Source: an optimization exercise on an open RTL-to-GDS flow (aim: small area). Production flows keep margins and buffers that such runs may drop. Function was checked by simulation only, so behaviour that the tests miss may differ from the original. Not every run is shown, and edits may drop behaviour that the tests do not exercise. Power is estimated from default activity; no workload was simulated.

===== flow/config.mk =====
export PLATFORM = sky130hd
export DESIGN_NAME = autofeeder
export DESIGN_NICKNAME = autofeeder
export VERILOG_FILES = /design/flow/design.v
export SDC_FILE = /design/flow/constraint.sdc
export NUM_CORES = 4
export LEC_CHECK = 0
export CAP_MARGIN = 20
export CORE_MARGIN = 2
export CORE_UTILIZATION = 40
export SLEW_MARGIN = 20

===== flow/constraint.sdc =====
create_clock -name core_clock -period 12.0 [get_ports {clk}]
set_input_delay 2.4000 -clock core_clock [delete_from_list [all_inputs] [get_ports {clk}]]
set_output_delay 2.4000 -clock core_clock [all_outputs]
set_load 0.01 [all_outputs]

===== flow/design.v =====
module autofeeder (
	input  logic clk,					 
	input  logic reset,
	input  logic tag,					 
	input  logic [3:0] col, 			 
	output logic [3:0] row, 			 
	output logic [6:0] seg,				 
	output logic L1, L2, L3, L4, LC, 	 
	output logic M1, M1B, M2, M2B,  	 
	output logic interrupt,
	output logic [2:0] EncodedState);	 
	logic [2:0] rp;
	logic slwen;
	logic [3:0] keys0, keys1, keys2, keys3;
	always_ff @(posedge clk)
		if (~reset) rp <= 0;
		else        rp <= rp + 1;
	assign slwen = (rp == 3'b011);
	always_comb
		case (rp[1:0])
			2'b00: row = 4'b1110;
			2'b01: row = 4'b1101;
			2'b10: row = 4'b1011;
			2'b11: row = 4'b0111;
		endcase
	always_ff @(posedge clk)
		if      (~reset)            {keys0, keys1, keys2, keys3} <= 16'hFFFF;
		else if (rp[1:0] == 2'b00) keys0 <= col;
		else if (rp[1:0] == 2'b01) keys1 <= col;
		else if (rp[1:0] == 2'b10) keys2 <= col;
		else                       keys3 <= col;
	function automatic logic onez(input logic [3:0] k);
		case (k)
			4'b1110, 4'b1101, 4'b1011, 4'b0111: onez = 1'b1;
			default:                            onez = 1'b0;
		endcase
	endfunction
	logic pressed;
	assign pressed = ~&{keys0, keys1, keys2, keys3};
	logic [3:0] bkeys;
	logic [1:0] brow;
	always_comb
		if      (onez(keys0)) begin brow = 2'd0; bkeys = keys0; end
		else if (onez(keys1)) begin brow = 2'd1; bkeys = keys1; end
		else if (onez(keys2)) begin brow = 2'd2; bkeys = keys2; end
		else                  begin brow = 2'd3; bkeys = keys3; end
	logic [6:0] kst;
	logic ButtonPressed;
	always_ff @(posedge clk)
		if (~reset) kst <= 0;
		else if (slwen) begin
			if      (kst == 7'd0)  begin if (pressed)  kst <= 7'd1; end
			else if (kst == 7'd35) begin if (~pressed) kst <= 7'd36; end
			else if (kst == 7'd67) kst <= 7'd0;
			else                   kst <= kst + 1;
		end
	assign ButtonPressed = (kst == 7'd2);
	logic mode, edit, cfg, DigitPressed;
	logic [3:0] digit;
	assign mode = ButtonPressed & (keys0 == 4'b0111);
	assign edit = ButtonPressed & ~onez(keys0) & (keys1 == 4'b0111);
	assign cfg  = ButtonPressed & ~onez(keys0) & ~onez(keys1) & (keys2 == 4'b0111);
	always_comb begin
		DigitPressed = ButtonPressed;
		digit = 4'd0;
		case ({brow, bkeys})
			6'b00_1110: digit = 4'd1;
			6'b00_1101: digit = 4'd2;
			6'b00_1011: digit = 4'd3;
			6'b01_1110: digit = 4'd4;
			6'b01_1101: digit = 4'd5;
			6'b01_1011: digit = 4'd6;
			6'b10_1110: digit = 4'd7;
			6'b10_1101: digit = 4'd8;
			6'b10_1011: digit = 4'd9;
			6'b11_1101: digit = 4'd0;
			default:    DigitPressed = 1'b0;
		endcase
	end
	logic [5:0] dcnt;
	always_ff @(posedge clk)
		if (~reset)              dcnt <= 0;
		else if (dcnt == 6'd61)  dcnt <= 6'd11;
		else                     dcnt <= dcnt + 1;
	assign L1 = ~((dcnt >= 6'd51) & (dcnt <= 6'd59));
	assign L2 = ~((dcnt >= 6'd11) & (dcnt <= 6'd18));
	assign L3 = ~((dcnt >= 6'd21) & (dcnt <= 6'd28));
	assign L4 = ~((dcnt >= 6'd31) & (dcnt <= 6'd38));
	assign LC = ~((dcnt >= 6'd41) & (dcnt <= 6'd48));
	localparam logic [3:0] WRLD = 4'b0000, WRWT = 4'b0010, FDTM = 4'b0011,
	                       FRWT = 4'b0100, FAMT = 4'b0101, ARWT = 4'b0110,
	                       RES  = 4'b1000, WSTR = 4'b1010, FSTR = 4'b1100,
	                       ASTR = 4'b1110;
	logic [3:0] state, nextstate;
	logic stinterrupt, rfinterrupt;
	logic [2:0] cnt;
	logic RFID;
	always_ff @(posedge clk)
		if (~reset)     state <= RES;
		else if (slwen) state <= nextstate;
	always_comb begin
		nextstate = state;
		stinterrupt = 1'b0;
		case (state)
			RES:  begin nextstate = WRLD; stinterrupt = 1'b1; end
			WRLD: if (mode) begin nextstate = FDTM; stinterrupt = 1'b1; end
			      else if (edit) begin nextstate = WSTR; stinterrupt = 1'b1; end
			WSTR: nextstate = WRWT;
			WRWT: if (cnt == 3'd4) begin nextstate = WRLD; stinterrupt = 1'b1; end
			FDTM: if (mode) begin nextstate = FAMT; stinterrupt = 1'b1; end
			      else if (edit) begin nextstate = FSTR; stinterrupt = 1'b1; end
			FSTR: nextstate = FRWT;
			FRWT: if (cnt == 3'd4) begin nextstate = FDTM; stinterrupt = 1'b1; end
			FAMT: if (mode) begin nextstate = WRLD; stinterrupt = 1'b1; end
			      else if (edit) begin nextstate = ASTR; stinterrupt = 1'b1; end
			ASTR: nextstate = ARWT;
			ARWT: if (cnt == 3'd2) begin nextstate = FAMT; stinterrupt = 1'b1; end
			default: nextstate = RES;
		endcase
	end
	assign interrupt = stinterrupt | rfinterrupt;
	assign EncodedState = state[3] ? 3'b111 :
	                      {state[2:1], state[0] | (RFID & (state[2:0] == 3'b000))};
	logic [7:0] coloncnt;
	logic flash, PrevF0, SecondInc;
	always_ff @(posedge clk)
		if (~reset) begin
			coloncnt <= 0;
			RFID <= 0;
			flash <= 0;
			rfinterrupt <= 0;
			PrevF0 <= 0;
		end else if (slwen) begin
			PrevF0 <= flash;
			coloncnt <= coloncnt + 1;
			rfinterrupt <= 0;
			if (coloncnt == 8'd75) flash <= 1;
			else if (coloncnt == 8'd150) begin
				flash <= 0;
				coloncnt <= 0;
			end else if (cfg) begin
				RFID <= ~RFID;
				rfinterrupt <= 1;
			end
		end
	assign SecondInc = flash ^ PrevF0;
	logic [2:0] WT1, WT3, FT1, FT3, RF1, RF3, P1, P3;
	logic [3:0] WT2, WT4, FT2, FT4, RF2, RF4, P2, P4;
	logic [3:0] FA3, FA4;
	logic [3:0] D1, D2, D3, D4;
	logic DC;			 
	logic feedstart;
	function automatic logic [13:0] tinc(input logic [13:0] t);
		logic [2:0] a, c; logic [3:0] b, d;
		{a, b, c, d} = t;
		if (d != 4'd9) d = d + 1;
		else begin
			d = 0;
			if (c != 3'd5) c = c + 1;
			else begin
				c = 0;
				if (b != 4'd9) b = b + 1;
				else begin
					b = 0;
					if (a != 3'd5) a = a + 1;
					else a = 0;
				end
			end
		end
		tinc = {a, b, c, d};
	endfunction
	wire [13:0] WT = {WT1, WT2, WT3, WT4};
	wire [13:0] FT = {FT1, FT2, FT3, FT4};
	wire [13:0] RF = {RF1, RF2, RF3, RF4};
	wire [13:0] PT = {P1, P2, P3, P4};
	wire digbig = (digit >= 4'd6);
	always_ff @(posedge clk) begin
		if (~reset) begin
			{WT1, WT2, WT3, WT4} <= 14'b0;
			{FT1, FT2, FT3, FT4} <= 14'b0;
			{RF1, RF2, RF3, RF4} <= 14'b0;
			{FA3, FA4} <= 8'b0;
			{D1, D2, D3, D4} <= 16'hEEEE;
			DC <= 1'b0;
		end else if (slwen) begin
			if (SecondInc) begin
				{WT1, WT2, WT3, WT4} <= tinc(WT);
				if (state == WRWT) {P1, P2, P3, P4} <= tinc(PT);
				if (RF4 != 0) RF4 <= RF4 - 1;
				else begin
					RF4 <= 4'd9;
					if (RF3 != 0) RF3 <= RF3 - 1;
					else begin
						RF3 <= 3'd5;
						if (RF2 != 0) RF2 <= RF2 - 1;
						else begin
							RF2 <= 4'd9;
							if (RF1 != 0) RF1 <= RF1 - 1;
							else if (feedstart) {RF1, RF2, RF3, RF4} <= FT;
							else {RF1, RF2, RF3, RF4} <= 14'b0;
						end
					end
				end
			end
			case (state)
				WRLD: begin
					cnt <= 0;
					{D1, D2, D3, D4} <= {1'b0, WT1, WT2, 1'b0, WT3, WT4};
					DC <= flash;
				end
				WSTR: begin
					{P1, P2, P3, P4} <= WT;
					{D1, D2, D3, D4} <= 16'hEEEE;
					DC <= 1'b1;
				end
				WRWT:
					if (DigitPressed) begin
						cnt <= cnt + 1;
						case (cnt)
							3'd0: begin
								WT1 <= digit[2:0]; D1 <= digit;
								if (digbig) begin cnt <= 4; {WT1, WT2, WT3, WT4} <= PT; end
							end
							3'd1: begin WT2 <= digit; D2 <= digit; end
							3'd2: begin
								WT3 <= digit[2:0]; D3 <= digit;
								if (digbig) begin cnt <= 4; {WT1, WT2, WT3, WT4} <= PT; end
							end
							3'd3: begin WT4 <= digit; D4 <= digit; end
							default: ;
						endcase
					end else if (edit) begin
						cnt <= 4;
						{WT1, WT2, WT3, WT4} <= PT;
					end
				FDTM: begin
					cnt <= 0;
					if (RFID) {D1, D2, D3, D4} <= {1'b0, RF1, RF2, 1'b0, RF3, RF4};
					else      {D1, D2, D3, D4} <= {1'b0, FT1, FT2, 1'b0, FT3, FT4};
					DC <= 1'b1;
				end
				FSTR: begin
					{P1, P2, P3, P4} <= FT;
					{D1, D2, D3, D4} <= 16'hEEEE;
					DC <= 1'b1;
				end
				FRWT:
					if (DigitPressed) begin
						cnt <= cnt + 1;
						case (cnt)
							3'd0: begin
								FT1 <= digit[2:0]; D1 <= digit;
								if (digbig) begin cnt <= 4; {FT1, FT2, FT3, FT4} <= PT; end
							end
							3'd1: begin FT2 <= digit; D2 <= digit; end
							3'd2: begin
								FT3 <= digit[2:0]; D3 <= digit;
								if (digbig) begin cnt <= 4; {FT1, FT2, FT3, FT4} <= PT; end
							end
							3'd3: begin
								FT4 <= digit; D4 <= digit;
								{RF1, RF2, RF3, RF4} <= FT;
							end
							default: ;
						endcase
					end else if (edit) begin
						cnt <= 4;
						{FT1, FT2, FT3, FT4} <= PT;
					end
				FAMT: begin
					cnt <= 0;
					{D1, D2, D3, D4} <= {8'hEE, FA3, FA4};
					DC <= 1'b0;
				end
				ASTR: begin
					P2 <= FA3;
					P4 <= FA4;
					{D1, D2, D3, D4} <= 16'hEEEE;
					DC <= 1'b0;
				end
				ARWT:
					if (DigitPressed) begin
						cnt <= cnt + 1;
						if (cnt == 3'd0) begin FA3 <= digit; D3 <= digit; end
						else if (cnt == 3'd1) begin FA4 <= digit; D4 <= digit; end
					end else if (edit) begin
						cnt <= 2;
						FA3 <= P2;
						FA4 <= P4;
					end
				default: ;
			endcase
		end
	end
	logic [3:0] dsel;
	always_comb
		if      (dcnt >= 6'd51) dsel = D1;
		else if (dcnt <= 6'd10) dsel = 4'd11;
		else if (dcnt <= 6'd20) dsel = D2;
		else if (dcnt <= 6'd30) dsel = D3;
		else if (dcnt <= 6'd40) dsel = D4;
		else                    dsel = {3'b111, DC};
	always_comb
		case (dsel)
			4'b0000 : seg = 7'b0000001;  
			4'b0001 : seg = 7'b1001111;  
			4'b0010 : seg = 7'b0010010;  
			4'b0011 : seg = 7'b0000110;  
			4'b0100 : seg = 7'b1001100;  
			4'b0101 : seg = 7'b0100100;  
			4'b0110 : seg = 7'b0100000;  
			4'b0111 : seg = 7'b0001111;  
			4'b1000 : seg = 7'b0000000;  
			4'b1001 : seg = 7'b0000100;  
			4'b1011 : seg = 7'b1000010;  
			4'b1100 : seg = 7'b1100000;  
			4'b1110 : seg = 7'b1111111;  
			4'b1111 : seg = 7'b0010000;  
			default : seg = 7'b1111110;  
		endcase
	always_ff @(posedge clk)
		if (~reset) feedstart <= 0;
		else if (slwen)
			if (RFID) feedstart <= tag & (RF == 14'b0);
			else      feedstart <= (WT == FT);
	localparam logic [1:0] IDLE = 2'd0, BUSY = 2'd1, DONE = 2'd2;
	logic [1:0] mstate;
	logic [4:0] QStep;
	logic [5:0] Step;
	logic [3:0] R3, R4;		 
	logic Finished;
	always_ff @(posedge clk)
		if (~reset) mstate <= IDLE;
		else if (slwen)
			case (mstate)
				IDLE: if (feedstart) mstate <= BUSY;
				BUSY: if (Finished) mstate <= DONE;
				default: mstate <= IDLE;
			endcase
	always_ff @(posedge clk) begin
		if (~reset) begin
			QStep <= 0;
			Step <= 0;
			{R3, R4} <= 8'b0;
			Finished <= 0;
			{M1, M1B, M2, M2B} <= 4'b0;
		end else if (slwen) begin
			QStep <= QStep + 1;
			if (mstate == IDLE) begin
				QStep <= 0;
				{R3, R4} <= 8'b0;
				Finished <= 0;
				{M1, M1B, M2, M2B} <= 4'b0;
			end else if (mstate == BUSY) begin
				if ((R3 > FA3) | ((R3 == FA3) & (R4 >= FA4))) Finished <= 1;
			end
			if (QStep == 5'd5) {M1, M1B, M2, M2B} <= 4'b1001;
			else if (QStep == 5'd10) {M1, M1B, M2, M2B} <= 4'b1010;
			else if (QStep == 5'd15) {M1, M1B, M2, M2B} <= 4'b0110;
			else if (QStep == 5'd20) begin
				QStep <= 0;
				{M1, M1B, M2, M2B} <= 4'b0101;
				if (Step == 6'd49) begin
					Step <= 0;
					if (R4 == 4'd9) {R3, R4} <= {R3 + 4'd1, 4'd0};
					else            {R3, R4} <= {R3, R4 + 4'd1};
				end else Step <= Step + 1;
			end else if (mstate == DONE) {M1, M1B, M2, M2B} <= 4'b0;
		end
	end
endmodule

===== flow/run.sh =====
#!/bin/bash
# synth_recipe.tcl (not shown) runs the flow's synth.tcl, then flattens the netlist and writes it again
# the make line also repeats each setting of config.mk as NAME=value (left out here)
make -C /OpenROAD-flow-scripts/flow DESIGN_CONFIG=/design/flow/config.mk WORK_HOME=/design/flow/orfs CLKGATE_MAP_FILE= SYNTH_SCRIPT=/design/flow/synth_recipe.tcl finish

Figure 1. IR drop map (run 1).
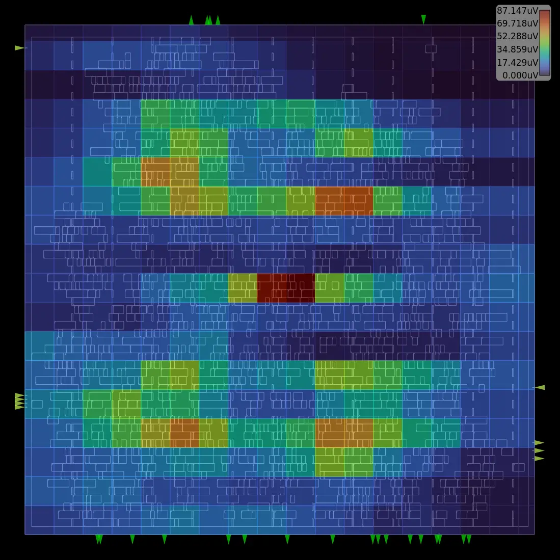
Power Total: 1.44 mW
Psw: 0.427 mW
PwrDens: 112 nW/um^2

Figure 2. Nets reached from selected ports (run 1).
Drawn at 3 px/um.
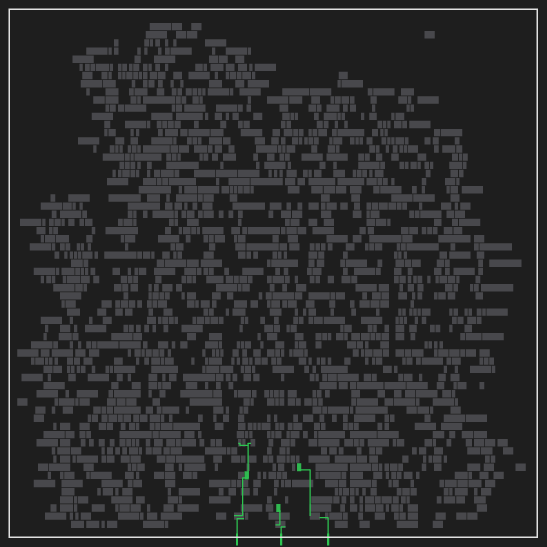
colour	port	bits	direction	edge	end cells	buffers	wire
green	EncodedState	3	output	bottom	3	3	79.8 um
PortBufs: 30
Ports: 31

Figure 3. Clock distribution (run 1).
Drawn at 3 px/um.
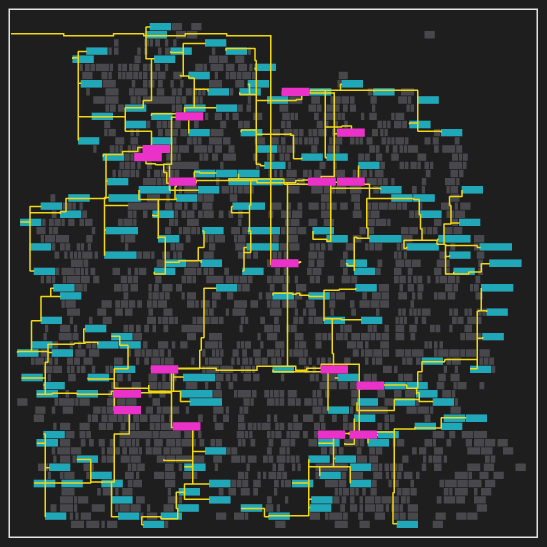
[magenta] clock drivers | count: 17
[cyan] flip-flops | count: 159
[yellow] clock wires | length: 2350 um
routed clock nets	18
flops lie	all over the die
Clk Latency, worst-skew pair: 0.44 ns
Clock Power Share: 44.4%
Clk power: 0.641 mW

==> impl_metrics.yaml, run 1 <==
min_path:
  worstHoldPathType: "flop to flop"
  min_from: "M2B$_SDFFE_PN0P_"
layout:
  diodes: 0
  layout-drive-gt1-share_pct: 6.49
timing:
  min_period_over_period_pct: 52.3
  hold_violations: 0
  relSlewSlack_pct: 26.3
  period_minus_slack_ns: 6.27
synth:
  syn_inst: 1554
  syn_area_um2: 11800
  yosysMostFrequentCell: "nand2_1"
  synth_cell_types: 90
  avgSynthCellArea_um2: 7.57
  netlist_top_cells_count: "nand2_1 (167), nor2_1 (164), dfxtp_1 (142)"
grt:
  grt_overflow: 0
  met3_usage_pct: 3.92
  antenna_found_initial: 0
  top_usage_layer: "met2"
  grt_pass1_wl_mm: 59.7
  grt_pass1_vias: 10700
pwr:
  vdd_drop_max_uv: 90.5
  p_leak_nw: 4.51
cts:
  hold_buffers: 0
  clock-root-buffer: "clkbuf_16"
  cts.sinks: 159
  tritoncts: "yes"
  htreeDepth: 4
flow_run:
  max_cap_viol_count: 0
setup_path:
  path_class: "flop to output pin"
  cp_max_fo: 13
  r2r-end: "WT2[0]$_SDFFE_PN0P_"
  cp_data_required_time_ns: 9.60
  crit_arrival_ns: 3.87
  endpoint_kind: "output pin"
floorplan:
  initial_core_util_pct: 40.8
  num_rows: 62
  die-area_um2: 30800
drt:
  final_antenna_net_count: 0
  vias_per_cell: 6.21
run_status:
  status: "complete, no violations"
placed_design:
  place_area_um2: 12200
  pre_cts_ws_ns: 6.24
  finalWeightedCongestion: 0.970
## run 1: cell type report
| type | count | area, um^2 |
|---|---|---|
| Fill cell | 2949 | 15900 |
| Multi-Input combinational cell | 1226 | 7760 |
| Sequential cell | 159 | 3350 |
| Tap cell | 384 | 480 |
| Clock buffer | 17 | 425 |
| Timing Repair Buffer | 45 | 408 |
| Clock inverter | 15 | 254 |
| Inverter | 63 | 236 |
## run 1: power breakdown
group          switching [mW]  internal (mW)
registers              0.0200          0.546
logic                   0.161         0.0742
clock network           0.246          0.394
## run 1: worst max-delay path by stage
stage,endpoint,depth (start not counted),startpoint,slack [ns]
2_1_floorplan,seg[2],11,dcnt[0]$_SDFF_PN0_,7.15
3_3_place_gp,seg[2],11,dcnt[3]$_SDFF_PN0_,6.33
3_5_place_dp,seg[3],11,dcnt[3]$_SDFF_PN0_,6.24
4_1_cts,seg[2],11,dcnt[3]$_SDFF_PN0_,5.76
5_1_grt,seg[2],11,dcnt[3]$_SDFF_PN0_,5.47
6_report,seg[2],11,dcnt[3]$_SDFF_PN0_,5.73
## run 1: flip-flops by register name (all words and copies together) (netlist names), 5 cells and up
signal    count
QStep         5
Step          6
coloncnt      8
dcnt          6
kst           7
## run 1: stage by stage
stage                     std cells  hold WS (ns)
final                          1909         0.456
after global routing           1909         0.480
after CTS                      1909         0.460
after detailed placement       1877         0.451
after global placement         1877         0.443
after floorplan                1554         0.448
## run 1: critical path: stages (launching register included)
cell	delay, ns
dfxtp_1	0.54
and2_0	0.34
a31o_2	0.27
o21ai_0	0.17
o22ai_1	0.19
o211ai_1	0.10
o21ai_1	0.38
inv_1	0.19
ha_1	0.27
mux2_2	0.27
a21oi_1	0.15
clkdlybuf4s50_1	0.55
## run 1: routing by layer
metal,vias to the layer above,share of wire [%]
met4,0,3.3
met3,79,8.4
met1,5613,45
met2,512,44
li1,5643,-
met5,-,0
## run 1: layout by cell type (no fill, tap or decap), drive strengths merged, types with 8 or more instances in the layout
cell           netlist  layout
nor3                54      54
and2                 8       8
nand2b              18      18
o21ai              114     114
a221oi              14      14
o211ai              25      25
inv                 61      68
a21o                13      13
nand4               17      17
or2                  9       9
and3                13      13
mux2                16      16
a222oi              12      12
o22ai               20      20
xnor2               21      21
buf                 21      16
a2111oi              9       9
a21oi              122     122
dfxtp              142     142
o2111ai              8       8
edfxtp              17      17
nand3               54      54
nor2b               17      17
xor2                23      23
a211oi              25      25
nor2               166     166
a22oi               14      14
o31ai               12      12
nor4                15      15
a31oi               17      17
ha                  50      50
nand2              167     167
clkdlybuf4s50        0      29
mux2i               53      53
clkbuf              85      17
## run 1: kinds of logic (layout without fill, tap and decap cells)
kind of cell | after synthesis | in the layout | synth area share [%]
and+or+nand+nor | 574 | 574 | 22.9
AOI/OAI and AO/OA | 488 | 488 | 28.1
buffers and inverters | 169 | 140 | 5.70
DFF | 159 | 159 | 28.5
muxes | 69 | 69 | 6.04
adders and majority gates | 51 | 51 | 5.40
xor gates and xnor gates | 44 | 44 | 3.34
==> run 1 -> run 2 <==
--- a/flow/design.v
+++ b/flow/design.v
@@ -13,3 +13,2 @@
 	logic slwen;
-	logic [3:0] keys0, keys1, keys2, keys3;
 	always_ff @(posedge clk)
@@ -25,23 +24,31 @@
 		endcase
-	always_ff @(posedge clk)
-		if      (~reset)            {keys0, keys1, keys2, keys3} <= 16'hFFFF;
-		else if (rp[1:0] == 2'b00) keys0 <= col;
-		else if (rp[1:0] == 2'b01) keys1 <= col;
-		else if (rp[1:0] == 2'b10) keys2 <= col;
-		else                       keys3 <= col;
-	function automatic logic onez(input logic [3:0] k);
-		case (k)
-			4'b1110, 4'b1101, 4'b1011, 4'b0111: onez = 1'b1;
-			default:                            onez = 1'b0;
+	logic cone, cany;
+	logic [1:0] cidx;
+	always_comb begin
+		cone = 1'b1;
+		cidx = 2'd0;
+		case (col)
+			4'b1110: cidx = 2'd0;
+			4'b1101: cidx = 2'd1;
+			4'b1011: cidx = 2'd2;
+			4'b0111: cidx = 2'd3;
+			default: cone = 1'b0;
 		endcase
-	endfunction
+	end
+	assign cany = ~&col;
+	logic [2:0] k0, k1;		 
+	logic [3:0] r23;		 
+	always_ff @(posedge clk) begin
+		if (rp[1:0] == 2'b00) k0 <= cone ? {1'b1, cidx} : {1'b0, cany, 1'b0};
+		if (rp[1:0] == 2'b01) k1 <= cone ? {1'b1, cidx} : {1'b0, cany, 1'b0};
+	end
+	always_ff @(posedge clk)
+		if (~reset) r23 <= 4'b0;
+		else if (rp[1:0] == 2'b11) r23 <= {cany, 1'b0, 1'b0, (col == 4'b1101)};
+		else if (rp[1:0] == 2'b10) begin
+			r23[3] <= r23[3] | cany;
+			if (cone) r23[2:0] <= {1'b1, cidx};
+		end
 	logic pressed;
-	assign pressed = ~&{keys0, keys1, keys2, keys3};
-	logic [3:0] bkeys;
-	logic [1:0] brow;
-	always_comb
-		if      (onez(keys0)) begin brow = 2'd0; bkeys = keys0; end
-		else if (onez(keys1)) begin brow = 2'd1; bkeys = keys1; end
-		else if (onez(keys2)) begin brow = 2'd2; bkeys = keys2; end
-		else                  begin brow = 2'd3; bkeys = keys3; end
+	assign pressed = k0[2] | k0[1] | k1[2] | k1[1] | r23[3];
 	logic [6:0] kst;
@@ -59,5 +66,5 @@
 	logic [3:0] digit;
-	assign mode = ButtonPressed & (keys0 == 4'b0111);
-	assign edit = ButtonPressed & ~onez(keys0) & (keys1 == 4'b0111);
-	assign cfg  = ButtonPressed & ~onez(keys0) & ~onez(keys1) & (keys2 == 4'b0111);
+	assign mode = ButtonPressed & (k0 == 3'b111);
+	assign edit = ButtonPressed & ~k0[2] & (k1 == 3'b111);
+	assign cfg  = ButtonPressed & ~k0[2] & ~k1[2] & (r23[2:0] == 3'b111);
 	always_comb begin
@@ -65,15 +72,24 @@
 		digit = 4'd0;
-		case ({brow, bkeys})
-			6'b00_1110: digit = 4'd1;
-			6'b00_1101: digit = 4'd2;
-			6'b00_1011: digit = 4'd3;
-			6'b01_1110: digit = 4'd4;
-			6'b01_1101: digit = 4'd5;
-			6'b01_1011: digit = 4'd6;
-			6'b10_1110: digit = 4'd7;
-			6'b10_1101: digit = 4'd8;
-			6'b10_1011: digit = 4'd9;
-			6'b11_1101: digit = 4'd0;
-			default:    DigitPressed = 1'b0;
-		endcase
+		if (k0[2])
+			case (k0[1:0])
+				2'd0: digit = 4'd1;
+				2'd1: digit = 4'd2;
+				2'd2: digit = 4'd3;
+				default: DigitPressed = 1'b0;
+			endcase
+		else if (k1[2])
+			case (k1[1:0])
+				2'd0: digit = 4'd4;
+				2'd1: digit = 4'd5;
+				2'd2: digit = 4'd6;
+				default: DigitPressed = 1'b0;
+			endcase
+		else
+			case (r23[2:0])
+				3'd4: digit = 4'd7;
+				3'd5: digit = 4'd8;
+				3'd6: digit = 4'd9;
+				3'd1: digit = 4'd0;
+				default: DigitPressed = 1'b0;
+			endcase
 	end
@@ -152,20 +168,16 @@
 	logic feedstart;
+	function automatic logic [3:0] inc10(input logic [3:0] d);
+		inc10 = (d[3] & d[0]) ? 4'd0 : d + 4'd1;
+	endfunction
+	function automatic logic [2:0] inc6(input logic [2:0] d);
+		inc6 = (d[2] & d[0]) ? 3'd0 : d + 3'd1;
+	endfunction
 	function automatic logic [13:0] tinc(input logic [13:0] t);
 		logic [2:0] a, c; logic [3:0] b, d;
+		logic c1, c2, c3;
 		{a, b, c, d} = t;
-		if (d != 4'd9) d = d + 1;
-		else begin
-			d = 0;
-			if (c != 3'd5) c = c + 1;
-			else begin
-				c = 0;
-				if (b != 4'd9) b = b + 1;
-				else begin
-					b = 0;
-					if (a != 3'd5) a = a + 1;
-					else a = 0;
-				end
-			end
-		end
-		tinc = {a, b, c, d};
+		c1 = d[3] & d[0];
+		c2 = c1 & c[2] & c[0];
+		c3 = c2 & b[3] & b[0];
+		tinc = {c3 ? inc6(a) : a, c2 ? inc10(b) : b, c1 ? inc6(c) : c, inc10(d)};
 	endfunction
@@ -176,2 +188,12 @@
 	wire digbig = (digit >= 4'd6);
+	logic [13:0] rdec;
+	always_comb begin
+		logic b1, b2, b3;
+		b1 = (RF4 == 4'd0);
+		b2 = b1 & (RF3 == 3'd0);
+		b3 = b2 & (RF2 == 4'd0);
+		rdec = {b3 ? RF1 - 3'd1 : RF1, b2 ? (RF2 == 4'd0 ? 4'd9 : RF2 - 4'd1) : RF2,
+		        b1 ? (RF3 == 3'd0 ? 3'd5 : RF3 - 3'd1) : RF3, b1 ? 4'd9 : RF4 - 4'd1};
+		if (b3 & (RF1 == 3'd0)) rdec = feedstart ? FT : 14'b0;
+	end
 	always_ff @(posedge clk) begin
@@ -188,17 +210,3 @@
 				if (state == WRWT) {P1, P2, P3, P4} <= tinc(PT);
-				if (RF4 != 0) RF4 <= RF4 - 1;
-				else begin
-					RF4 <= 4'd9;
-					if (RF3 != 0) RF3 <= RF3 - 1;
-					else begin
-						RF3 <= 3'd5;
-						if (RF2 != 0) RF2 <= RF2 - 1;
-						else begin
-							RF2 <= 4'd9;
-							if (RF1 != 0) RF1 <= RF1 - 1;
-							else if (feedstart) {RF1, RF2, RF3, RF4} <= FT;
-							else {RF1, RF2, RF3, RF4} <= 14'b0;
-						end
-					end
-				end
+				{RF1, RF2, RF3, RF4} <= rdec;
 			end
@@ -343,4 +351,2 @@
 			Step <= 0;
-			{R3, R4} <= 8'b0;
-			Finished <= 0;
 			{M1, M1B, M2, M2B} <= 4'b0;
--- a/flow/config.mk
+++ b/flow/config.mk
@@ -7,2 +7,3 @@
 export LEC_CHECK = 0
+export ABC_AREA = 1
 export CAP_MARGIN = 20
==> run 2 against run 1 <==
Against the previous run: hold slack gained 0.025 ns; non-clock buffer count fell by 9; setup slack improved by 0.61 ns; critical path depth up 1; first-iteration DRC count down 20%; die area decreased by 5.2%; via count decreased by 2.4%; count of clock-buffer cells in the layout stayed put; fmax increased by 11%; synthesized cell count rose by 9.5%.
==> impl_metrics.yaml, run 2 <==
pwr:
  switchingPower_mw: 0.397
  p_seq_share_pct: 43.5
  p_leak_nw: 5.29
  comb_power_share_pct: 12.8
  clkPwrFrac_pct: 43.8
setup_path:
  cp_slowest_stage_delay_ns: 0.52
  endpoint_kind: "output pin"
  crit_top_cell: "a21oi_1"
  cp_max_fo: 7
  cp_data_required_time_ns: 9.60
floorplan:
  die-area_um2: 29200
  io_pins: 31
cts:
  tritoncts: "yes"
  hold_buffers: 0
  clock_latency_ns: 0.45
  htreeDepth: 4
run_status:
  status: "complete, no violations"
grt:
  grt_pass1_vias: 10700
  grt_overflow: 0
  grt_pass1_wl_mm: 58.0
layout:
  largest_register: "coloncnt"
  diodes: 0
  layout-drive-gt1-share_pct: 7.75
  top_regs: "coloncnt (8), kst (7)"
  largest_register_ffs: 8
synth:
  syn_inst: 1702
  yosysMostFrequentCell: "nand2_1"
  synth_compound_area_share_pct: 19.7
  synthSimpleGateAreaFrac_pct: 31.4
  syn_area_um2: 11100
  avgSynthCellArea_um2: 6.55
  yosys.area_share.adder_pct: 6.40
timing:
  relSlewSlack_pct: 33.9
  hold_violations: 0
  min_period_over_period_pct: 47.2
  period_minus_slack_ns: 5.67
flow_run:
  max_cap_viol_count: 0
min_path:
  worstHoldPathType: "flop to flop"
drt:
  vias_per_cell: 5.49
placed_design:
  portBuffers: 30
  pre_cts_ws_ns: 6.81
[run 2: cell types whose count changed after synthesis, moves of 21 or more]
| cell | delta |
|---|---|
| clkbuf_1 | -63 |
| nand2_1 | +245 |
| dfxtp_1 | -21 |
| nand3_1 | +50 |
| mux2i_1 | -52 |
| nor3_1 | -24 |
| inv_2 | +27 |
| inv_1 | +161 |
[run 2: power groups by stage]
stage	clock network (mW)	logic, mW	registers, mW
2_1_floorplan	0	0.110	0.555
3_3_place_gp	0	0.157	0.559
4_1_cts	0.559	0.158	0.547
3_5_place_dp	0	0.157	0.559
5_1_grt	0.582	0.179	0.549
6_report	0.551	0.161	0.547
[run 2: worst paths after layout]
check	slack (ns)	end	cells past startpoint	start
worst max-delay path	6.33	seg[3]	12	dcnt[1]$_SDFF_PN0_
worst min-delay path	0.48	D4[1]$_SDFFE_PN1P_	2	D4[1]$_SDFFE_PN1P_
worst max register to register	8.81	coloncnt[6]$_SDFFE_PN0P_	9	rp[1]$_SDFF_PN0_
worst min register to register	0.48	D4[1]$_SDFFE_PN1P_	2	D4[1]$_SDFFE_PN1P_
[run 2: through the flow]
| step | total power [mW] | area [um^2] | std cells | utilization [%] |
|---|---|---|---|---|
| final | 1.26 | 12400 | 2106 | 44.8 |
| after CTS | 1.26 | 12400 | 2106 | 44.8 |
| after floorplan | 0.666 | 11100 | 1702 | - |
| after global placement | 0.716 | 11800 | 2074 | 42.6 |
| after detailed placement | 0.716 | 11800 | 2074 | 42.6 |
| after global routing | 1.31 | 12400 | 2106 | 44.8 |
[run 2: layout make-up]
class | count | area (um^2)
Multi-Input combinational cell | 1254 | 6630
Tap cell | 378 | 473
Timing Repair Buffer | 36 | 340
Fill cell | 2922 | 15300
Inverter | 253 | 950
Clock buffer | 17 | 425
Clock inverter | 15 | 168
Sequential cell | 153 | 3380
[run 2: metal layers]
layer  up-vias  global-route usage [%]  wire length, um
met3       113                    4.56             2860
met2       494                    40.2            16300
met1      5266                    33.6            15600
met5         -                       0                0
met4         0                    13.5             1810
li1       5690                       -                -
[run 2: logic make-up (layout without fill, tap and decap cells)]
logic type | after synthesis | after routing
multiplexers | 1 | 1
AO/OA/AOI/OAI | 379 | 379
adder cells (fa/ha/maj) | 57 | 57
XOR/XNOR | 23 | 23
flip-flops | 153 | 153
AND/OR/NAND/NOR | 794 | 794
buffers and inverters | 295 | 321
[run 2: worst max-delay path: cells and delay by family (launching register included)]
kind	cells	cell delay (ns)
fa+ha+maj	2	0.59
flops	1	0.44
simple gates	4	0.39
compound gates	3	0.69
buf+inv	3	0.70
Figure 4. Nets reached from selected ports (run 2).
Drawn at 3 px/um.
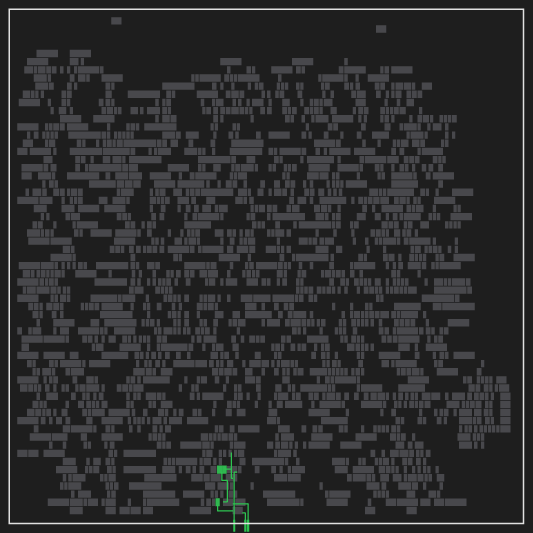

Figure 5. IR drop map (run 2).
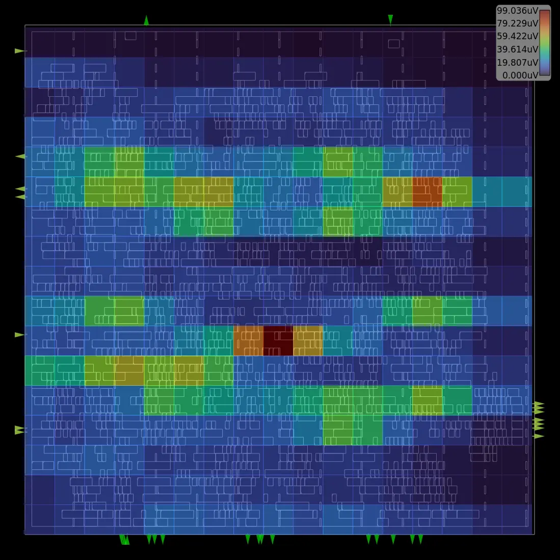
PwrDens: 102 nW/um^2
Int Pwr: 0.862 mW
Power Total: 1.26 mW

Figure 6. A small window of the routed layout (run 2).
Window x 23 to 63, y 23 to 63 um. Cells in grey, sequential cells in the stronger grey; small squares are vias.
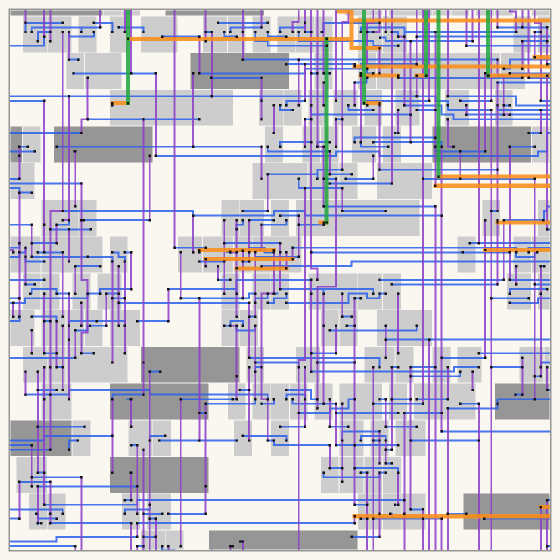
colour	layer
orange	metal 3
blue	metal 1
purple	metal 2
green	metal 4
netlist names of flops here include	r23 (4), WT4 (2)
most frequent	nand2_1 (33), inv_1 (17), nor2_1 (15)
sequential cells in the window	10
cells with their middle in the window	130

==> run 2 -> run 3 <==
--- a/flow/design.v
+++ b/flow/design.v
@@ -53,2 +53,4 @@
 	assign pressed = k0[2] | k0[1] | k1[2] | k1[1] | r23[3];
+	localparam logic [6:0] K_SCAN = 7'b0000001, K_UNDO = 7'b0000111,
+	                       K_DISP = 7'b0101100, K_LAST = 7'b0001110;
 	logic [6:0] kst;
@@ -56,10 +58,10 @@
 	always_ff @(posedge clk)
-		if (~reset) kst <= 0;
+		if (~reset) kst <= K_SCAN;
 		else if (slwen) begin
-			if      (kst == 7'd0)  begin if (pressed)  kst <= 7'd1; end
-			else if (kst == 7'd35) begin if (~pressed) kst <= 7'd36; end
-			else if (kst == 7'd67) kst <= 7'd0;
-			else                   kst <= kst + 1;
+			if      (kst == K_SCAN) begin if (pressed)  kst <= {kst[5:0], kst[6] ^ kst[0]}; end
+			else if (kst == K_DISP) begin if (~pressed) kst <= {kst[5:0], kst[6] ^ kst[0]}; end
+			else if (kst == K_LAST) kst <= K_SCAN;
+			else                    kst <= {kst[5:0], kst[6] ^ kst[0]};
 		end
-	assign ButtonPressed = (kst == 7'd2);
+	assign ButtonPressed = (kst == K_UNDO);
 	logic mode, edit, cfg, DigitPressed;
@@ -139,2 +141,3 @@
 	                      {state[2:1], state[0] | (RFID & (state[2:0] == 3'b000))};
+	localparam logic [7:0] C_0 = 8'b00000001, C_75 = 8'b11000110, C_150 = 8'b01000110;
 	logic [7:0] coloncnt;
@@ -143,3 +146,3 @@
 		if (~reset) begin
-			coloncnt <= 0;
+			coloncnt <= C_0;
 			RFID <= 0;
@@ -150,8 +153,8 @@
 			PrevF0 <= flash;
-			coloncnt <= coloncnt + 1;
+			coloncnt <= {coloncnt[6:0], coloncnt[7] ^ coloncnt[2]};
 			rfinterrupt <= 0;
-			if (coloncnt == 8'd75) flash <= 1;
-			else if (coloncnt == 8'd150) begin
+			if (coloncnt == C_75) flash <= 1;
+			else if (coloncnt == C_150) begin
 				flash <= 0;
-				coloncnt <= 0;
+				coloncnt <= C_0;
 			end else if (cfg) begin
@@ -335,2 +338,5 @@
 	logic [1:0] mstate;
+	localparam logic [4:0] Q_0 = 5'b00001, Q_5 = 5'b11110, Q_10 = 5'b10100,
+	                       Q_15 = 5'b11000, Q_20 = 5'b10000;
+	localparam logic [5:0] S_0 = 6'b000001, S_49 = 6'b010100;
 	logic [4:0] QStep;
@@ -349,9 +355,9 @@
 		if (~reset) begin
-			QStep <= 0;
-			Step <= 0;
+			QStep <= Q_0;
+			Step <= S_0;
 			{M1, M1B, M2, M2B} <= 4'b0;
 		end else if (slwen) begin
-			QStep <= QStep + 1;
+			QStep <= {QStep[3:0], QStep[4] ^ QStep[0]};
 			if (mstate == IDLE) begin
-				QStep <= 0;
+				QStep <= Q_0;
 				{R3, R4} <= 8'b0;
@@ -362,13 +368,13 @@
 			end
-			if (QStep == 5'd5) {M1, M1B, M2, M2B} <= 4'b1001;
-			else if (QStep == 5'd10) {M1, M1B, M2, M2B} <= 4'b1010;
-			else if (QStep == 5'd15) {M1, M1B, M2, M2B} <= 4'b0110;
-			else if (QStep == 5'd20) begin
-				QStep <= 0;
+			if (QStep == Q_5) {M1, M1B, M2, M2B} <= 4'b1001;
+			else if (QStep == Q_10) {M1, M1B, M2, M2B} <= 4'b1010;
+			else if (QStep == Q_15) {M1, M1B, M2, M2B} <= 4'b0110;
+			else if (QStep == Q_20) begin
+				QStep <= Q_0;
 				{M1, M1B, M2, M2B} <= 4'b0101;
-				if (Step == 6'd49) begin
-					Step <= 0;
+				if (Step == S_49) begin
+					Step <= S_0;
 					if (R4 == 4'd9) {R3, R4} <= {R3 + 4'd1, 4'd0};
 					else            {R3, R4} <= {R3, R4 + 4'd1};
-				end else Step <= Step + 1;
+				end else Step <= {Step[4:0], Step[5] ^ Step[0]};
 			end else if (mstate == DONE) {M1, M1B, M2, M2B} <= 4'b0;
==> flow/flow/run.sh (new file) <==
#!/bin/bash
# Standard layout, with one change: the synthesis's ABC step uses the area
# script in flow/abc_area.script (deeper logic optimisation before mapping).
# Every other synthesis step, and every step after synthesis, is standard.sh's.
set -euo pipefail
rm -rf scripts_mod
cp -r "$FLOW_HOME/scripts" scripts_mod
cp flow/abc_area.script scripts_mod/abc_area.script
bash standard.sh SCRIPTS_DIR="$PWD/scripts_mod" synth > synth.log 2>&1
bash standard.sh > layout.log 2>&1
==> flow/flow/abc_area.script (new file) <==
strash
&get -n
&fraig -x
&put
dc2
strash
&get -n
&deepsyn -T 60
&put
strash
&get -n
&dch -f
&nf -R 1000
&put
topo
dnsize -c
==> flow/standard.sh (new file) <==
#!/bin/bash
# synth_recipe.tcl (not shown) runs the flow's synth.tcl, then flattens the netlist and writes it again
# the make line also repeats each setting of config.mk as NAME=value (left out here)
make -C /OpenROAD-flow-scripts/flow DESIGN_CONFIG=/design/flow/config.mk WORK_HOME=/design/flow/orfs CLKGATE_MAP_FILE= SYNTH_SCRIPT=/design/flow/synth_recipe.tcl "${@:-finish}"
removed: flow/run.sh
Figure 7. M1 wires (run 3).
Drawn at 2 px/um. Cells faint in the background.
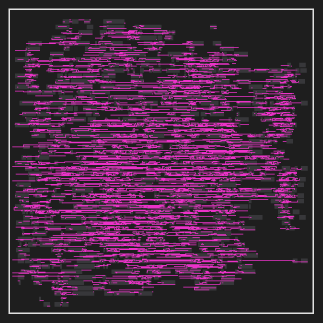
share of all routed wire	44%
longest straight run	52.9 um
nets with wire on the layer	1091
total wire length: 27.4 mm
met1 Usage GRT: 33.4%
via count: 8479

Figure 8. Nets reached from selected ports (run 3).
Drawn at 3 px/um.
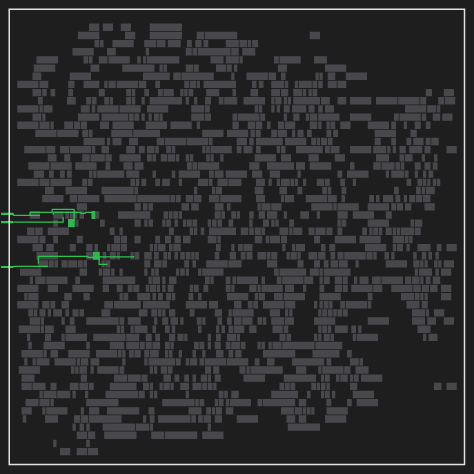
colour	port	bits	direction	edge	end cells	buffers	wire
green	EncodedState	3	output	left	3	3	116 um

Figure 9. A small window of the routed layout (run 3).
Window x 18 to 58, y 18 to 58 um. Cells in grey, sequential cells in the stronger grey; small squares are vias.
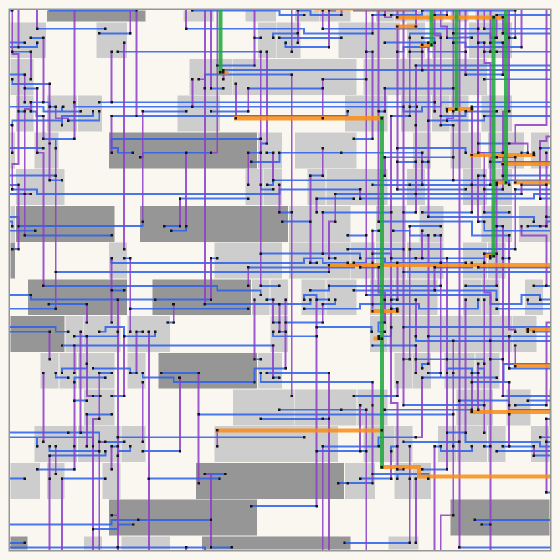

==> run 3 against run 2 <==
Against the previous run: combinational power shrank 34%; non-clock buffer count grew 4; count of clock-buffer cells in the layout grew 5; power shrank 6.0%; critical path depth is the same; clock power shrank 4.5%.
==> impl_metrics.yaml, run 3 <==
run_status:
  status: "complete, no violations"
synth:
  syn_inst: 1055
  synth_mux_area_share_pct: 1.17
  synth_cell_types: 56
  synth_compound_area_share_pct: 25.6
  synthXorXnorAreaFrac_pct: 1.82
  yosys.area_share.adder_pct: 6.92
  syn_area_um2: 8680
  avgSynthCellArea_um2: 8.22
  netlist_top_cells_count: "nand2_1 (161), dfxtp_1 (121), nor2_1 (110)"
  yosysMostFrequentCell: "nand2_1"
timing:
  min_period_over_period_pct: 54.3
  period_minus_slack_ns: 6.51
  hold_violations: 0
placed_design:
  finalWeightedCongestion: 0.987
  portBuffers: 30
layout:
  fill_cells: 2104
  largest_register: "coloncnt"
  final_common_cell: "nand2_1"
  largest_register_ffs: 8
  areaGrowthSynthToFinish_pct: 15.1
  layout-drive-gt1-share_pct: 3.90
  top_regs: "coloncnt (8), kst (7)"
  layout_common_cells: "nand2_1 (161), dfxtp_1 (121), nor2_1 (109)"
setup_path:
  worst-r2r-cell-count: 10
  cp_max_fo: 7
  r2r-end: "RF4[1]$_SDFFE_PN0P_"
  cp_data_required_time_ns: 9.60
  r2r_slack_ns: 7.20
  worstReg2RegStart: "k0[2]$_DFFE_PN_"
  worstPathCellList: "clkinv_1 > ha_1 > nor2_1 > o21ai_0 > nor2b_1 > nand2_1 > nor2_1 > nor4_2 > clkinv_1 > ha_1 > a2111oi_0 > clkdlybuf4s50_1"
  crit_slowest_cell: "nor4_2"
  crit_arrival_ns: 4.11
  path_class: "flop to output pin"
  cp_slowest_stage_delay_ns: 0.62
cts:
  clock_latency_ns: 0.44
  tritoncts: "yes"
  cts.sinks: 153
  hold_buffers: 0
drt:
  final_antenna_net_count: 0
  vias_per_cell: 6.05
grt:
  grt_overflow: 0
  grt_pass1_vias: 7857
  grt_pass1_wl_mm: 43.2
  antenna_found_initial: 0
floorplan:
  io_pins: 31
  die-area_um2: 22900
  initial_core_util_pct: 41.0
  num_rows: 53
min_path:
  whs_path_depth: 2
  min_to: "r23[3]$_SDFFE_PN0P_"
  worstHoldPathType: "flop to flop"
  min_from: "r23[3]$_SDFFE_PN0P_"
flow_run:
  max_cap_viol_count: 0
pwr:
  vdd_drop_max_uv: 100
  p_leak_nw: 3.68
  total_power_mw: 1.18
  powerDensity_nw_per_um2: 118
[run 3: cell types whose count changed after synthesis, moves of 22 or more]
cell	change
nand2_1	-251
inv_1	-222
a21oi_1	-65
o21ai_0	-28
clkinv_1	+48
a22o_1	+23
inv_2	-27
nand3_1	-65
a22oi_1	+22
o21ai_1	-23
nor2_1	-49
nand2b_1	+24
clkbuf_1	-22
[run 3: through the flow]
step / cells / util, % / hold slack [ns] / cell area, um^2 / worst slack (ns)
6_report: 1402 / 47.2 / 0.457 / 9990 / 5.49
5_1_grt: 1402 / 47.2 / 0.477 / 9990 / 5.12
4_1_cts: 1402 / 47.2 / 0.459 / 9980 / 5.14
3_5_place_dp: 1370 / 44.5 / 0.448 / 9410 / 5.64
3_3_place_gp: 1370 / 44.5 / 0.441 / 9410 / 5.67
2_1_floorplan: 1055 / - / 0.417 / 8680 / 6.40
[run 3: worst max-delay path: cells and delay by family, from the launching register on]
| family | cells | cell delay [ns] |
|---|---|---|
| simple gates | 5 | 1.09 |
| compound gates | 2 | 0.47 |
| flops | 1 | 0.45 |
| fa+ha+maj | 2 | 0.54 |
| buf+inv | 3 | 1.13 |
[run 3: final cells by class]
class,instances,area [um^2],area share (%)
tap,275,344,3.44
clock inverter,10,81.3,0.814
timing repair buffer,40,375,3.76
sequential,153,3380,33.9
inverter,52,195,1.95
multi-input combinational,850,5110,51.2
clock buffer,22,495,4.96
[run 3: kinds of logic after synthesis]
group,after synthesis
xor+xnor,18
flops,153
compound gates,332
fa+ha+maj,48
buf+inv,52
simple gates,442
mux,10
[run 3: report_power, final]
| group | total, mW | switching [mW] | internal, mW |
|---|---|---|---|
| clock | 0.526 | 0.230 | 0.297 |
| combinational | 0.106 | 0.0686 | 0.0372 |
| sequential | 0.551 | 0.0154 | 0.536 |
| total | 1.18 | 0.314 | 0.870 |
[run 3: worst max path at each step]
stage	from	to	slack, ns
final	dcnt[0]$_SDFF_PN0_	seg[1]	5.49
after global routing	dcnt[0]$_SDFF_PN0_	seg[1]	5.12
after CTS	dcnt[0]$_SDFF_PN0_	seg[1]	5.14
after detailed placement	dcnt[0]$_SDFF_PN0_	seg[1]	5.64
after global placement	dcnt[0]$_SDFF_PN0_	seg[1]	5.67
after floorplan	dcnt[0]$_SDFF_PN0_	seg[1]	6.40
[run 3: layer usage]
metal  up-vias  share of wire (%)  wire length [um]  GRT usage [%]
met2       358                 45             12300           39.1
li1       4037                  -                 -              -
met1      4014                 44             11900           33.4
met3        70                8.1              2210           4.40
met5         -                  0                 0              0
met4         0                3.3               894           9.63
==> run 3 -> run 4 <==
==> flow/flow/run.sh (replaced) <==
#!/bin/bash
# Standard layout, with these changes:
# - the synthesis's ABC step uses the area script in flow/abc_area.script
#   (deeper logic optimisation before mapping); every other synthesis step
#   is standard.sh's;
# - the port buffers are sky130_fd_sc_hd__buf_1;
# - the clock tree uses sky130_fd_sc_hd__clkbuf_8 and no dummy loads.
# Everything else is standard.sh's.
set -euo pipefail
rm -rf scripts_mod
cp -r "$FLOW_HOME/scripts" scripts_mod
cp flow/abc_area.script scripts_mod/abc_area.script
bash standard.sh SCRIPTS_DIR="$PWD/scripts_mod" synth > synth.log 2>&1
bash standard.sh "BUFFER_PORTS_ARGS=-buffer_cell sky130_fd_sc_hd__buf_1" \
  "CTS_ARGS=-sink_clustering_enable -repair_clock_nets -dont_use_dummy_load -buf_list sky130_fd_sc_hd__clkbuf_8" \
  > layout.log 2>&1
Figure 10. IR drop map (run 4).
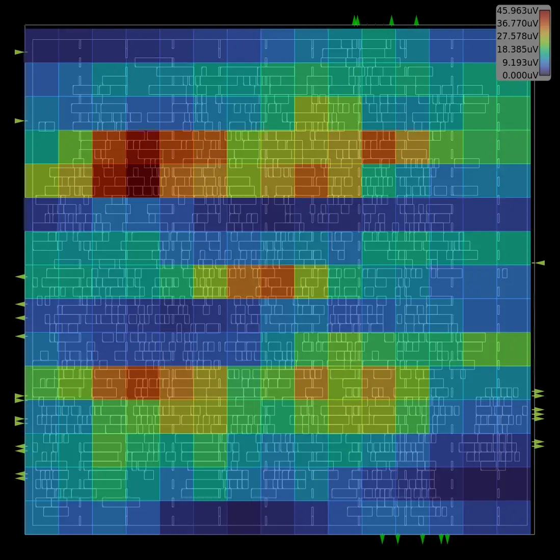
Int Pwr: 0.686 mW
Psw: 0.239 mW
PwrDens: 97.9 nW/um^2
Power Total: 0.925 mW

Figure 11. M1 wires (run 4).
Drawn at 2 px/um. Cells faint in the background.
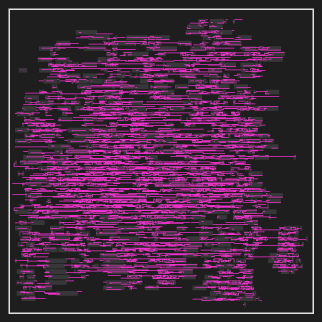
main direction	horizontal
share of all routed wire	44%
via count: 8337
total wire length: 27.1 mm
met1 Usage GRT: 32.6%

==> run 4 against run 3 <==
Against the previous run: sequential power fell by 0.9%; first-iteration DRC count is 3.4% higher; utilization fell by 2.6 points; critical path type unchanged; power is 22% lower; die area fell by 0.13%; clock skew rose by 0.024 ns; sequential share of layout area increased by 1.9 points; count of clock-buffer cells in the layout shrank 5.
==> impl_metrics.yaml, run 4 <==
synth:
  yosys.area_share.adder_pct: 6.93
  synthSimpleGateAreaFrac_pct: 22.4
  netlist_top_cells_count: "nand2_1 (144), dfxtp_1 (121), nor2_1 (120)"
  yosysMostFrequentCell: "nand2_1"
  avgSynthCellArea_um2: 8.24
  synth_compound_area_share_pct: 26.5
  syn_inst: 1052
  synth_top_family_by_area: "compound AO/OA/AOI/OAI gates"
  synthXorXnorAreaFrac_pct: 1.21
  syn_area_um2: 8670
cts:
  postCtsSetupBuffers: 0
  cts.sinks: 153
  tritoncts: "yes"
  hold_buffers: 0
  clock-root-buffer: "clkbuf_8"
  htreeDepth: 4
setup_path:
  cp_max_fo: 6
  endpoint_kind: "output pin"
  worst-r2r-cell-count: 14
  r2r-end: "WT1[2]$_SDFFE_PN0P_"
  r2r_slack_ns: 7.51
  worstReg2RegStart: "k0[2]$_DFFE_PN_"
timing:
  relSlewSlack_pct: 21.3
  period_minus_slack_ns: 6.23
  hold_violations: 0
floorplan:
  die-area_um2: 22900
  initial_core_util_pct: 41.0
  io_pins: 31
  num_rows: 53
grt:
  grt_overflow: 0
  grt_pass1_vias: 7699
  grt_pass1_wl_mm: 42.4
  antenna_found_initial: 0
layout:
  final_common_cell: "nand2_1"
  top_regs: "coloncnt (8), kst (7)"
  layout-drive-gt1-share_pct: 2.79
  layout_common_cells: "nand2_1 (144), dfxtp_1 (121), nor2_1 (120)"
  fin_cells: 1385
  diodes: 0
pwr:
  p_leak_nw: 3.35
  vdd_drop_max_uv: 61.8
drt:
  vias_per_cell: 6.02
  final_antenna_net_count: 0
min_path:
  min_from: "r23[3]$_SDFFE_PN0P_"
  whs_path_depth: 2
placed_design:
  finalWeightedCongestion: 0.964
  portBuffers: 30
  dp_cells: 1368
run_status:
  status: "complete, no violations"
flow_run:
  max_cap_viol_count: 0
Figure 12. Clock distribution (run 4).
Drawn at 4 px/um.
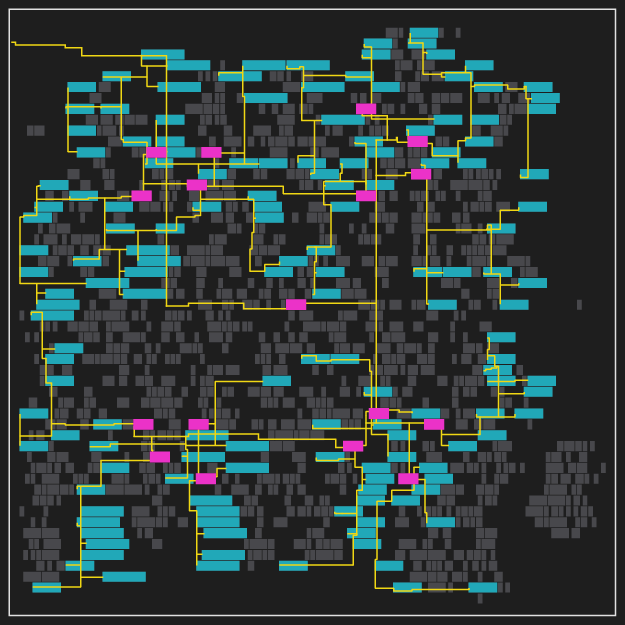
[cyan] flip-flops | count: 153
[yellow] clock wires | length: 1860 um
[magenta] clock drivers | count: 17
flops lie	all over the die
routed clock nets	18
Clock Power Share: 31.3%
Clk power: 0.290 mW
Clk Latency, worst-skew pair: 0.46 ns
Clock Skew: 0.0328 ns

[run 4: changes by cell type after synthesis, sizes merged, moves of 5 or more]
cell / change
nand2: -17
a22oi: -6
a21o: -6
nand3: -6
nand2b: -7
nor4: +6
clkinv: +10
nor3: -11
nor2: +10
a21oi: -5
o21ai: +18
[run 4: cell type report]
class / count / area (um^2)
tap: 275 / 344
clock buffer: 17 / 234
inverter: 62 / 233
multi-input combinational: 837 / 5060
timing repair buffer: 41 / 196
sequential: 153 / 3380
fill: 2112 / 11700
[run 4: stage by stage]
step | cell area [um^2] | worst slack, ns | hold slack, ns
3_3_place_gp | 9210 | 6.32 | 0.434
5_1_grt | 9450 | 5.27 | 0.466
6_report | 9450 | 5.77 | 0.439
3_5_place_dp | 9210 | 6.24 | 0.435
2_1_floorplan | 8670 | 6.76 | 0.417
4_1_cts | 9450 | 5.76 | 0.445
[run 4: how the worst max path moves through the flow]
stage	from	end	slack, ns	cells past startpoint
after CTS	dcnt[2]$_SDFF_PP0_	seg[1]	5.76	11
final	dcnt[0]$_SDFF_PN0_	seg[1]	5.77	13
after detailed placement	dcnt[2]$_SDFF_PP0_	seg[1]	6.24	11
after global placement	dcnt[2]$_SDFF_PP0_	seg[1]	6.32	11
after floorplan	dcnt[2]$_SDFF_PP0_	seg[1]	6.76	10
after global routing	dcnt[2]$_SDFF_PP0_	seg[1]	5.27	11
[run 4: report_power, final]
part	leakage, nW	internal (mW)	switching, mW
registers	1.27	0.534	0.0122
clock network	0.122	0.125	0.165
logic	1.96	0.0273	0.0615
[run 4: critical path: stages (launching register included)]
cell      delay (ns)
dfxtp_1         0.43
clkinv_1        0.19
ha_1            0.28
nor2_1          0.10
o21ai_0         0.09
nor2b_1         0.19
nand2_1         0.12
nor2_1          0.05
nor4_1          0.77
clkinv_1        0.32
ha_1            0.26
or3_1           0.36
nand3_1         0.08
buf_1           0.15
[run 4: cell families after synthesis]
group                      count (synthesis)
AOI/OAI and AO/OA                        344
DFF                                      153
buffers and inverters                     62
and+or+nand+nor                          422
xor gates and xnor gates                  12
adders and majority gates                 48
muxes                                     11
[run 4: layer usage]
layer	track usage [%]	vias to the layer above	share of wire [%]
li1	-	4049	-
met1	32.6	3851	44
met2	37.4	368	44
met3	6.17	69	9.0
met4	9.21	0	3.1
met5	0	-	0
==> run 4 -> run 5 <==
--- a/flow/flow/run.sh
+++ b/flow/flow/run.sh
@@ -4,3 +4,4 @@
 #   (deeper logic optimisation before mapping); every other synthesis step
-#   is standard.sh's;
+#   is standard.sh's, except that adders are left to ABC instead of being
+#   mapped to the library's half/full-adder cells beforehand;
 # - the port buffers are sky130_fd_sc_hd__buf_1;
@@ -12,3 +13,3 @@
 cp flow/abc_area.script scripts_mod/abc_area.script
-bash standard.sh SCRIPTS_DIR="$PWD/scripts_mod" synth > synth.log 2>&1
+bash standard.sh SCRIPTS_DIR="$PWD/scripts_mod" ADDER_MAP_FILE= synth > synth.log 2>&1
 bash standard.sh "BUFFER_PORTS_ARGS=-buffer_cell sky130_fd_sc_hd__buf_1" \
==> run 5 against run 4 <==
Against the previous run: largest cell class unchanged; still clean; non-clock buffer count stayed put; register-to-register slack better by 0.52 ns; sequential power hardly changed; sequential share of layout area rose by 3.8 points.
==> impl_metrics.yaml, run 5 <==
run_status:
  status: "complete, no violations"
grt:
  grt_pass1_vias: 6960
  grt_pass1_wl_mm: 39.6
layout:
  top_regs: "coloncnt (8), kst (7)"
  layout-drive-gt1-share_pct: 2.99
  final_common_cell: "nand2_1"
  areaGrowthSynthToFinish_pct: 9.81
  fill_cells: 2029
  diodes: 0
  regArea_um2: 3380
synth:
  synthXorXnorAreaFrac_pct: 2.14
  synth_cell_types: 56
  synthSimpleGateAreaFrac_pct: 22.7
  synth_mux_area_share_pct: 0.659
cts:
  hold_buffers: 0
  clock-root-buffer: "clkbuf_8"
  clock_latency_ns: 0.48
  htreeDepth: 4
  cts.sinks: 153
timing:
  min_period_over_period_pct: 48.9
  relSlewSlack_pct: 28.4
  period_minus_slack_ns: 5.87
pwr:
  intPower_mw: 0.678
  p_leak_nw: 2.85
  p_seq_share_pct: 60.4
  vdd_drop_max_uv: 67.0
  netSwitchingFraction_pct: 25.1
  comb_power_share_pct: 6.4
setup_path:
  worst-r2r-cell-count: 11
  worstReg2RegStart: "kst[1]$_SDFFE_PN0P_"
  r2r_slack_ns: 8.03
  cp_data_required_time_ns: 12.36
  cp-startpoint: "reset"
  r2r-end: "RF4[3]$_SDFFE_PN0P_"
  path_class: "input port to flop"
drt:
  num_vias: 7776
  vias_per_cell: 6.13
floorplan:
  initial_core_util_pct: 40.4
  num_rows: 51
placed_design:
  place_area_um2: 8310
  finalWeightedCongestion: 1.01
## run 5: cell types whose count changed after synthesis, sizes merged, moves of 7 or more
cell    previous run  this run
clkinv            62        47
nor3              19        29
nand2            144       135
nor2b             24        11
o22ai             17        24
ha                48         0
o21ai            104        89
a31oi             18        10
nor2             120       103
a221o              5        12
## run 5: logic make-up (layout without fill, tap and decap cells)
| kind of cell | Yosys count | after routing |
|---|---|---|
| compound gates | 333 | 333 |
| xor+xnor | 19 | 19 |
| fa+ha+maj | 2 | 2 |
| buf+inv | 47 | 105 |
| flops | 153 | 153 |
| mux | 5 | 5 |
| simple gates | 387 | 387 |
## run 5: cell type report
class	instances	share of cell area (%)
repair buffers	41	2.27
inverters	47	2.06
well taps	265	3.88
multi-input cells	746	49.5
flip-flops and latches	153	39.6
clock buffers	17	2.74
## run 5: worst min-delay path by stage
stage / start / end / cells past startpoint
3_3_place_gp: D3[0]$_SDFFE_PN0P_ / D3[0]$_SDFFE_PN0P_ / 2
4_1_cts: D3[3]$_SDFFE_PN1P_ / D3[3]$_SDFFE_PN1P_ / 2
3_5_place_dp: D3[3]$_SDFFE_PN1P_ / D3[3]$_SDFFE_PN1P_ / 2
5_1_grt: D3[1]$_SDFFE_PN1P_ / D3[1]$_SDFFE_PN1P_ / 2
2_1_floorplan: D3[0]$_SDFFE_PN0P_ / D3[0]$_SDFFE_PN0P_ / 2
6_report: D3[3]$_SDFFE_PN1P_ / D3[3]$_SDFFE_PN1P_ / 2
## run 5: per-layer routing
layer	up-vias	part of all wire (%)	GRT usage, %
li1	3672	-	-
met4	0	3.8	10.6
met5	-	0	0
met1	3628	43	34.4
met3	91	8.3	5.03
met2	385	45	39.4
## run 5: critical path: cells and delay by family
kind | cells | cell delay, ns
AOI/OAI and AO/OA | 3 | 1.09
and+or+nand+nor | 2 | 1.24
buffers and inverters | 2 | 1.50
## run 5: metrics by stage
stage	std cells	worst slack, ns	hold slack [ns]	utilization (%)	total power, mW
floorplan	946	7.15	0.424	-	0.591
global placement	1251	5.83	0.437	43.1	0.614
detailed placement	1252	5.73	0.448	43.1	0.615
CTS	1269	6.22	0.469	44.3	0.904
global route	1269	5.90	0.487	44.3	0.935
finish	1269	6.13	0.469	44.3	0.905
## run 5: power by group through the flow
stage	sequential (mW)	clock [mW]	combinational, mW
floorplan	0.555	0	0.0364
global placement	0.558	0	0.0560
detailed placement	0.558	0	0.0562
CTS	0.547	0.301	0.0565
global route	0.549	0.323	0.0638
finish	0.547	0.301	0.0577
Figure 13. Nets reached from selected ports (run 5).
Drawn at 3 px/um.
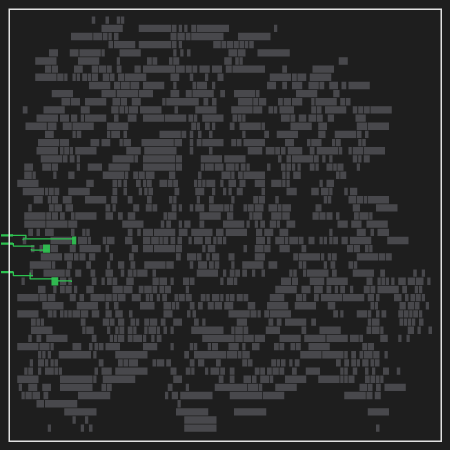
colour	port	bits	direction	edge	end cells	buffers	wire
green	EncodedState	3	output	left	3	3	62.3 um

Figure 14. Clock distribution (run 5).
Drawn at 4 px/um.
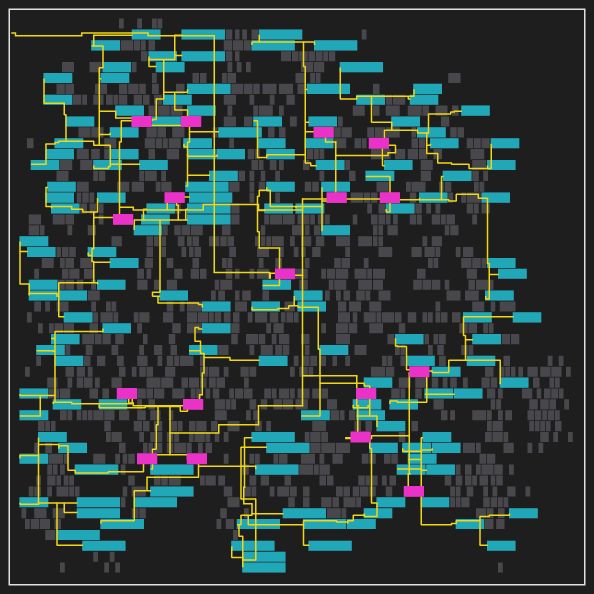
[cyan] flip-flops | count: 153
[magenta] clock drivers | count: 17
[yellow] clock wires | length: 2010 um
routed clock nets	18
Clk power: 0.301 mW
Clock Skew: 0.0285 ns
Clock Power Share: 33.2%

Figure 15. A small window of the routed layout (run 5).
Window x 16 to 56, y 16 to 56 um. Cells in grey, sequential cells in the stronger grey; small squares are vias.
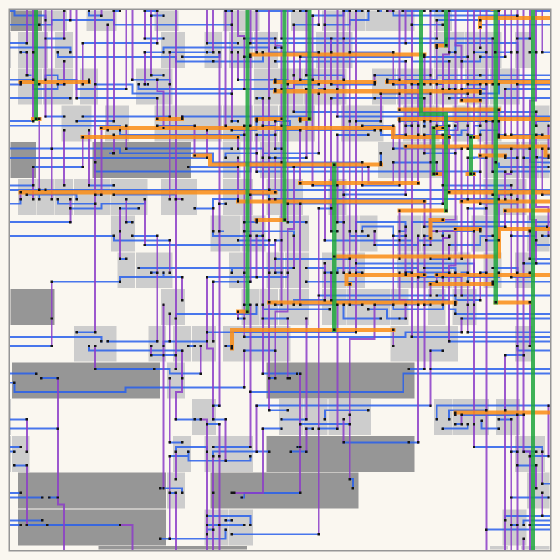
colour	layer
green	metal 4
orange	metal 3
purple	metal 2
blue	metal 1
cells with their middle in the window	120
most frequent	nor2_1 (18), nand2_1 (17)
netlist names of flops here include	cnt (3), k1 (2)
sequential cells in the window	7

==> run 5 -> run 6 <==
==> flow/flow/run.sh (replaced) <==
#!/bin/bash
# Standard layout, with these changes:
# - synthesis is standard.sh's, except that its ABC step uses the area
#   script in flow/abc_area.script (a randomised deep logic optimisation
#   before mapping) and that adders are left to ABC instead of being mapped
#   to the library's half/full-adder cells beforehand. The synthesis runs
#   with four seeds of that optimisation and keeps the smallest netlist;
# - the port buffers are sky130_fd_sc_hd__buf_1;
# - the clock tree uses sky130_fd_sc_hd__clkbuf_8 and no dummy loads.
# Everything else is standard.sh's.
set -euo pipefail
for S in 1 2 3 4; do
  rm -rf syn_$S; mkdir -p syn_$S
  cp -r "$FLOW_HOME/scripts" syn_$S/scripts
  sed "s/SEED/$S/" flow/abc_area.script > syn_$S/scripts/abc_area.script
  bash standard.sh WORK_HOME="$PWD/syn_$S/orfs" SCRIPTS_DIR="$PWD/syn_$S/scripts" ADDER_MAP_FILE= synth \
    > syn_$S/synth.log 2>&1 &
done
wait
best=""; besta=""
for S in 1 2 3 4; do
  a=$(sed -n "s/.*Chip area for module.*: \([0-9.]*\).*/\1/p" syn_$S/orfs/reports/sky130hd/autofeeder/base/synth_stat.txt || true)
  echo "seed $S area $a" >> synth_choice.log
  if [[ -n "$a" ]] && { [[ -z "$besta" ]] || awk "BEGIN{exit !($a < $besta)}"; }; then best=$S; besta=$a; fi
done
echo "chosen seed $best area $besta" >> synth_choice.log
rm -rf orfs
mv syn_$best/orfs orfs
bash standard.sh "BUFFER_PORTS_ARGS=-buffer_cell sky130_fd_sc_hd__buf_1" \
  "CTS_ARGS=-sink_clustering_enable -repair_clock_nets -dont_use_dummy_load -buf_list sky130_fd_sc_hd__clkbuf_8" \
  > layout.log 2>&1
==> flow/flow/abc_area.script (replaced) <==
strash
&get -n
&fraig -x
&put
dc2
strash
&get -n
&deepsyn -T 60 -S SEED
&put
strash
&get -n
&dch -f
&nf -p -R 1000
&put
topo
dnsize -c
Figure 16. Nets reached from selected ports (run 6).
Drawn at 3 px/um.
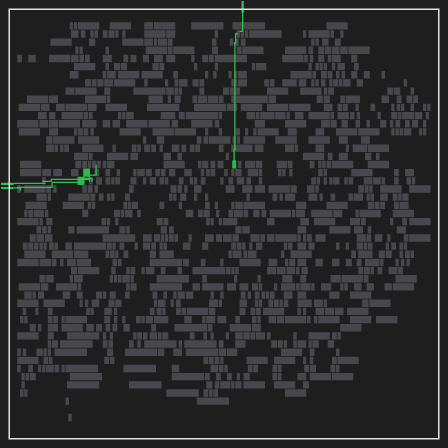

Figure 17. Clock distribution (run 6).
Drawn at 4 px/um.
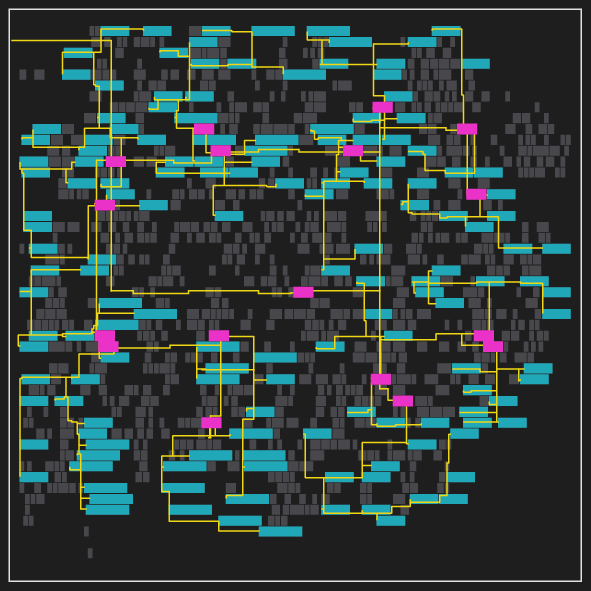
Clock Power Share: 29.9%
Clk power: 0.291 mW

==> run 6 against run 5 <==
Against the previous run: register-to-register slack worse by 0.42 ns; first-iteration DRC count down 5.6%; flip-flop and latch count unchanged; hold slack worse by 0.0084 ns; setup slack worse by 0.074 ns; sequential power about the same; area after synthesis down 1.2%; power up 7.7%; non-clock buffer count up 2; combinational power up 140%; count of clock-buffer cells in the layout unchanged; critical path type is now flop to output pin; largest cell class unchanged; largest power group unchanged; highest routed layer unchanged.
==> impl_metrics.yaml, run 6 <==
cts:
  tritoncts: "yes"
  htreeDepth: 4
  postCtsSetupBuffers: 0
  cts.sinks: 153
  clock_latency_ns: 0.46
  hold_buffers: 0
min_path:
  worstHoldPathType: "flop to flop"
placed_design:
  finalWeightedCongestion: 0.952
  dp_cells: 1211
  portBuffers: 30
grt:
  met2_usage_pct: 36.2
  antenna_found_initial: 0
  met3_usage_pct: 5.10
  grt_overflow: 0
  grt_pass1_vias: 6848
  grt_pass1_wl_mm: 38.6
  top_usage_layer: "met2"
timing:
  min_period_over_period_pct: 49.6
  fin_skew_ns: 0.0326
  hold_violations: 0
  period_minus_slack_ns: 5.95
drt:
  num_vias: 7497
  final_antenna_net_count: 0
  wl_mm: 24.7
  vias_per_cell: 6.11
setup_path:
  crit_slowest_cell: "nor3_1"
  path_class: "flop to output pin"
  cp_slowest_stage_delay_ns: 0.65
  crit_top_cell: "nor2_1"
  cp_data_required_time_ns: 9.60
  worstPathCellList: "nor2_1 > nor2b_1 > o21ai_0 > nor2_1 > a22oi_1 > nor2_1 > nor3_1 > nand2_1 > nand2_1 > nor2_1 > nand2_1 > nand3_1 > o221a_1 > o21a_1 > buf_1"
  cp_max_fo: 7
synth:
  yosysMostFrequentCell: "nand2_1"
  synth_cell_types: 56
  syn_inst: 934
  netlist_top_cells_count: "nand2_1 (157), dfxtp_1 (121), nor2_1 (101)"
  syn_area_um2: 7690
layout:
  diodes: 0
  layout_common_cells: "nand2_1 (157), dfxtp_1 (121), nor2_1 (101)"
  final_common_cell: "nand2_1"
  largest_register: "coloncnt"
  layout-drive-gt1-share_pct: 3.12
  top_regs: "coloncnt (8), kst (7)"
  final_core_util_pct: 44.9
  fin_cells: 1228
run_status:
  status: "complete, no violations"
floorplan:
  die-area_um2: 20300
  initial_core_util_pct: 41.0
  num_rows: 50
  io_pins: 31
pwr:
  vdd_drop_max_uv: 94.9
  p_leak_nw: 2.87
flow_run:
  max_cap_viol_count: 0
Figure 18. IR drop map (run 6).
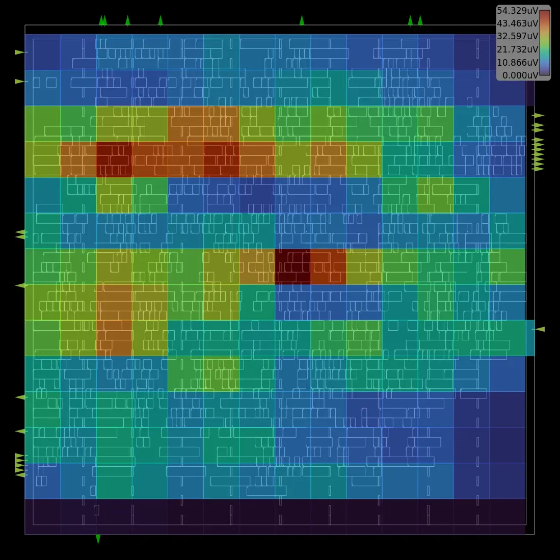
Power Total: 0.975 mW
PwrDens: 116 nW/um^2
Psw: 0.277 mW
Int Pwr: 0.698 mW

==> run 6: changes by cell type in the layout (fill, tap and decap cells not counted), sizes merged, moves of 6 or more <==
| cell | change |
|---|---|
| nor3 | -11 |
| nand2b | +6 |
| nor2b | +7 |
| o21a | -6 |
| a221o | -8 |
| a22oi | -7 |
| nand3 | -9 |
| clkinv | -14 |
| o22a | +7 |
| nand2 | +22 |
==> run 6: power by group <==
| group | internal [mW] | total [mW] | switching [mW] |
|---|---|---|---|
| Clock | 0.125 | 0.291 | 0.167 |
| Sequential | 0.535 | 0.548 | 0.0123 |
| Combinational | 0.0378 | 0.136 | 0.0979 |
| Total | 0.698 | 0.975 | 0.277 |
==> run 6: metal layers <==
| layer | part of all wire (%) | vias up | routed length, um |
|---|---|---|---|
| li1 | - | 3603 | - |
| met1 | 46 | 3475 | 11500 |
| met2 | 42 | 364 | 10400 |
| met3 | 8.1 | 55 | 2010 |
| met4 | 3.4 | 0 | 844 |
| met5 | 0 | - | 0 |
==> run 6: critical path: cells and delay by family, from the launching register on <==
kind	cells	cell delay [ns]
buffers and inverters	1	0.12
AO/OA/AOI/OAI	4	1.06
flip-flops	1	0.35
AND/OR/NAND/NOR	10	1.57
==> run 6: layout make-up <==
class / instances / area, um^2 / area share, %
Sequential cell: 153 / 3380 / 40.2
Timing Repair Buffer: 43 / 211 / 2.51
Clock buffer: 17 / 234 / 2.78
Multi-Input combinational cell: 748 / 4180 / 49.6
Tap cell: 234 / 293 / 3.47
Inverter: 33 / 124 / 1.47
==> run 6: cells by family after synthesis <==
family	Yosys count	synth area share [%]
AOI/OAI and AO/OA	317	27.2
buffers and inverters	33	1.61
DFF	153	44.0
muxes	2	0.260
and+or+nand+nor	404	24.0
xor gates and xnor gates	23	2.62
adders and majority gates	2	0.260
==> run 6: final timing paths <==
check	slack, ns	endpoint	depth (start not counted)	start
setup / recovery	6.05	seg[3]	15	dcnt[0]$_SDFF_PN0_
hold / removal	0.46	M1$_SDFFE_PN0P_	2	M1$_SDFFE_PN0P_
setup reg to reg	7.61	WT2[0]$_SDFFE_PN0P_	12	kst[6]$_SDFFE_PN0P_
hold reg to reg	0.46	M1$_SDFFE_PN0P_	2	M1$_SDFFE_PN0P_
==> run 6: per-stage QoR <==
step / setup WS [ns] / area, um^2 / power, mW
after global routing: 5.59 / 8430 / 1.02
after CTS: 6.07 / 8430 / 0.978
after global placement: 6.20 / 8190 / 0.692
final: 6.05 / 8430 / 0.975
after detailed placement: 5.96 / 8190 / 0.690
after floorplan: 6.95 / 7690 / 0.638
Figure 19. M1 wires (run 6).
Drawn at 3 px/um. Cells faint in the background.
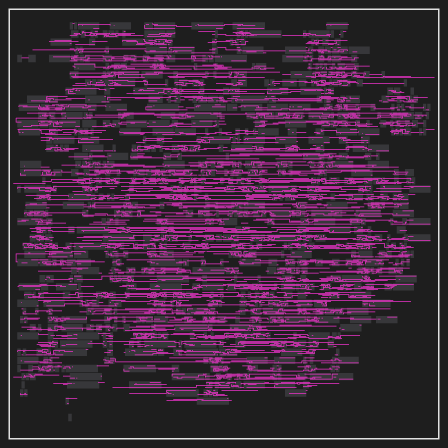

==> run 6 -> run 7 <==
--- a/flow/config.mk
+++ b/flow/config.mk
@@ -11,2 +11,3 @@
 export CORE_UTILIZATION = 40
+export GPL_TIMING_DRIVEN = 0
 export SLEW_MARGIN = 20
Figure 20. M1 wires (run 7).
Drawn at 3 px/um. Cells faint in the background.
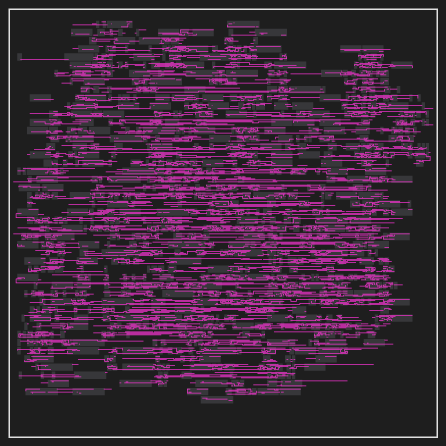
nets with wire on the layer	940
share of all routed wire	47%
wire length on this layer	11100 um
longest straight run	76.8 um
main direction	horizontal
total wire length: 23.6 mm
via count: 7384
met1 Usage GRT: 33.3%

Figure 21. A small window of the routed layout (run 7).
Window x 16 to 56, y 16 to 56 um. Cells in grey, sequential cells in the stronger grey; small squares are vias.
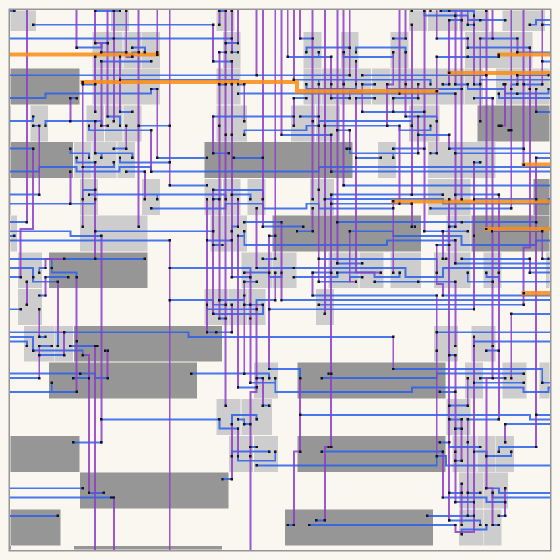
colour	layer
orange	metal 3
purple	metal 2
blue	metal 1
most frequent	nor2_1 (16), nand2_1 (13), a21oi_1 (10)
netlist names of flops here include	P3 (3), r23 (3), cnt (2)
cells with their middle in the window	92
sequential cells in the window	13

Figure 22. Clock distribution (run 7).
Drawn at 4 px/um.
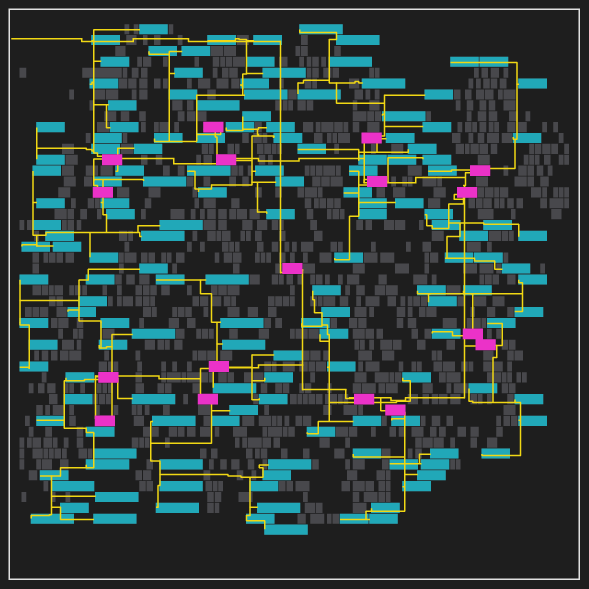
[cyan] flip-flops | count: 153
[magenta] clock drivers | count: 17
[yellow] clock wires | length: 1930 um
flops lie	all over the die
Clock Skew: 0.0305 ns
Clk power: 0.294 mW

==> run 7 against run 6 <==
Against the previous run: still clean on timing, DRC and antenna; global-route usage shrank 1.1 points; flip-flop and latch count is the same; first-iteration DRC count shrank 20%; critical path type is now input port to flop; largest power group unchanged.
==> impl_metrics.yaml, run 7 <==
pwr:
  p_leak_nw: 2.75
  total_power_mw: 0.941
  comb_power_share_pct: 10.6
  vdd_drop_max_uv: 67.5
  switchingPower_mw: 0.254
  clkPwrFrac_pct: 31.2
  intPower_mw: 0.687
  p_seq_share_pct: 58.2
setup_path:
  path_delay_family: "simple AND/OR/NAND/NOR gates"
  endpoint_kind: "flop"
  r2r_slack_ns: 6.79
  endpoint: "RF4[0]$_SDFFE_PN0P_"
  r2r-end: "RF4[0]$_SDFFE_PN0P_"
  cp.depth: 10
  crit_arrival_ns: 6.25
  crit_buf_inv: 2
  worst-r2r-cell-count: 12
  crit_slowest_cell: "nand2_1"
  cp_max_fo: 24
  worstReg2RegStart: "rp[1]$_SDFF_PN0_"
layout:
  fill_cells: 1896
  fin_area_um2: 8330
  top_regs: "coloncnt (8), kst (7)"
  multiInputGateArea_um2: 4130
  largest_register: "coloncnt"
floorplan:
  initial_core_util_pct: 40.8
  num_rows: 50
flow_run:
  max_cap_viol_count: 0
cts:
  clock-root-buffer: "clkbuf_8"
  clock_latency_ns: 0.46
  hold_buffers: 0
  postCtsSetupBuffers: 0
  tritoncts: "yes"
  cts.sinks: 153
synth:
  synth_cell_types: 55
  syn_area_um2: 7630
  avgSynthCellArea_um2: 8.23
  yosysMostFrequentCell: "nand2_1"
  netlist_top_cells_count: "nand2_1 (147), dfxtp_1 (121), o21ai_0 (101)"
grt:
  grt_pass1_wl_mm: 37.5
  grt_overflow: 0
  grt_pass1_vias: 6959
placed_design:
  portBuffers: 30
  dp_cells: 1194
  finalWeightedCongestion: 0.958
run_status:
  status: "complete, no violations"
drt:
  vias_per_cell: 6.10
  final_antenna_net_count: 0
timing:
  hold_violations: 0
  period_minus_slack_ns: 5.89
  min_period_over_period_pct: 49.1
-- run 7: cell count changes after synthesis, moves of 8 or more --
cell     change
nor2_1      -13
nor3_1      +10
a21oi_1     +14
nand2_1     -10
xnor2_1      -8
o21ai_0     +14
-- run 7: logic make-up (layout without fill, tap and decap cells) --
group                      Yosys count  after routing  synth area share [%]
buffers and inverters               38             87                  1.87
muxes                                8              8                  1.05
AOI/OAI and AO/OA                  328            328                  27.3
adders and majority gates            1              1                 0.131
DFF                                153            153                  44.3
and+or+nand+nor                    385            385                  23.6
xor gates and xnor gates            15             15                  1.72
-- run 7: cell type report --
class	instances	share of cell area, %
multi-input cells	737	49.6
flip-flops and latches	153	40.6
well taps	234	3.51
clock buffers	17	2.81
repair buffers	32	1.79
inverters	38	1.71
-- run 7: how the worst min path moves through the flow --
stage	startpoint	to	slack, ns	depth (start not counted)
floorplan	r23[3]$_SDFFE_PN0P_	r23[3]$_SDFFE_PN0P_	0.43	2
global placement	M2B$_SDFFE_PN0P_	M2B$_SDFFE_PN0P_	0.43	1
detailed placement	M1$_SDFFE_PN0P_	M1$_SDFFE_PN0P_	0.44	1
CTS	M1$_SDFFE_PN0P_	M1$_SDFFE_PN0P_	0.46	1
global route	M2B$_SDFFE_PN0P_	M2B$_SDFFE_PN0P_	0.49	1
finish	M1$_SDFFE_PN0P_	M1$_SDFFE_PN0P_	0.46	1
-- run 7: power by group through the flow --
| stage | combinational (mW) | sequential [mW] | clock, mW |
|---|---|---|---|
| after floorplan | 0.0630 | 0.554 | 0 |
| after global placement | 0.0950 | 0.559 | 0 |
| after detailed placement | 0.0961 | 0.559 | 0 |
| after CTS | 0.0966 | 0.547 | 0.300 |
| after global routing | 0.109 | 0.549 | 0.321 |
| final | 0.0994 | 0.548 | 0.294 |
-- run 7: metrics by stage --
stage | setup WS [ns] | util [%]
final | 6.11 | 44.5
after global routing | 5.85 | 44.5
after CTS | 6.00 | 44.5
after detailed placement | 5.80 | 43.3
after global placement | 3.77 | 43.0
after floorplan | 7.12 | -
-- run 7: metal layers --
metal	vias to the layer above	GRT usage [%]	wire length, um
met4	0	8.58	584
met1	3458	33.3	11100
met5	-	0	0
li1	3582	-	-
met2	299	37.0	10300
met3	45	4.14	1640
==> run 7 -> run 8 <==
--- a/flow/flow/run.sh
+++ b/flow/flow/run.sh
@@ -6,3 +6,4 @@
 #   to the library's half/full-adder cells beforehand. The synthesis runs
-#   with four seeds of that optimisation and keeps the smallest netlist;
+#   with eight seeds of that optimisation (four at a time) and keeps the
+#   smallest netlist;
 # - the port buffers are sky130_fd_sc_hd__buf_1;
@@ -11,12 +12,15 @@
 set -euo pipefail
-for S in 1 2 3 4; do
-  rm -rf syn_$S; mkdir -p syn_$S
-  cp -r "$FLOW_HOME/scripts" syn_$S/scripts
-  sed "s/SEED/$S/" flow/abc_area.script > syn_$S/scripts/abc_area.script
-  bash standard.sh WORK_HOME="$PWD/syn_$S/orfs" SCRIPTS_DIR="$PWD/syn_$S/scripts" ADDER_MAP_FILE= synth \
-    > syn_$S/synth.log 2>&1 &
+for R in 0 4; do
+  for K in 1 2 3 4; do
+    S=$((R + K))
+    rm -rf syn_$S; mkdir -p syn_$S
+    cp -r "$FLOW_HOME/scripts" syn_$S/scripts
+    sed "s/SEED/$S/" flow/abc_area.script > syn_$S/scripts/abc_area.script
+    bash standard.sh WORK_HOME="$PWD/syn_$S/orfs" SCRIPTS_DIR="$PWD/syn_$S/scripts" ADDER_MAP_FILE= synth \
+      > syn_$S/synth.log 2>&1 &
+  done
+  wait
 done
-wait
 best=""; besta=""
-for S in 1 2 3 4; do
+for S in 1 2 3 4 5 6 7 8; do
   a=$(sed -n "s/.*Chip area for module.*: \([0-9.]*\).*/\1/p" syn_$S/orfs/reports/sky130hd/autofeeder/base/synth_stat.txt || true)
==> run 8 against run 7 <==
Against the previous run: still clean on timing, DRC and antenna; fmax stayed put; non-clock buffer count stayed put; flip-flop and latch count stayed put; wire length stayed put; first-iteration DRC count stayed put; utilization stayed put; critical endpoint unchanged; largest cell class unchanged.
==> impl_metrics.yaml, run 8 <==
run_status:
  status: "complete, no violations"
pwr:
  vdd_drop_max_uv: 67.5
  p_leak_nw: 2.75
drt:
  wl_mm: 23.6
  final_antenna_net_count: 0
  vias_per_cell: 6.10
setup_path:
  cp.depth: 10
  cp_data_required_time_ns: 12.36
  path_class: "input port to flop"
  cp_slowest_stage_delay_ns: 0.67
  endpoint_kind: "flop"
  worst-r2r-cell-count: 12
  r2r-end: "RF4[0]$_SDFFE_PN0P_"
  worstPathCellList: "buf_2 > nand2_1 > clkinv_1 > nand2_1 > nor3_1 > nand2_1 > o21ai_0 > nor2b_1 > nand2_1 > o21ai_0"
  crit_slowest_cell: "nand2_1"
  endpoint: "RF4[0]$_SDFFE_PN0P_"
  crit_arrival_ns: 6.25
  crit_top_cell: "nand2_1"
layout:
  fill_cells: 1896
  largest_register: "coloncnt"
  top_regs: "coloncnt (8), kst (7)"
  regArea_um2: 3380
  final_common_cell: "nand2_1"
  diodes: 0
  areaGrowthSynthToFinish_pct: 9.13
  layout_common_cells: "nand2_1 (147), dfxtp_1 (121), o21ai_0 (101)"
cts:
  hold_buffers: 0
  clock-root-buffer: "clkbuf_8"
  htreeDepth: 4
  cts.sinks: 153
  postCtsSetupBuffers: 0
  tritoncts: "yes"
  clock_latency_ns: 0.46
synth:
  yosysMostFrequentCell: "nand2_1"
  syn_area_um2: 7630
  synth_cell_types: 55
  netlist_top_cells_count: "nand2_1 (147), dfxtp_1 (121), o21ai_0 (101)"
timing:
  min_period_over_period_pct: 49.1
  relSlewSlack_pct: 27.1
  hold_violations: 0
  fin_skew_ns: 0.0305
flow_run:
  max_cap_viol_count: 0
grt:
  top_usage_layer: "met2"
  grt_pass1_vias: 6959
  antenna_found_initial: 0
  met1_usage_pct: 33.3
  grt_overflow: 0
floorplan:
  die-area_um2: 20200
min_path:
  worstHoldPathType: "flop to flop"
placed_design:
  finalWeightedCongestion: 0.958
-- run 8: worst min-delay path by stage --
stage,start,endpoint,slack [ns],depth (start not counted)
2_1_floorplan,r23[3]$_SDFFE_PN0P_,r23[3]$_SDFFE_PN0P_,0.43,2
3_3_place_gp,M2B$_SDFFE_PN0P_,M2B$_SDFFE_PN0P_,0.43,1
3_5_place_dp,M1$_SDFFE_PN0P_,M1$_SDFFE_PN0P_,0.44,1
4_1_cts,M1$_SDFFE_PN0P_,M1$_SDFFE_PN0P_,0.46,1
5_1_grt,M2B$_SDFFE_PN0P_,M2B$_SDFFE_PN0P_,0.49,1
6_report,M1$_SDFFE_PN0P_,M1$_SDFFE_PN0P_,0.46,1
-- run 8: power breakdown --
group	internal [mW]	total [mW]	leakage [nW]	switching, mW
Clock	0.125	0.294	0.122	0.169
Sequential	0.534	0.548	1.27	0.0136
Combinational	0.0275	0.0994	1.36	0.0719
-- run 8: layer usage --
| layer | part of all wire, % | up-vias |
|---|---|---|
| li1 | - | 3582 |
| met1 | 47 | 3458 |
| met2 | 44 | 299 |
| met3 | 7.0 | 45 |
| met4 | 2.5 | 0 |
| met5 | 0 | - |
-- run 8: worst register-to-register path, stage by stage, from the launching register on --
cell,delay (ns)
dfxtp_1,0.44
nand2_1,0.20
or2_0,0.59
or3_1,0.54
or2_0,0.31
or4_1,0.51
or3_1,0.40
nor4_1,0.45
nand3b_1,0.23
o21ai_0,0.59
nor2b_1,0.62
nand2_1,0.12
o21ai_0,0.10
-- run 8: kinds of logic (layout without fill, tap and decap cells) --
kind of cell             Yosys count  after routing  synth area share, %
XOR/XNOR                          15             15                 1.72
buffers and inverters             38             87                 1.87
adder cells (fa/ha/maj)            1              1                0.131
multiplexers                       8              8                 1.05
AO/OA/AOI/OAI                    328            328                 27.3
flip-flops                       153            153                 44.3
AND/OR/NAND/NOR                  385            385                 23.6
-- run 8: metrics by stage --
step	instance area [um^2]	setup slack, ns	instances	hold slack [ns]	util (%)
after floorplan	7630	7.12	928	0.435	-
after global placement	8040	3.77	1192	0.434	43.0
after detailed placement	8100	5.80	1194	0.445	43.3
after CTS	8330	6.00	1211	0.464	44.5
after global routing	8330	5.85	1211	0.488	44.5
final	8330	6.11	1211	0.457	44.5
-- run 8: area by class of cell --
cell class / instances / area share [%]
Sequential cell: 153 / 40.6
Clock buffer: 17 / 2.81
Timing Repair Buffer: 32 / 1.79
Multi-Input combinational cell: 737 / 49.6
Tap cell: 234 / 3.51
Inverter: 38 / 1.71
Figure 23. IR drop map (run 8).
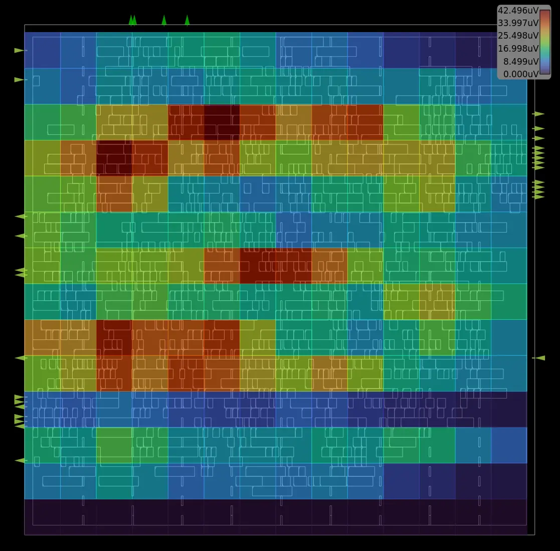
Psw: 0.254 mW
Power Total: 0.941 mW
Int Pwr: 0.687 mW
PwrDens: 113 nW/um^2

Figure 24. Nets reached from selected ports (run 8).
Drawn at 3 px/um.
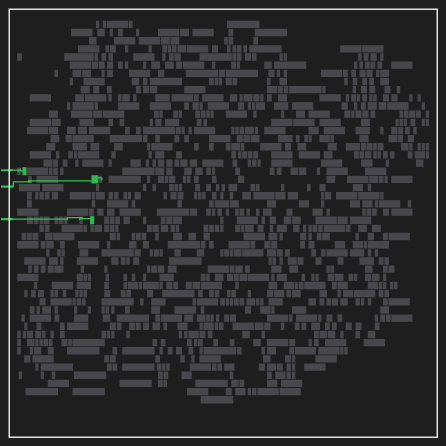
colour	port	bits	direction	edge	end cells	buffers	wire
green	EncodedState	3	output	left	3	3	68.1 um

==> run 8 -> run 9 <==
--- a/flow/flow/run.sh
+++ b/flow/flow/run.sh
@@ -6,3 +6,3 @@
 #   to the library's half/full-adder cells beforehand. The synthesis runs
-#   with eight seeds of that optimisation (four at a time) and keeps the
+#   with twelve seeds of that optimisation (four at a time) and keeps the
 #   smallest netlist;
@@ -12,3 +12,3 @@
 set -euo pipefail
-for R in 0 4; do
+for R in 0 4 8; do
   for K in 1 2 3 4; do
@@ -24,3 +24,3 @@
 best=""; besta=""
-for S in 1 2 3 4 5 6 7 8; do
+for S in 1 2 3 4 5 6 7 8 9 10 11 12; do
   a=$(sed -n "s/.*Chip area for module.*: \([0-9.]*\).*/\1/p" syn_$S/orfs/reports/sky130hd/autofeeder/base/synth_stat.txt || true)
==> run 9 against run 8 <==
Against the previous run: critical path depth did not move; via count unchanged; power did not move; wire length stayed put; flip-flop and latch count did not move; hold slack unchanged; sequential share of layout area is the same; cell area stayed put; clock power about the same; fmax stayed put; non-clock buffer count stayed put; combinational power about the same; largest power group unchanged.
==> impl_metrics.yaml, run 9 <==
run_status:
  status: "complete, no violations"
pwr:
  p_seq_share_pct: 58.2
  clkPwrFrac_pct: 31.2
  netSwitchingFraction_pct: 27.0
  p_leak_nw: 2.75
  switchingPower_mw: 0.254
  vdd_drop_max_uv: 67.5
  intPower_mw: 0.687
floorplan:
  io_pins: 31
  die-area_um2: 20200
  initial_core_util_pct: 40.8
  num_rows: 50
cts:
  postCtsSetupBuffers: 0
  clock_latency_ns: 0.46
  clock-root-buffer: "clkbuf_8"
  tritoncts: "yes"
  hold_buffers: 0
layout:
  final_common_cell: "nand2_1"
  regArea_um2: 3380
  top_regs: "coloncnt (8), kst (7)"
  largest_register: "coloncnt"
  multiInputGateArea_um2: 4130
  diodes: 0
  layout-drive-gt1-share_pct: 2.56
  layout_common_cells: "nand2_1 (147), dfxtp_1 (121), o21ai_0 (101)"
  areaGrowthSynthToFinish_pct: 9.13
grt:
  antenna_found_initial: 0
  met1_usage_pct: 33.3
  grt_pass1_vias: 6959
  grt_overflow: 0
  grt_pass1_wl_mm: 37.5
  met3_usage_pct: 4.14
timing:
  min_period_over_period_pct: 49.1
  period_minus_slack_ns: 5.89
  fin_skew_ns: 0.0305
  relSlewSlack_pct: 27.1
  hold_violations: 0
drt:
  wl_mm: 23.6
  vias_per_cell: 6.10
  num_vias: 7384
synth:
  synth_cell_types: 55
  avgSynthCellArea_um2: 8.23
  synthSimpleGateAreaFrac_pct: 23.6
  synth_mux_area_share_pct: 1.05
  syn_area_um2: 7630
  synth_compound_area_share_pct: 27.3
  yosys.area_share.adder_pct: 0.131
  yosysMostFrequentCell: "nand2_1"
min_path:
  worstHoldPathType: "flop to flop"
setup_path:
  cp_max_fo: 24
  path_class: "input port to flop"
  cp_data_required_time_ns: 12.36
  crit_arrival_ns: 6.25
placed_design:
  finalWeightedCongestion: 0.958
  portBuffers: 30
-- run 9: per-stage QoR --
| step | util, % | instances | power [mW] | instance area (um^2) | worst slack [ns] |
|---|---|---|---|---|---|
| 6_report | 44.5 | 1211 | 0.941 | 8330 | 6.11 |
| 5_1_grt | 44.5 | 1211 | 0.979 | 8330 | 5.85 |
| 4_1_cts | 44.5 | 1211 | 0.944 | 8330 | 6.00 |
| 3_5_place_dp | 43.3 | 1194 | 0.655 | 8100 | 5.80 |
| 3_3_place_gp | 43.0 | 1192 | 0.654 | 8040 | 3.77 |
| 2_1_floorplan | - | 928 | 0.617 | 7630 | 7.12 |
-- run 9: layout make-up --
cell class                 count  area share [%]
inverter                      38            1.71
tap                          234            3.51
clock buffer                  17            2.81
multi-input combinational    737            49.6
sequential                   153            40.6
timing repair buffer          32            1.79
-- run 9: layer usage --
metal	wire (um)	part of all wire (%)	vias up
li1	-	-	3582
met1	11100	47	3458
met2	10300	44	299
met3	1640	7.0	45
met4	584	2.5	0
met5	0	0	-
-- run 9: logic make-up (layout without fill, tap and decap cells) --
| logic type | count (synthesis) | count (layout) |
|---|---|---|
| AND/OR/NAND/NOR | 385 | 385 |
| flip-flops | 153 | 153 |
| buffers and inverters | 38 | 87 |
| AO/OA/AOI/OAI | 328 | 328 |
| multiplexers | 8 | 8 |
| adder cells (fa/ha/maj) | 1 | 1 |
| XOR/XNOR | 15 | 15 |
-- run 9: worst paths after layout --
kind / from / endpoint / slack [ns] / cells after the start
worst max-delay path: reset / RF4[0]$_SDFFE_PN0P_ / 6.11 / 10
worst min-delay path: M1$_SDFFE_PN0P_ / M1$_SDFFE_PN0P_ / 0.46 / 1
worst min register to register: M1$_SDFFE_PN0P_ / M1$_SDFFE_PN0P_ / 0.46 / 1
worst max register to register: rp[1]$_SDFF_PN0_ / RF4[0]$_SDFFE_PN0P_ / 6.79 / 12
-- run 9: worst max-delay path, cell delays in order --
cell and delay, ns:
buf_2 0.44, nand2_1 0.67, clkinv_1 0.61, nand2_1 0.25, nor3_1 0.43, nand2_1 0.24
o21ai_0 0.35, nor2b_1 0.62, nand2_1 0.12, o21ai_0 0.10
-- run 9: power groups by stage --
stage                     Sequential (mW)  Combinational (mW)  Clock [mW]
after floorplan                     0.554              0.0630           0
after global placement              0.559              0.0950           0
after detailed placement            0.559              0.0961           0
after CTS                           0.547              0.0966       0.300
after global routing                0.549               0.109       0.321
final                               0.548              0.0994       0.294
==> run 9 -> run 10 <==
--- a/flow/design.v
+++ b/flow/design.v
@@ -113,3 +113,5 @@
 	logic stinterrupt, rfinterrupt;
-	logic [2:0] cnt;
+	logic [2:0] cnt;		 
+	wire cnt0 = ~cnt[1] & ~cnt[0], cnt1 = ~cnt[1] & cnt[0], cnt2 = cnt[1] & ~cnt[2],
+	     cnt3 = cnt[2] & cnt[0], cnt4 = cnt[2] & ~cnt[0];
 	logic RFID;
@@ -126,3 +128,3 @@
 			WSTR: nextstate = WRWT;
-			WRWT: if (cnt == 3'd4) begin nextstate = WRLD; stinterrupt = 1'b1; end
+			WRWT: if (cnt4) begin nextstate = WRLD; stinterrupt = 1'b1; end
 			FDTM: if (mode) begin nextstate = FAMT; stinterrupt = 1'b1; end
@@ -130,3 +132,3 @@
 			FSTR: nextstate = FRWT;
-			FRWT: if (cnt == 3'd4) begin nextstate = FDTM; stinterrupt = 1'b1; end
+			FRWT: if (cnt4) begin nextstate = FDTM; stinterrupt = 1'b1; end
 			FAMT: if (mode) begin nextstate = WRLD; stinterrupt = 1'b1; end
@@ -134,3 +136,3 @@
 			ASTR: nextstate = ARWT;
-			ARWT: if (cnt == 3'd2) begin nextstate = FAMT; stinterrupt = 1'b1; end
+			ARWT: if (cnt2) begin nextstate = FAMT; stinterrupt = 1'b1; end
 			default: nextstate = RES;
@@ -141,21 +143,13 @@
 	                      {state[2:1], state[0] | (RFID & (state[2:0] == 3'b000))};
-	localparam logic [7:0] C_0 = 8'b00000001, C_75 = 8'b11000110, C_150 = 8'b01000110;
 	logic [7:0] coloncnt;
-	logic flash, PrevF0, SecondInc;
+	logic flash, SecondInc;
 	always_ff @(posedge clk)
 		if (~reset) begin
-			coloncnt <= C_0;
+			coloncnt <= 8'd0;
 			RFID <= 0;
-			flash <= 0;
 			rfinterrupt <= 0;
-			PrevF0 <= 0;
 		end else if (slwen) begin
-			PrevF0 <= flash;
-			coloncnt <= {coloncnt[6:0], coloncnt[7] ^ coloncnt[2]};
+			coloncnt <= (coloncnt == 8'd151) ? 8'd1 : coloncnt + 8'd1;
 			rfinterrupt <= 0;
-			if (coloncnt == C_75) flash <= 1;
-			else if (coloncnt == C_150) begin
-				flash <= 0;
-				coloncnt <= C_0;
-			end else if (cfg) begin
+			if ((coloncnt != 8'd75) & (coloncnt != 8'd150) & cfg) begin
 				RFID <= ~RFID;
@@ -164,3 +158,4 @@
 		end
-	assign SecondInc = flash ^ PrevF0;
+	assign flash = (coloncnt >= 8'd76) & (coloncnt <= 8'd150);
+	assign SecondInc = (coloncnt == 8'd76) | (coloncnt == 8'd151);
 	logic [2:0] WT1, WT3, FT1, FT3, RF1, RF3, P1, P3;
@@ -228,14 +223,14 @@
 					if (DigitPressed) begin
-						cnt <= cnt + 1;
-						case (cnt)
-							3'd0: begin
+						cnt <= {cnt[1:0], ~cnt[2]};
+						case (1'b1)
+							cnt0: begin
 								WT1 <= digit[2:0]; D1 <= digit;
-								if (digbig) begin cnt <= 4; {WT1, WT2, WT3, WT4} <= PT; end
+								if (digbig) begin cnt <= 3'b110; {WT1, WT2, WT3, WT4} <= PT; end
 							end
-							3'd1: begin WT2 <= digit; D2 <= digit; end
-							3'd2: begin
+							cnt1: begin WT2 <= digit; D2 <= digit; end
+							cnt2: begin
 								WT3 <= digit[2:0]; D3 <= digit;
-								if (digbig) begin cnt <= 4; {WT1, WT2, WT3, WT4} <= PT; end
+								if (digbig) begin cnt <= 3'b110; {WT1, WT2, WT3, WT4} <= PT; end
 							end
-							3'd3: begin WT4 <= digit; D4 <= digit; end
+							cnt3: begin WT4 <= digit; D4 <= digit; end
 							default: ;
@@ -243,3 +238,3 @@
 					end else if (edit) begin
-						cnt <= 4;
+						cnt <= 3'b110;
 						{WT1, WT2, WT3, WT4} <= PT;
@@ -259,14 +254,14 @@
 					if (DigitPressed) begin
-						cnt <= cnt + 1;
-						case (cnt)
-							3'd0: begin
+						cnt <= {cnt[1:0], ~cnt[2]};
+						case (1'b1)
+							cnt0: begin
 								FT1 <= digit[2:0]; D1 <= digit;
-								if (digbig) begin cnt <= 4; {FT1, FT2, FT3, FT4} <= PT; end
+								if (digbig) begin cnt <= 3'b110; {FT1, FT2, FT3, FT4} <= PT; end
 							end
-							3'd1: begin FT2 <= digit; D2 <= digit; end
-							3'd2: begin
+							cnt1: begin FT2 <= digit; D2 <= digit; end
+							cnt2: begin
 								FT3 <= digit[2:0]; D3 <= digit;
-								if (digbig) begin cnt <= 4; {FT1, FT2, FT3, FT4} <= PT; end
+								if (digbig) begin cnt <= 3'b110; {FT1, FT2, FT3, FT4} <= PT; end
 							end
-							3'd3: begin
+							cnt3: begin
 								FT4 <= digit; D4 <= digit;
@@ -277,3 +272,3 @@
 					end else if (edit) begin
-						cnt <= 4;
+						cnt <= 3'b110;
 						{FT1, FT2, FT3, FT4} <= PT;
@@ -293,7 +288,7 @@
 					if (DigitPressed) begin
-						cnt <= cnt + 1;
-						if (cnt == 3'd0) begin FA3 <= digit; D3 <= digit; end
-						else if (cnt == 3'd1) begin FA4 <= digit; D4 <= digit; end
+						cnt <= {cnt[1:0], ~cnt[2]};
+						if (cnt0) begin FA3 <= digit; D3 <= digit; end
+						else if (cnt1) begin FA4 <= digit; D4 <= digit; end
 					end else if (edit) begin
-						cnt <= 2;
+						cnt <= 3'b011;
 						FA3 <= P2;
--- a/flow/flow/run.sh
+++ b/flow/flow/run.sh
@@ -6,4 +6,3 @@
 #   to the library's half/full-adder cells beforehand. The synthesis runs
-#   with twelve seeds of that optimisation (four at a time) and keeps the
-#   smallest netlist;
+#   with four seeds of that optimisation and keeps the smallest netlist;
 # - the port buffers are sky130_fd_sc_hd__buf_1;
@@ -12,15 +11,12 @@
 set -euo pipefail
-for R in 0 4 8; do
-  for K in 1 2 3 4; do
-    S=$((R + K))
-    rm -rf syn_$S; mkdir -p syn_$S
-    cp -r "$FLOW_HOME/scripts" syn_$S/scripts
-    sed "s/SEED/$S/" flow/abc_area.script > syn_$S/scripts/abc_area.script
-    bash standard.sh WORK_HOME="$PWD/syn_$S/orfs" SCRIPTS_DIR="$PWD/syn_$S/scripts" ADDER_MAP_FILE= synth \
-      > syn_$S/synth.log 2>&1 &
-  done
-  wait
+for S in 1 2 3 4; do
+  rm -rf syn_$S; mkdir -p syn_$S
+  cp -r "$FLOW_HOME/scripts" syn_$S/scripts
+  sed "s/SEED/$S/" flow/abc_area.script > syn_$S/scripts/abc_area.script
+  bash standard.sh WORK_HOME="$PWD/syn_$S/orfs" SCRIPTS_DIR="$PWD/syn_$S/scripts" ADDER_MAP_FILE= synth \
+    > syn_$S/synth.log 2>&1 &
 done
+wait
 best=""; besta=""
-for S in 1 2 3 4 5 6 7 8 9 10 11 12; do
+for S in 1 2 3 4; do
   a=$(sed -n "s/.*Chip area for module.*: \([0-9.]*\).*/\1/p" syn_$S/orfs/reports/sky130hd/autofeeder/base/synth_stat.txt || true)
==> run 10 against run 9 <==
Against the previous run: global-route usage grew 0.18 points; setup slack lost 0.10 ns; non-clock buffer count shrank 1; fmax shrank 1.7%; hold slack lost 0.013 ns; cell count grew 3.6%; utilization grew 0.21 points; clock skew shrank 0.0044 ns; critical endpoint is now seg[1]; largest cell class unchanged; largest power group unchanged.
==> impl_metrics.yaml, run 10 <==
synth:
  synth_compound_area_share_pct: 27.6
  yosysMostFrequentCell: "nand2_1"
  syn_inst: 946
  synthXorXnorAreaFrac_pct: 1.59
  netlist_top_cells_count: "nand2_1 (144), dfxtp_1 (119), nor2_1 (97)"
  avgSynthCellArea_um2: 8.17
  yosys.area_share.adder_pct: 0.518
  synth_mux_area_share_pct: 0.146
  synth_top_family_by_area: "compound AO/OA/AOI/OAI gates"
floorplan:
  die-area_um2: 20500
  initial_core_util_pct: 41.1
  io_pins: 31
setup_path:
  endpoint_kind: "output pin"
  cp_data_required_time_ns: 9.60
  worstReg2RegStart: "rp[1]$_SDFF_PN0_"
  worstPathCellList: "nor2_1 > nor2b_1 > o21ai_0 > nor2b_1 > nand2b_1 > nand2_1 > nor2_1 > nor3_1 > or2_0 > nand2b_1 > mux2_1 > o31a_1 > buf_1"
  r2r_slack_ns: 7.63
  crit_slowest_cell: "nor3_1"
  cp_max_fo: 6
grt:
  grt_pass1_vias: 6962
  grt_overflow: 0
  grt_pass1_wl_mm: 37.8
placed_design:
  pre_cts_ws_ns: 5.95
  place_area_um2: 8190
  portBuffers: 30
timing:
  fin_skew_ns: 0.0261
  hold_violations: 0
  relSlewSlack_pct: 23.8
  period_minus_slack_ns: 5.99
  fin_ws_ns: 6.01
layout:
  layout_common_cells: "nand2_1 (144), dfxtp_1 (119), nor2_1 (96)"
  fill_cells: 1912
  largest_register_ffs: 8
  fin_area_um2: 8430
  largest_register: "coloncnt"
  areaGrowthSynthToFinish_pct: 9.00
  fin_cells: 1254
run_status:
  status: "complete, no violations"
drt:
  final_antenna_net_count: 0
cts:
  tritoncts: "yes"
  postCtsSetupBuffers: 0
  clock_latency_ns: 0.45
  cts.sinks: 151
min_path:
  min_from: "rfinterrupt$_SDFFE_PN0P_"
pwr:
  vdd_drop_max_uv: 69.8
[run 10: cell types whose count changed after synthesis, sizes merged, moves of 5 or more]
cell and delta:
a21oi -8, a22oi +7, a32oi +7, a41oi +5, and3 +5, mux2i -8
nand3 +16, nor2 +9, nor2b +5, o21ai -25, o22ai +7, or2 +5
[run 10: stage by stage]
stage	hold slack [ns]	util, %
2_1_floorplan	0.417	-
3_3_place_gp	0.433	43.4
3_5_place_dp	0.435	43.5
4_1_cts	0.447	44.8
5_1_grt	0.474	44.8
6_report	0.445	44.8
[run 10: layout make-up]
| cell class | count | area, um^2 | area share [%] |
|---|---|---|---|
| Multi-Input combinational cell | 759 | 4260 | 50.5 |
| Inverter | 36 | 135 | 1.60 |
| Sequential cell | 151 | 3340 | 39.7 |
| Tap cell | 260 | 325 | 3.86 |
| Clock buffer | 17 | 234 | 2.78 |
| Timing Repair Buffer | 31 | 134 | 1.59 |
[run 10: worst max-delay path by stage]
stage / startpoint / endpoint / slack (ns) / depth (start not counted)
global route: dcnt[0]$_SDFF_PN0_ / seg[1] / 5.50 / 14
detailed placement: reset / D3[2]$_SDFFE_PN1P_ / 5.95 / 8
finish: dcnt[0]$_SDFF_PN0_ / seg[1] / 6.01 / 13
global placement: reset / FA3[0]$_SDFFE_PN0P_ / 3.47 / 8
floorplan: dcnt[0]$_SDFF_PN0_ / seg[1] / 6.98 / 12
CTS: dcnt[0]$_SDFF_PN0_ / seg[1] / 5.98 / 13
[run 10: per-layer routing]
layer / part of all wire [%] / vias to the layer above / track usage (%)
li1: - / 3652 / -
met1: 45 / 3627 / 33.4
met2: 44 / 338 / 36.4
met3: 7.5 / 58 / 4.33
met4: 3.4 / 0 / 10.3
met5: 0 / - / 0
[run 10: worst max-delay path, delay by kind of cell (launching register included)]
| kind | cells | cell delay, ns |
|---|---|---|
| simple gates | 9 | 1.73 |
| compound gates | 2 | 0.55 |
| flops | 1 | 0.36 |
| mux | 1 | 0.35 |
| buf+inv | 1 | 0.13 |
[run 10: logic make-up (layout without fill, tap and decap cells)]
family | Yosys count | count (layout)
AO/OA/AOI/OAI | 324 | 324
XOR/XNOR | 14 | 14
adder cells (fa/ha/maj) | 4 | 4
buffers and inverters | 36 | 84
flip-flops | 151 | 151
multiplexers | 1 | 1
AND/OR/NAND/NOR | 416 | 416
[run 10: report_power, final]
group / internal [mW] / leakage (nW) / switching, mW / total (mW)
clock: 0.125 / 0.122 / 0.165 / 0.290
combinational: 0.0210 / 1.43 / 0.0499 / 0.0709
sequential: 0.526 / 1.26 / 0.0101 / 0.536
Figure 25. IR drop map (run 10).
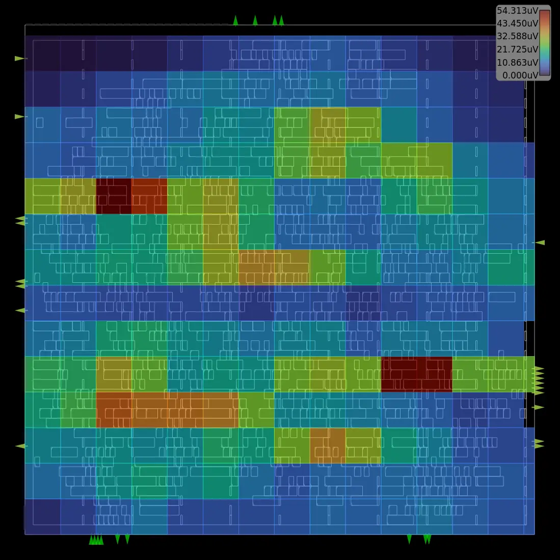
Psw: 0.225 mW
Int Pwr: 0.672 mW
Power Total: 0.897 mW
PwrDens: 106 nW/um^2

Figure 26. A small window of the routed layout (run 10).
Window x 16 to 56, y 16 to 56 um. Cells in grey, sequential cells in the stronger grey; small squares are vias.
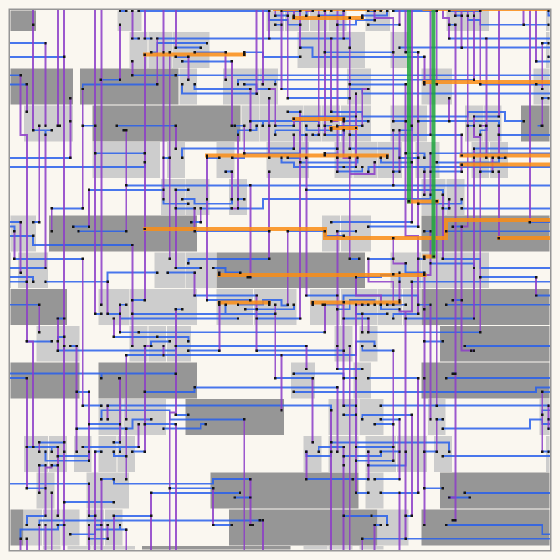
colour	layer
blue	metal 1
purple	metal 2
green	metal 4
orange	metal 3
sequential cells in the window	17
cells with their middle in the window	107
netlist names of flops here include	r23 (4), P1 (3), P3 (3)
most frequent	nand2_1 (24), nor2_1 (14), edfxtp_1 (11)

Figure 27. M1 wires (run 10).
Drawn at 2 px/um. Cells faint in the background.
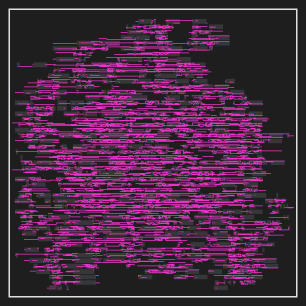
nets with wire on the layer	960
longest straight run	77.3 um
share of all routed wire	45%
wire length on this layer	10800 um
met1 Usage GRT: 33.4%
total wire length: 24.0 mm
via count: 7675

==> run 10 -> run 11 <==
--- a/flow/design.v
+++ b/flow/design.v
@@ -107,12 +107,17 @@
 	assign LC = ~((dcnt >= 6'd41) & (dcnt <= 6'd48));
-	localparam logic [3:0] WRLD = 4'b0000, WRWT = 4'b0010, FDTM = 4'b0011,
-	                       FRWT = 4'b0100, FAMT = 4'b0101, ARWT = 4'b0110,
-	                       RES  = 4'b1000, WSTR = 4'b1010, FSTR = 4'b1100,
-	                       ASTR = 4'b1110;
-	logic [3:0] state, nextstate;
+	localparam logic [4:0] WRLD = 5'b00_000, WSTR = 5'b00_001, FSTR = 5'b00_010,
+	                       FDTM = 5'b00_011, ASTR = 5'b00_100, FAMT = 5'b00_101,
+	                       RES  = 5'b00_111, W0 = 5'b01_000, F0 = 5'b10_000,
+	                       A0   = 5'b11_000;
+	logic [4:0] state, nextstate;
 	logic stinterrupt, rfinterrupt;
-	logic [2:0] cnt;		 
+	logic RFID;
+	wire [2:0] cnt = state[2:0];
 	wire cnt0 = ~cnt[1] & ~cnt[0], cnt1 = ~cnt[1] & cnt[0], cnt2 = cnt[1] & ~cnt[2],
 	     cnt3 = cnt[2] & cnt[0], cnt4 = cnt[2] & ~cnt[0];
-	logic RFID;
+	wire sWRLD = (state == WRLD), sWSTR = (state == WSTR), sFSTR = (state == FSTR),
+	     sFDTM = (state == FDTM), sASTR = (state == ASTR), sFAMT = (state == FAMT),
+	     sRES  = (state == RES);
+	wire sW = (state[4:3] == 2'b01), sF = (state[4:3] == 2'b10), sA = (state[4:3] == 2'b11);
+	wire digbig;
 	always_ff @(posedge clk)
@@ -120,2 +125,10 @@
 		else if (slwen) state <= nextstate;
+	logic [2:0] cnt_next;
+	always_comb begin
+		cnt_next = cnt;
+		if (DigitPressed) begin
+			cnt_next = {cnt[1:0], ~cnt[2]};
+			if ((sW | sF) & (cnt0 | cnt2) & digbig) cnt_next = 3'b110;
+		end else if (edit) cnt_next = sA ? 3'b011 : 3'b110;
+	end
 	always_comb begin
@@ -123,22 +136,29 @@
 		stinterrupt = 1'b0;
-		case (state)
-			RES:  begin nextstate = WRLD; stinterrupt = 1'b1; end
-			WRLD: if (mode) begin nextstate = FDTM; stinterrupt = 1'b1; end
-			      else if (edit) begin nextstate = WSTR; stinterrupt = 1'b1; end
-			WSTR: nextstate = WRWT;
-			WRWT: if (cnt4) begin nextstate = WRLD; stinterrupt = 1'b1; end
-			FDTM: if (mode) begin nextstate = FAMT; stinterrupt = 1'b1; end
-			      else if (edit) begin nextstate = FSTR; stinterrupt = 1'b1; end
-			FSTR: nextstate = FRWT;
-			FRWT: if (cnt4) begin nextstate = FDTM; stinterrupt = 1'b1; end
-			FAMT: if (mode) begin nextstate = WRLD; stinterrupt = 1'b1; end
-			      else if (edit) begin nextstate = ASTR; stinterrupt = 1'b1; end
-			ASTR: nextstate = ARWT;
-			ARWT: if (cnt2) begin nextstate = FAMT; stinterrupt = 1'b1; end
-			default: nextstate = RES;
-		endcase
+		if (sRES) begin nextstate = WRLD; stinterrupt = 1'b1; end
+		else if (sWRLD) begin
+			if (mode) begin nextstate = FDTM; stinterrupt = 1'b1; end
+			else if (edit) begin nextstate = WSTR; stinterrupt = 1'b1; end
+		end else if (sWSTR) nextstate = W0;
+		else if (sW) begin
+			if (cnt4) begin nextstate = WRLD; stinterrupt = 1'b1; end
+			else nextstate = {2'b01, cnt_next};
+		end else if (sFDTM) begin
+			if (mode) begin nextstate = FAMT; stinterrupt = 1'b1; end
+			else if (edit) begin nextstate = FSTR; stinterrupt = 1'b1; end
+		end else if (sFSTR) nextstate = F0;
+		else if (sF) begin
+			if (cnt4) begin nextstate = FDTM; stinterrupt = 1'b1; end
+			else nextstate = {2'b10, cnt_next};
+		end else if (sFAMT) begin
+			if (mode) begin nextstate = WRLD; stinterrupt = 1'b1; end
+			else if (edit) begin nextstate = ASTR; stinterrupt = 1'b1; end
+		end else if (sASTR) nextstate = A0;
+		else if (sA) begin
+			if (cnt2) begin nextstate = FAMT; stinterrupt = 1'b1; end
+			else nextstate = {2'b11, cnt_next};
+		end else nextstate = RES;
 	end
 	assign interrupt = stinterrupt | rfinterrupt;
-	assign EncodedState = state[3] ? 3'b111 :
-	                      {state[2:1], state[0] | (RFID & (state[2:0] == 3'b000))};
+	assign EncodedState = (state[4:3] != 2'b00) ? {state[4:3], 1'b0} :
+	                      sWRLD ? {2'b00, RFID} : sFDTM ? 3'b011 : sFAMT ? 3'b101 : 3'b111;
 	logic [7:0] coloncnt;
@@ -185,3 +205,3 @@
 	wire [13:0] PT = {P1, P2, P3, P4};
-	wire digbig = (digit >= 4'd6);
+	assign digbig = (digit >= 4'd6);
 	logic [13:0] rdec;
@@ -207,8 +227,7 @@
 				{WT1, WT2, WT3, WT4} <= tinc(WT);
-				if (state == WRWT) {P1, P2, P3, P4} <= tinc(PT);
+				if (sW) {P1, P2, P3, P4} <= tinc(PT);
 				{RF1, RF2, RF3, RF4} <= rdec;
 			end
-			case (state)
-				WRLD: begin
-					cnt <= 0;
+			case (1'b1)
+				sWRLD: begin
 					{D1, D2, D3, D4} <= {1'b0, WT1, WT2, 1'b0, WT3, WT4};
@@ -216,3 +235,3 @@
 				end
-				WSTR: begin
+				sWSTR: begin
 					{P1, P2, P3, P4} <= WT;
@@ -221,5 +240,4 @@
 				end
-				WRWT:
+				sW:
 					if (DigitPressed) begin
-						cnt <= {cnt[1:0], ~cnt[2]};
 						case (1'b1)
@@ -227,3 +245,3 @@
 								WT1 <= digit[2:0]; D1 <= digit;
-								if (digbig) begin cnt <= 3'b110; {WT1, WT2, WT3, WT4} <= PT; end
+								if (digbig) begin {WT1, WT2, WT3, WT4} <= PT; end
 							end
@@ -232,3 +250,3 @@
 								WT3 <= digit[2:0]; D3 <= digit;
-								if (digbig) begin cnt <= 3'b110; {WT1, WT2, WT3, WT4} <= PT; end
+								if (digbig) begin {WT1, WT2, WT3, WT4} <= PT; end
 							end
@@ -238,7 +256,5 @@
 					end else if (edit) begin
-						cnt <= 3'b110;
 						{WT1, WT2, WT3, WT4} <= PT;
 					end
-				FDTM: begin
-					cnt <= 0;
+				sFDTM: begin
 					if (RFID) {D1, D2, D3, D4} <= {1'b0, RF1, RF2, 1'b0, RF3, RF4};
@@ -247,3 +263,3 @@
 				end
-				FSTR: begin
+				sFSTR: begin
 					{P1, P2, P3, P4} <= FT;
@@ -252,5 +268,4 @@
 				end
-				FRWT:
+				sF:
 					if (DigitPressed) begin
-						cnt <= {cnt[1:0], ~cnt[2]};
 						case (1'b1)
@@ -258,3 +273,3 @@
 								FT1 <= digit[2:0]; D1 <= digit;
-								if (digbig) begin cnt <= 3'b110; {FT1, FT2, FT3, FT4} <= PT; end
+								if (digbig) begin {FT1, FT2, FT3, FT4} <= PT; end
 							end
@@ -263,3 +278,3 @@
 								FT3 <= digit[2:0]; D3 <= digit;
-								if (digbig) begin cnt <= 3'b110; {FT1, FT2, FT3, FT4} <= PT; end
+								if (digbig) begin {FT1, FT2, FT3, FT4} <= PT; end
 							end
@@ -272,7 +287,5 @@
 					end else if (edit) begin
-						cnt <= 3'b110;
 						{FT1, FT2, FT3, FT4} <= PT;
 					end
-				FAMT: begin
-					cnt <= 0;
+				sFAMT: begin
 					{D1, D2, D3, D4} <= {8'hEE, FA3, FA4};
@@ -280,3 +293,3 @@
 				end
-				ASTR: begin
+				sASTR: begin
 					P2 <= FA3;
@@ -286,5 +299,4 @@
 				end
-				ARWT:
+				sA:
 					if (DigitPressed) begin
-						cnt <= {cnt[1:0], ~cnt[2]};
 						if (cnt0) begin FA3 <= digit; D3 <= digit; end
@@ -292,3 +304,2 @@
 					end else if (edit) begin
-						cnt <= 3'b011;
 						FA3 <= P2;
@@ -340,2 +351,6 @@
 	logic Finished;
+	logic mon, m1, m2;	 
+	assign {M1, M2} = {m1, m2};
+	assign M1B = mon & ~m1;
+	assign M2B = mon & ~m2;
 	always_ff @(posedge clk)
@@ -352,3 +367,3 @@
 			Step <= S_0;
-			{M1, M1B, M2, M2B} <= 4'b0;
+			{mon, m1, m2} <= 3'b000;
 		end else if (slwen) begin
@@ -359,3 +374,3 @@
 				Finished <= 0;
-				{M1, M1B, M2, M2B} <= 4'b0;
+				{mon, m1, m2} <= 3'b000;
 			end else if (mstate == BUSY) begin
@@ -363,8 +378,8 @@
 			end
-			if (QStep == Q_5) {M1, M1B, M2, M2B} <= 4'b1001;
-			else if (QStep == Q_10) {M1, M1B, M2, M2B} <= 4'b1010;
-			else if (QStep == Q_15) {M1, M1B, M2, M2B} <= 4'b0110;
+			if (QStep == Q_5) {mon, m1, m2} <= 3'b110;
+			else if (QStep == Q_10) {mon, m1, m2} <= 3'b111;
+			else if (QStep == Q_15) {mon, m1, m2} <= 3'b101;
 			else if (QStep == Q_20) begin
 				QStep <= Q_0;
-				{M1, M1B, M2, M2B} <= 4'b0101;
+				{mon, m1, m2} <= 3'b100;
 				if (Step == S_49) begin
@@ -374,3 +389,3 @@
 				end else Step <= {Step[4:0], Step[5] ^ Step[0]};
-			end else if (mstate == DONE) {M1, M1B, M2, M2B} <= 4'b0;
+			end else if (mstate == DONE) {mon, m1, m2} <= 3'b000;
 		end
--- a/flow/flow/run.sh
+++ b/flow/flow/run.sh
@@ -6,3 +6,4 @@
 #   to the library's half/full-adder cells beforehand. The synthesis runs
-#   with four seeds of that optimisation and keeps the smallest netlist;
+#   with eight seeds of that optimisation (four at a time) and keeps the
+#   smallest netlist;
 # - the port buffers are sky130_fd_sc_hd__buf_1;
@@ -11,12 +12,15 @@
 set -euo pipefail
-for S in 1 2 3 4; do
-  rm -rf syn_$S; mkdir -p syn_$S
-  cp -r "$FLOW_HOME/scripts" syn_$S/scripts
-  sed "s/SEED/$S/" flow/abc_area.script > syn_$S/scripts/abc_area.script
-  bash standard.sh WORK_HOME="$PWD/syn_$S/orfs" SCRIPTS_DIR="$PWD/syn_$S/scripts" ADDER_MAP_FILE= synth \
-    > syn_$S/synth.log 2>&1 &
+for R in 0 4; do
+  for K in 1 2 3 4; do
+    S=$((R + K))
+    rm -rf syn_$S; mkdir -p syn_$S
+    cp -r "$FLOW_HOME/scripts" syn_$S/scripts
+    sed "s/SEED/$S/" flow/abc_area.script > syn_$S/scripts/abc_area.script
+    bash standard.sh WORK_HOME="$PWD/syn_$S/orfs" SCRIPTS_DIR="$PWD/syn_$S/scripts" ADDER_MAP_FILE= synth \
+      > syn_$S/synth.log 2>&1 &
+  done
+  wait
 done
-wait
 best=""; besta=""
-for S in 1 2 3 4; do
+for S in 1 2 3 4 5 6 7 8; do
   a=$(sed -n "s/.*Chip area for module.*: \([0-9.]*\).*/\1/p" syn_$S/orfs/reports/sky130hd/autofeeder/base/synth_stat.txt || true)
Figure 28. Nets reached from selected ports (run 11).
Drawn at 3 px/um.
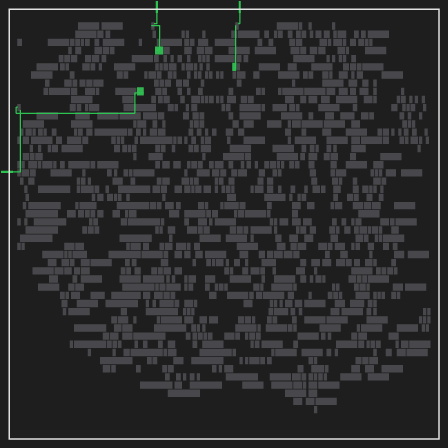

Figure 29. Clock distribution (run 11).
Drawn at 4 px/um.
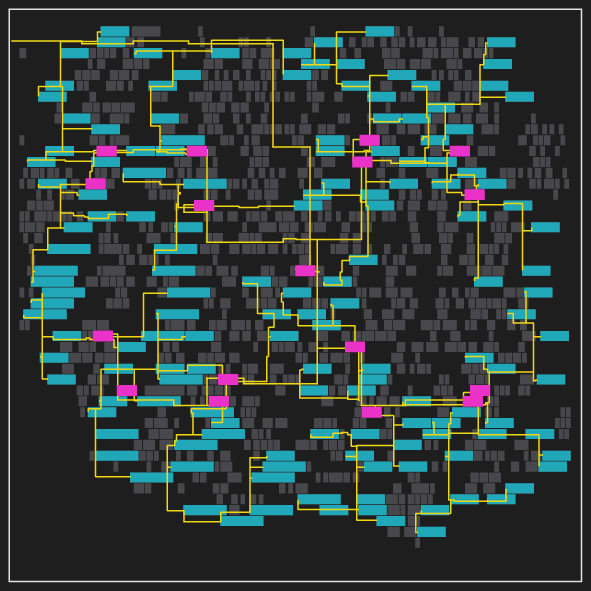
[magenta] clock drivers | count: 17
[yellow] clock wires | length: 1910 um
[cyan] flip-flops | count: 148
routed clock nets	18
Clock Skew: 0.0200 ns
Clock Power Share: 32.6%
Clk power: 0.290 mW

Figure 30. A small window of the routed layout (run 11).
Window x 16 to 56, y 16 to 56 um. Cells in grey, sequential cells in the stronger grey; small squares are vias.
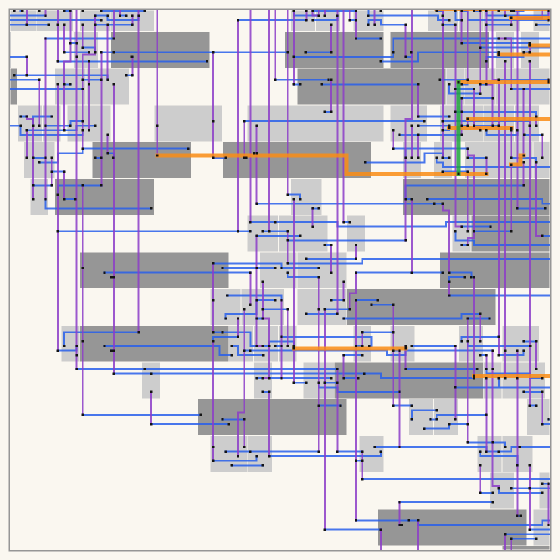

==> run 11 against run 10 <==
Against the previous run: synthesized cell count is 0.63% lower; critical endpoint is now seg[3]; global-route usage grew 0.13 points; hold slack better by 0.033 ns; wire length hardly changed; fmax grew 0.56%; cell count is 2.5% lower; clock power about the same; critical path type unchanged.
==> impl_metrics.yaml, run 11 <==
pwr:
  vdd_drop_max_uv: 67.2
  powerDensity_nw_per_um2: 106
  p_leak_nw: 2.85
cts:
  postCtsSetupBuffers: 0
  tritoncts: "yes"
  cts.sinks: 148
  hold_buffers: 0
  clock_latency_ns: 0.46
  cts.clk_slew.worst_paths_ns: 0.07
  clock-root-buffer: "clkbuf_8"
grt:
  grt_overflow: 0
  grt_pass1_vias: 6929
  grt_pass1_wl_mm: 37.9
  antenna_found_initial: 0
run_status:
  status: "complete, no violations"
timing:
  rsz0062_at_grt: "no"
  whs_ns: 0.477
  relSlewSlack_pct: 29.1
  hold_violations: 0
  period_minus_slack_ns: 5.96
  fin_ws_ns: 6.04
  min_period_over_period_pct: 49.6
setup_path:
  worstPathCellList: "and3_1 > nor2b_1 > nor2_1 > or2_0 > nand2_1 > o22ai_1 > a21oi_1 > nand3_1 > and2_0 > nor2b_1 > nor2_1 > nor3_1 > o21a_1 > buf_1"
  cp_data_required_time_ns: 9.60
  path_class: "flop to output pin"
  cp_slowest_stage_delay_ns: 0.47
  crit_arrival_ns: 3.56
  endpoint_kind: "output pin"
  cp_max_fo: 9
synth:
  netlist_top_cells_count: "dfxtp_1 (119), nand2_1 (115), nor2_1 (107)"
  avgSynthCellArea_um2: 8.19
  synth_cell_types: 58
  yosysMostFrequentCell: "dfxtp_1"
  syn_area_um2: 7700
  ys_ff_latch: 148
  syn_inst: 940
  synth_area_leaders: "dfxtp_1 (31%), edfxtp_1 (11%), nand2_1 (5.6%)"
drt:
  vias_per_cell: 6.24
  wl_mm: 24.0
  routedWlPerCell_um: 19.6
  num_vias: 7634
layout:
  diodes: 0
  largest_register_ffs: 8
  layout_common_cells: "dfxtp_1 (119), nand2_1 (115), nor2_1 (106)"
  final_core_util_pct: 44.8
  fin_cells: 1223
  final_common_cell: "dfxtp_1"
  largest_register: "coloncnt"
  top_regs: "coloncnt (8), kst (7)"
  layout-drive-gt1-share_pct: 2.53
floorplan:
  initial_core_util_pct: 41.0
  die-area_um2: 20400
  io_pins: 31
  num_rows: 50
placed_design:
  dp_cells: 1205
  pre_cts_ws_ns: 5.80
  portBuffers: 30
  finalWeightedCongestion: 0.956
min_path:
  worstHoldPathType: "flop to flop"
flow_run:
  max_cap_viol_count: 0
==> run 11: layer usage <==
layer,part of all wire (%),vias to the layer above,track usage [%]
met5,0,-,0
met3,8.9,59,5.60
met1,45,3575,33.3
met4,2.9,0,9.64
li1,-,3673,-
met2,43,327,36.4
==> run 11: cells by family (layout without fill, tap and decap cells) <==
group | count (synthesis) | in the layout | share of synthesized area (%)
adder cells (fa/ha/maj) | 4 | 4 | 0.520
multiplexers | 6 | 6 | 0.780
flip-flops | 148 | 148 | 42.3
AO/OA/AOI/OAI | 339 | 339 | 29.0
XOR/XNOR | 13 | 13 | 1.48
AND/OR/NAND/NOR | 394 | 394 | 24.2
buffers and inverters | 36 | 85 | 1.76
==> run 11: cell type report <==
class                           count  area (um^2)
Timing Repair Buffer               32          161
Inverter                           36          135
Tap cell                          234          293
Fill cell                        1913        10400
Clock buffer                       17          234
Sequential cell                   148         3250
Multi-Input combinational cell    756         4340
==> run 11: final timing paths <==
path	startpoint	to	slack [ns]	cells past startpoint
worst min-delay path	rp[2]$_SDFF_PN0_	rp[2]$_SDFF_PN0_	0.48	2
worst max-delay path	dcnt[0]$_SDFF_PN0_	seg[3]	6.04	14
worst max register to register	kst[6]$_SDFFE_PN0P_	WT1[2]$_SDFFE_PN0P_	7.55	11
worst min register to register	rp[2]$_SDFF_PN0_	rp[2]$_SDFF_PN0_	0.48	2
==> run 11: critical path: cells and delay by family, from the launching register on <==
family                 cells  cell delay [ns]
AND/OR/NAND/NOR           10             1.83
AO/OA/AOI/OAI              3             0.67
flip-flops                 1             0.47
buffers and inverters      1             0.14
==> run 11: metrics by stage <==
stage               total power [mW]  instance area, um^2
finish                         0.889                 8410
CTS                            0.895                 8390
detailed placement             0.608                 8150
floorplan                      0.580                 7700
global route                   0.924                 8410
global placement               0.607                 8100
==> run 11: report_power, final <==
part           internal (mW)  total, mW  switching (mW)
Clock                  0.125      0.290           0.165
Combinational         0.0233     0.0760          0.0526
Sequential             0.513      0.524          0.0104
Total                  0.661      0.889           0.228

## what the ideal ports hide
No port has a modelled driver above. Below, the same layouts with a new extraction and two added sets of constraints. Step 1 assumes that a clkbuf_16 drives the clock port and a buf_2 every other input. Step 2 times the ports against the registers' clock, not the clock port: input delays grow and output delays shrink by t, the midpoint of the rising clock arrivals with the driver on. Slacks: ideal ports / drivers / drivers and shift; pairs: ideal ports / drivers.
run | shift t [ns] | setup slack, ns | worst setup path at the end
run 1 | 0.485 | 5.727 / 5.679 / 6.164 | register to output
run 2 | 0.501 | 6.333 / 6.279 / 6.780 | register to output
run 3 | 0.479 | 5.489 / 5.442 / 5.831 | input to register
run 4 | 0.484 | 5.772 / 5.730 / 6.214 | register to output
run 5 | 0.502 | 6.126 / 6.145 / 5.642 | input to register
run 6 | 0.490 | 6.053 / 6.011 / 5.959 | input to register
run 7 | 0.487 | 6.112 / 6.102 / 5.644 | input to register
run 8 | 0.487 | 6.112 / 6.102 / 5.644 | input to register
run 9 | 0.487 | 6.112 / 6.102 / 5.644 | input to register
run 10 | 0.477 | 6.011 / 5.974 / 5.878 | input to register
run 11 | 0.492 | 6.044 / 6.002 / 6.212 | input to register
After both steps every run listed still meets setup and hold. The setup slack of run 5, which loses most, moves by +0.019 ns with the drivers and by -0.484 ns with both steps.
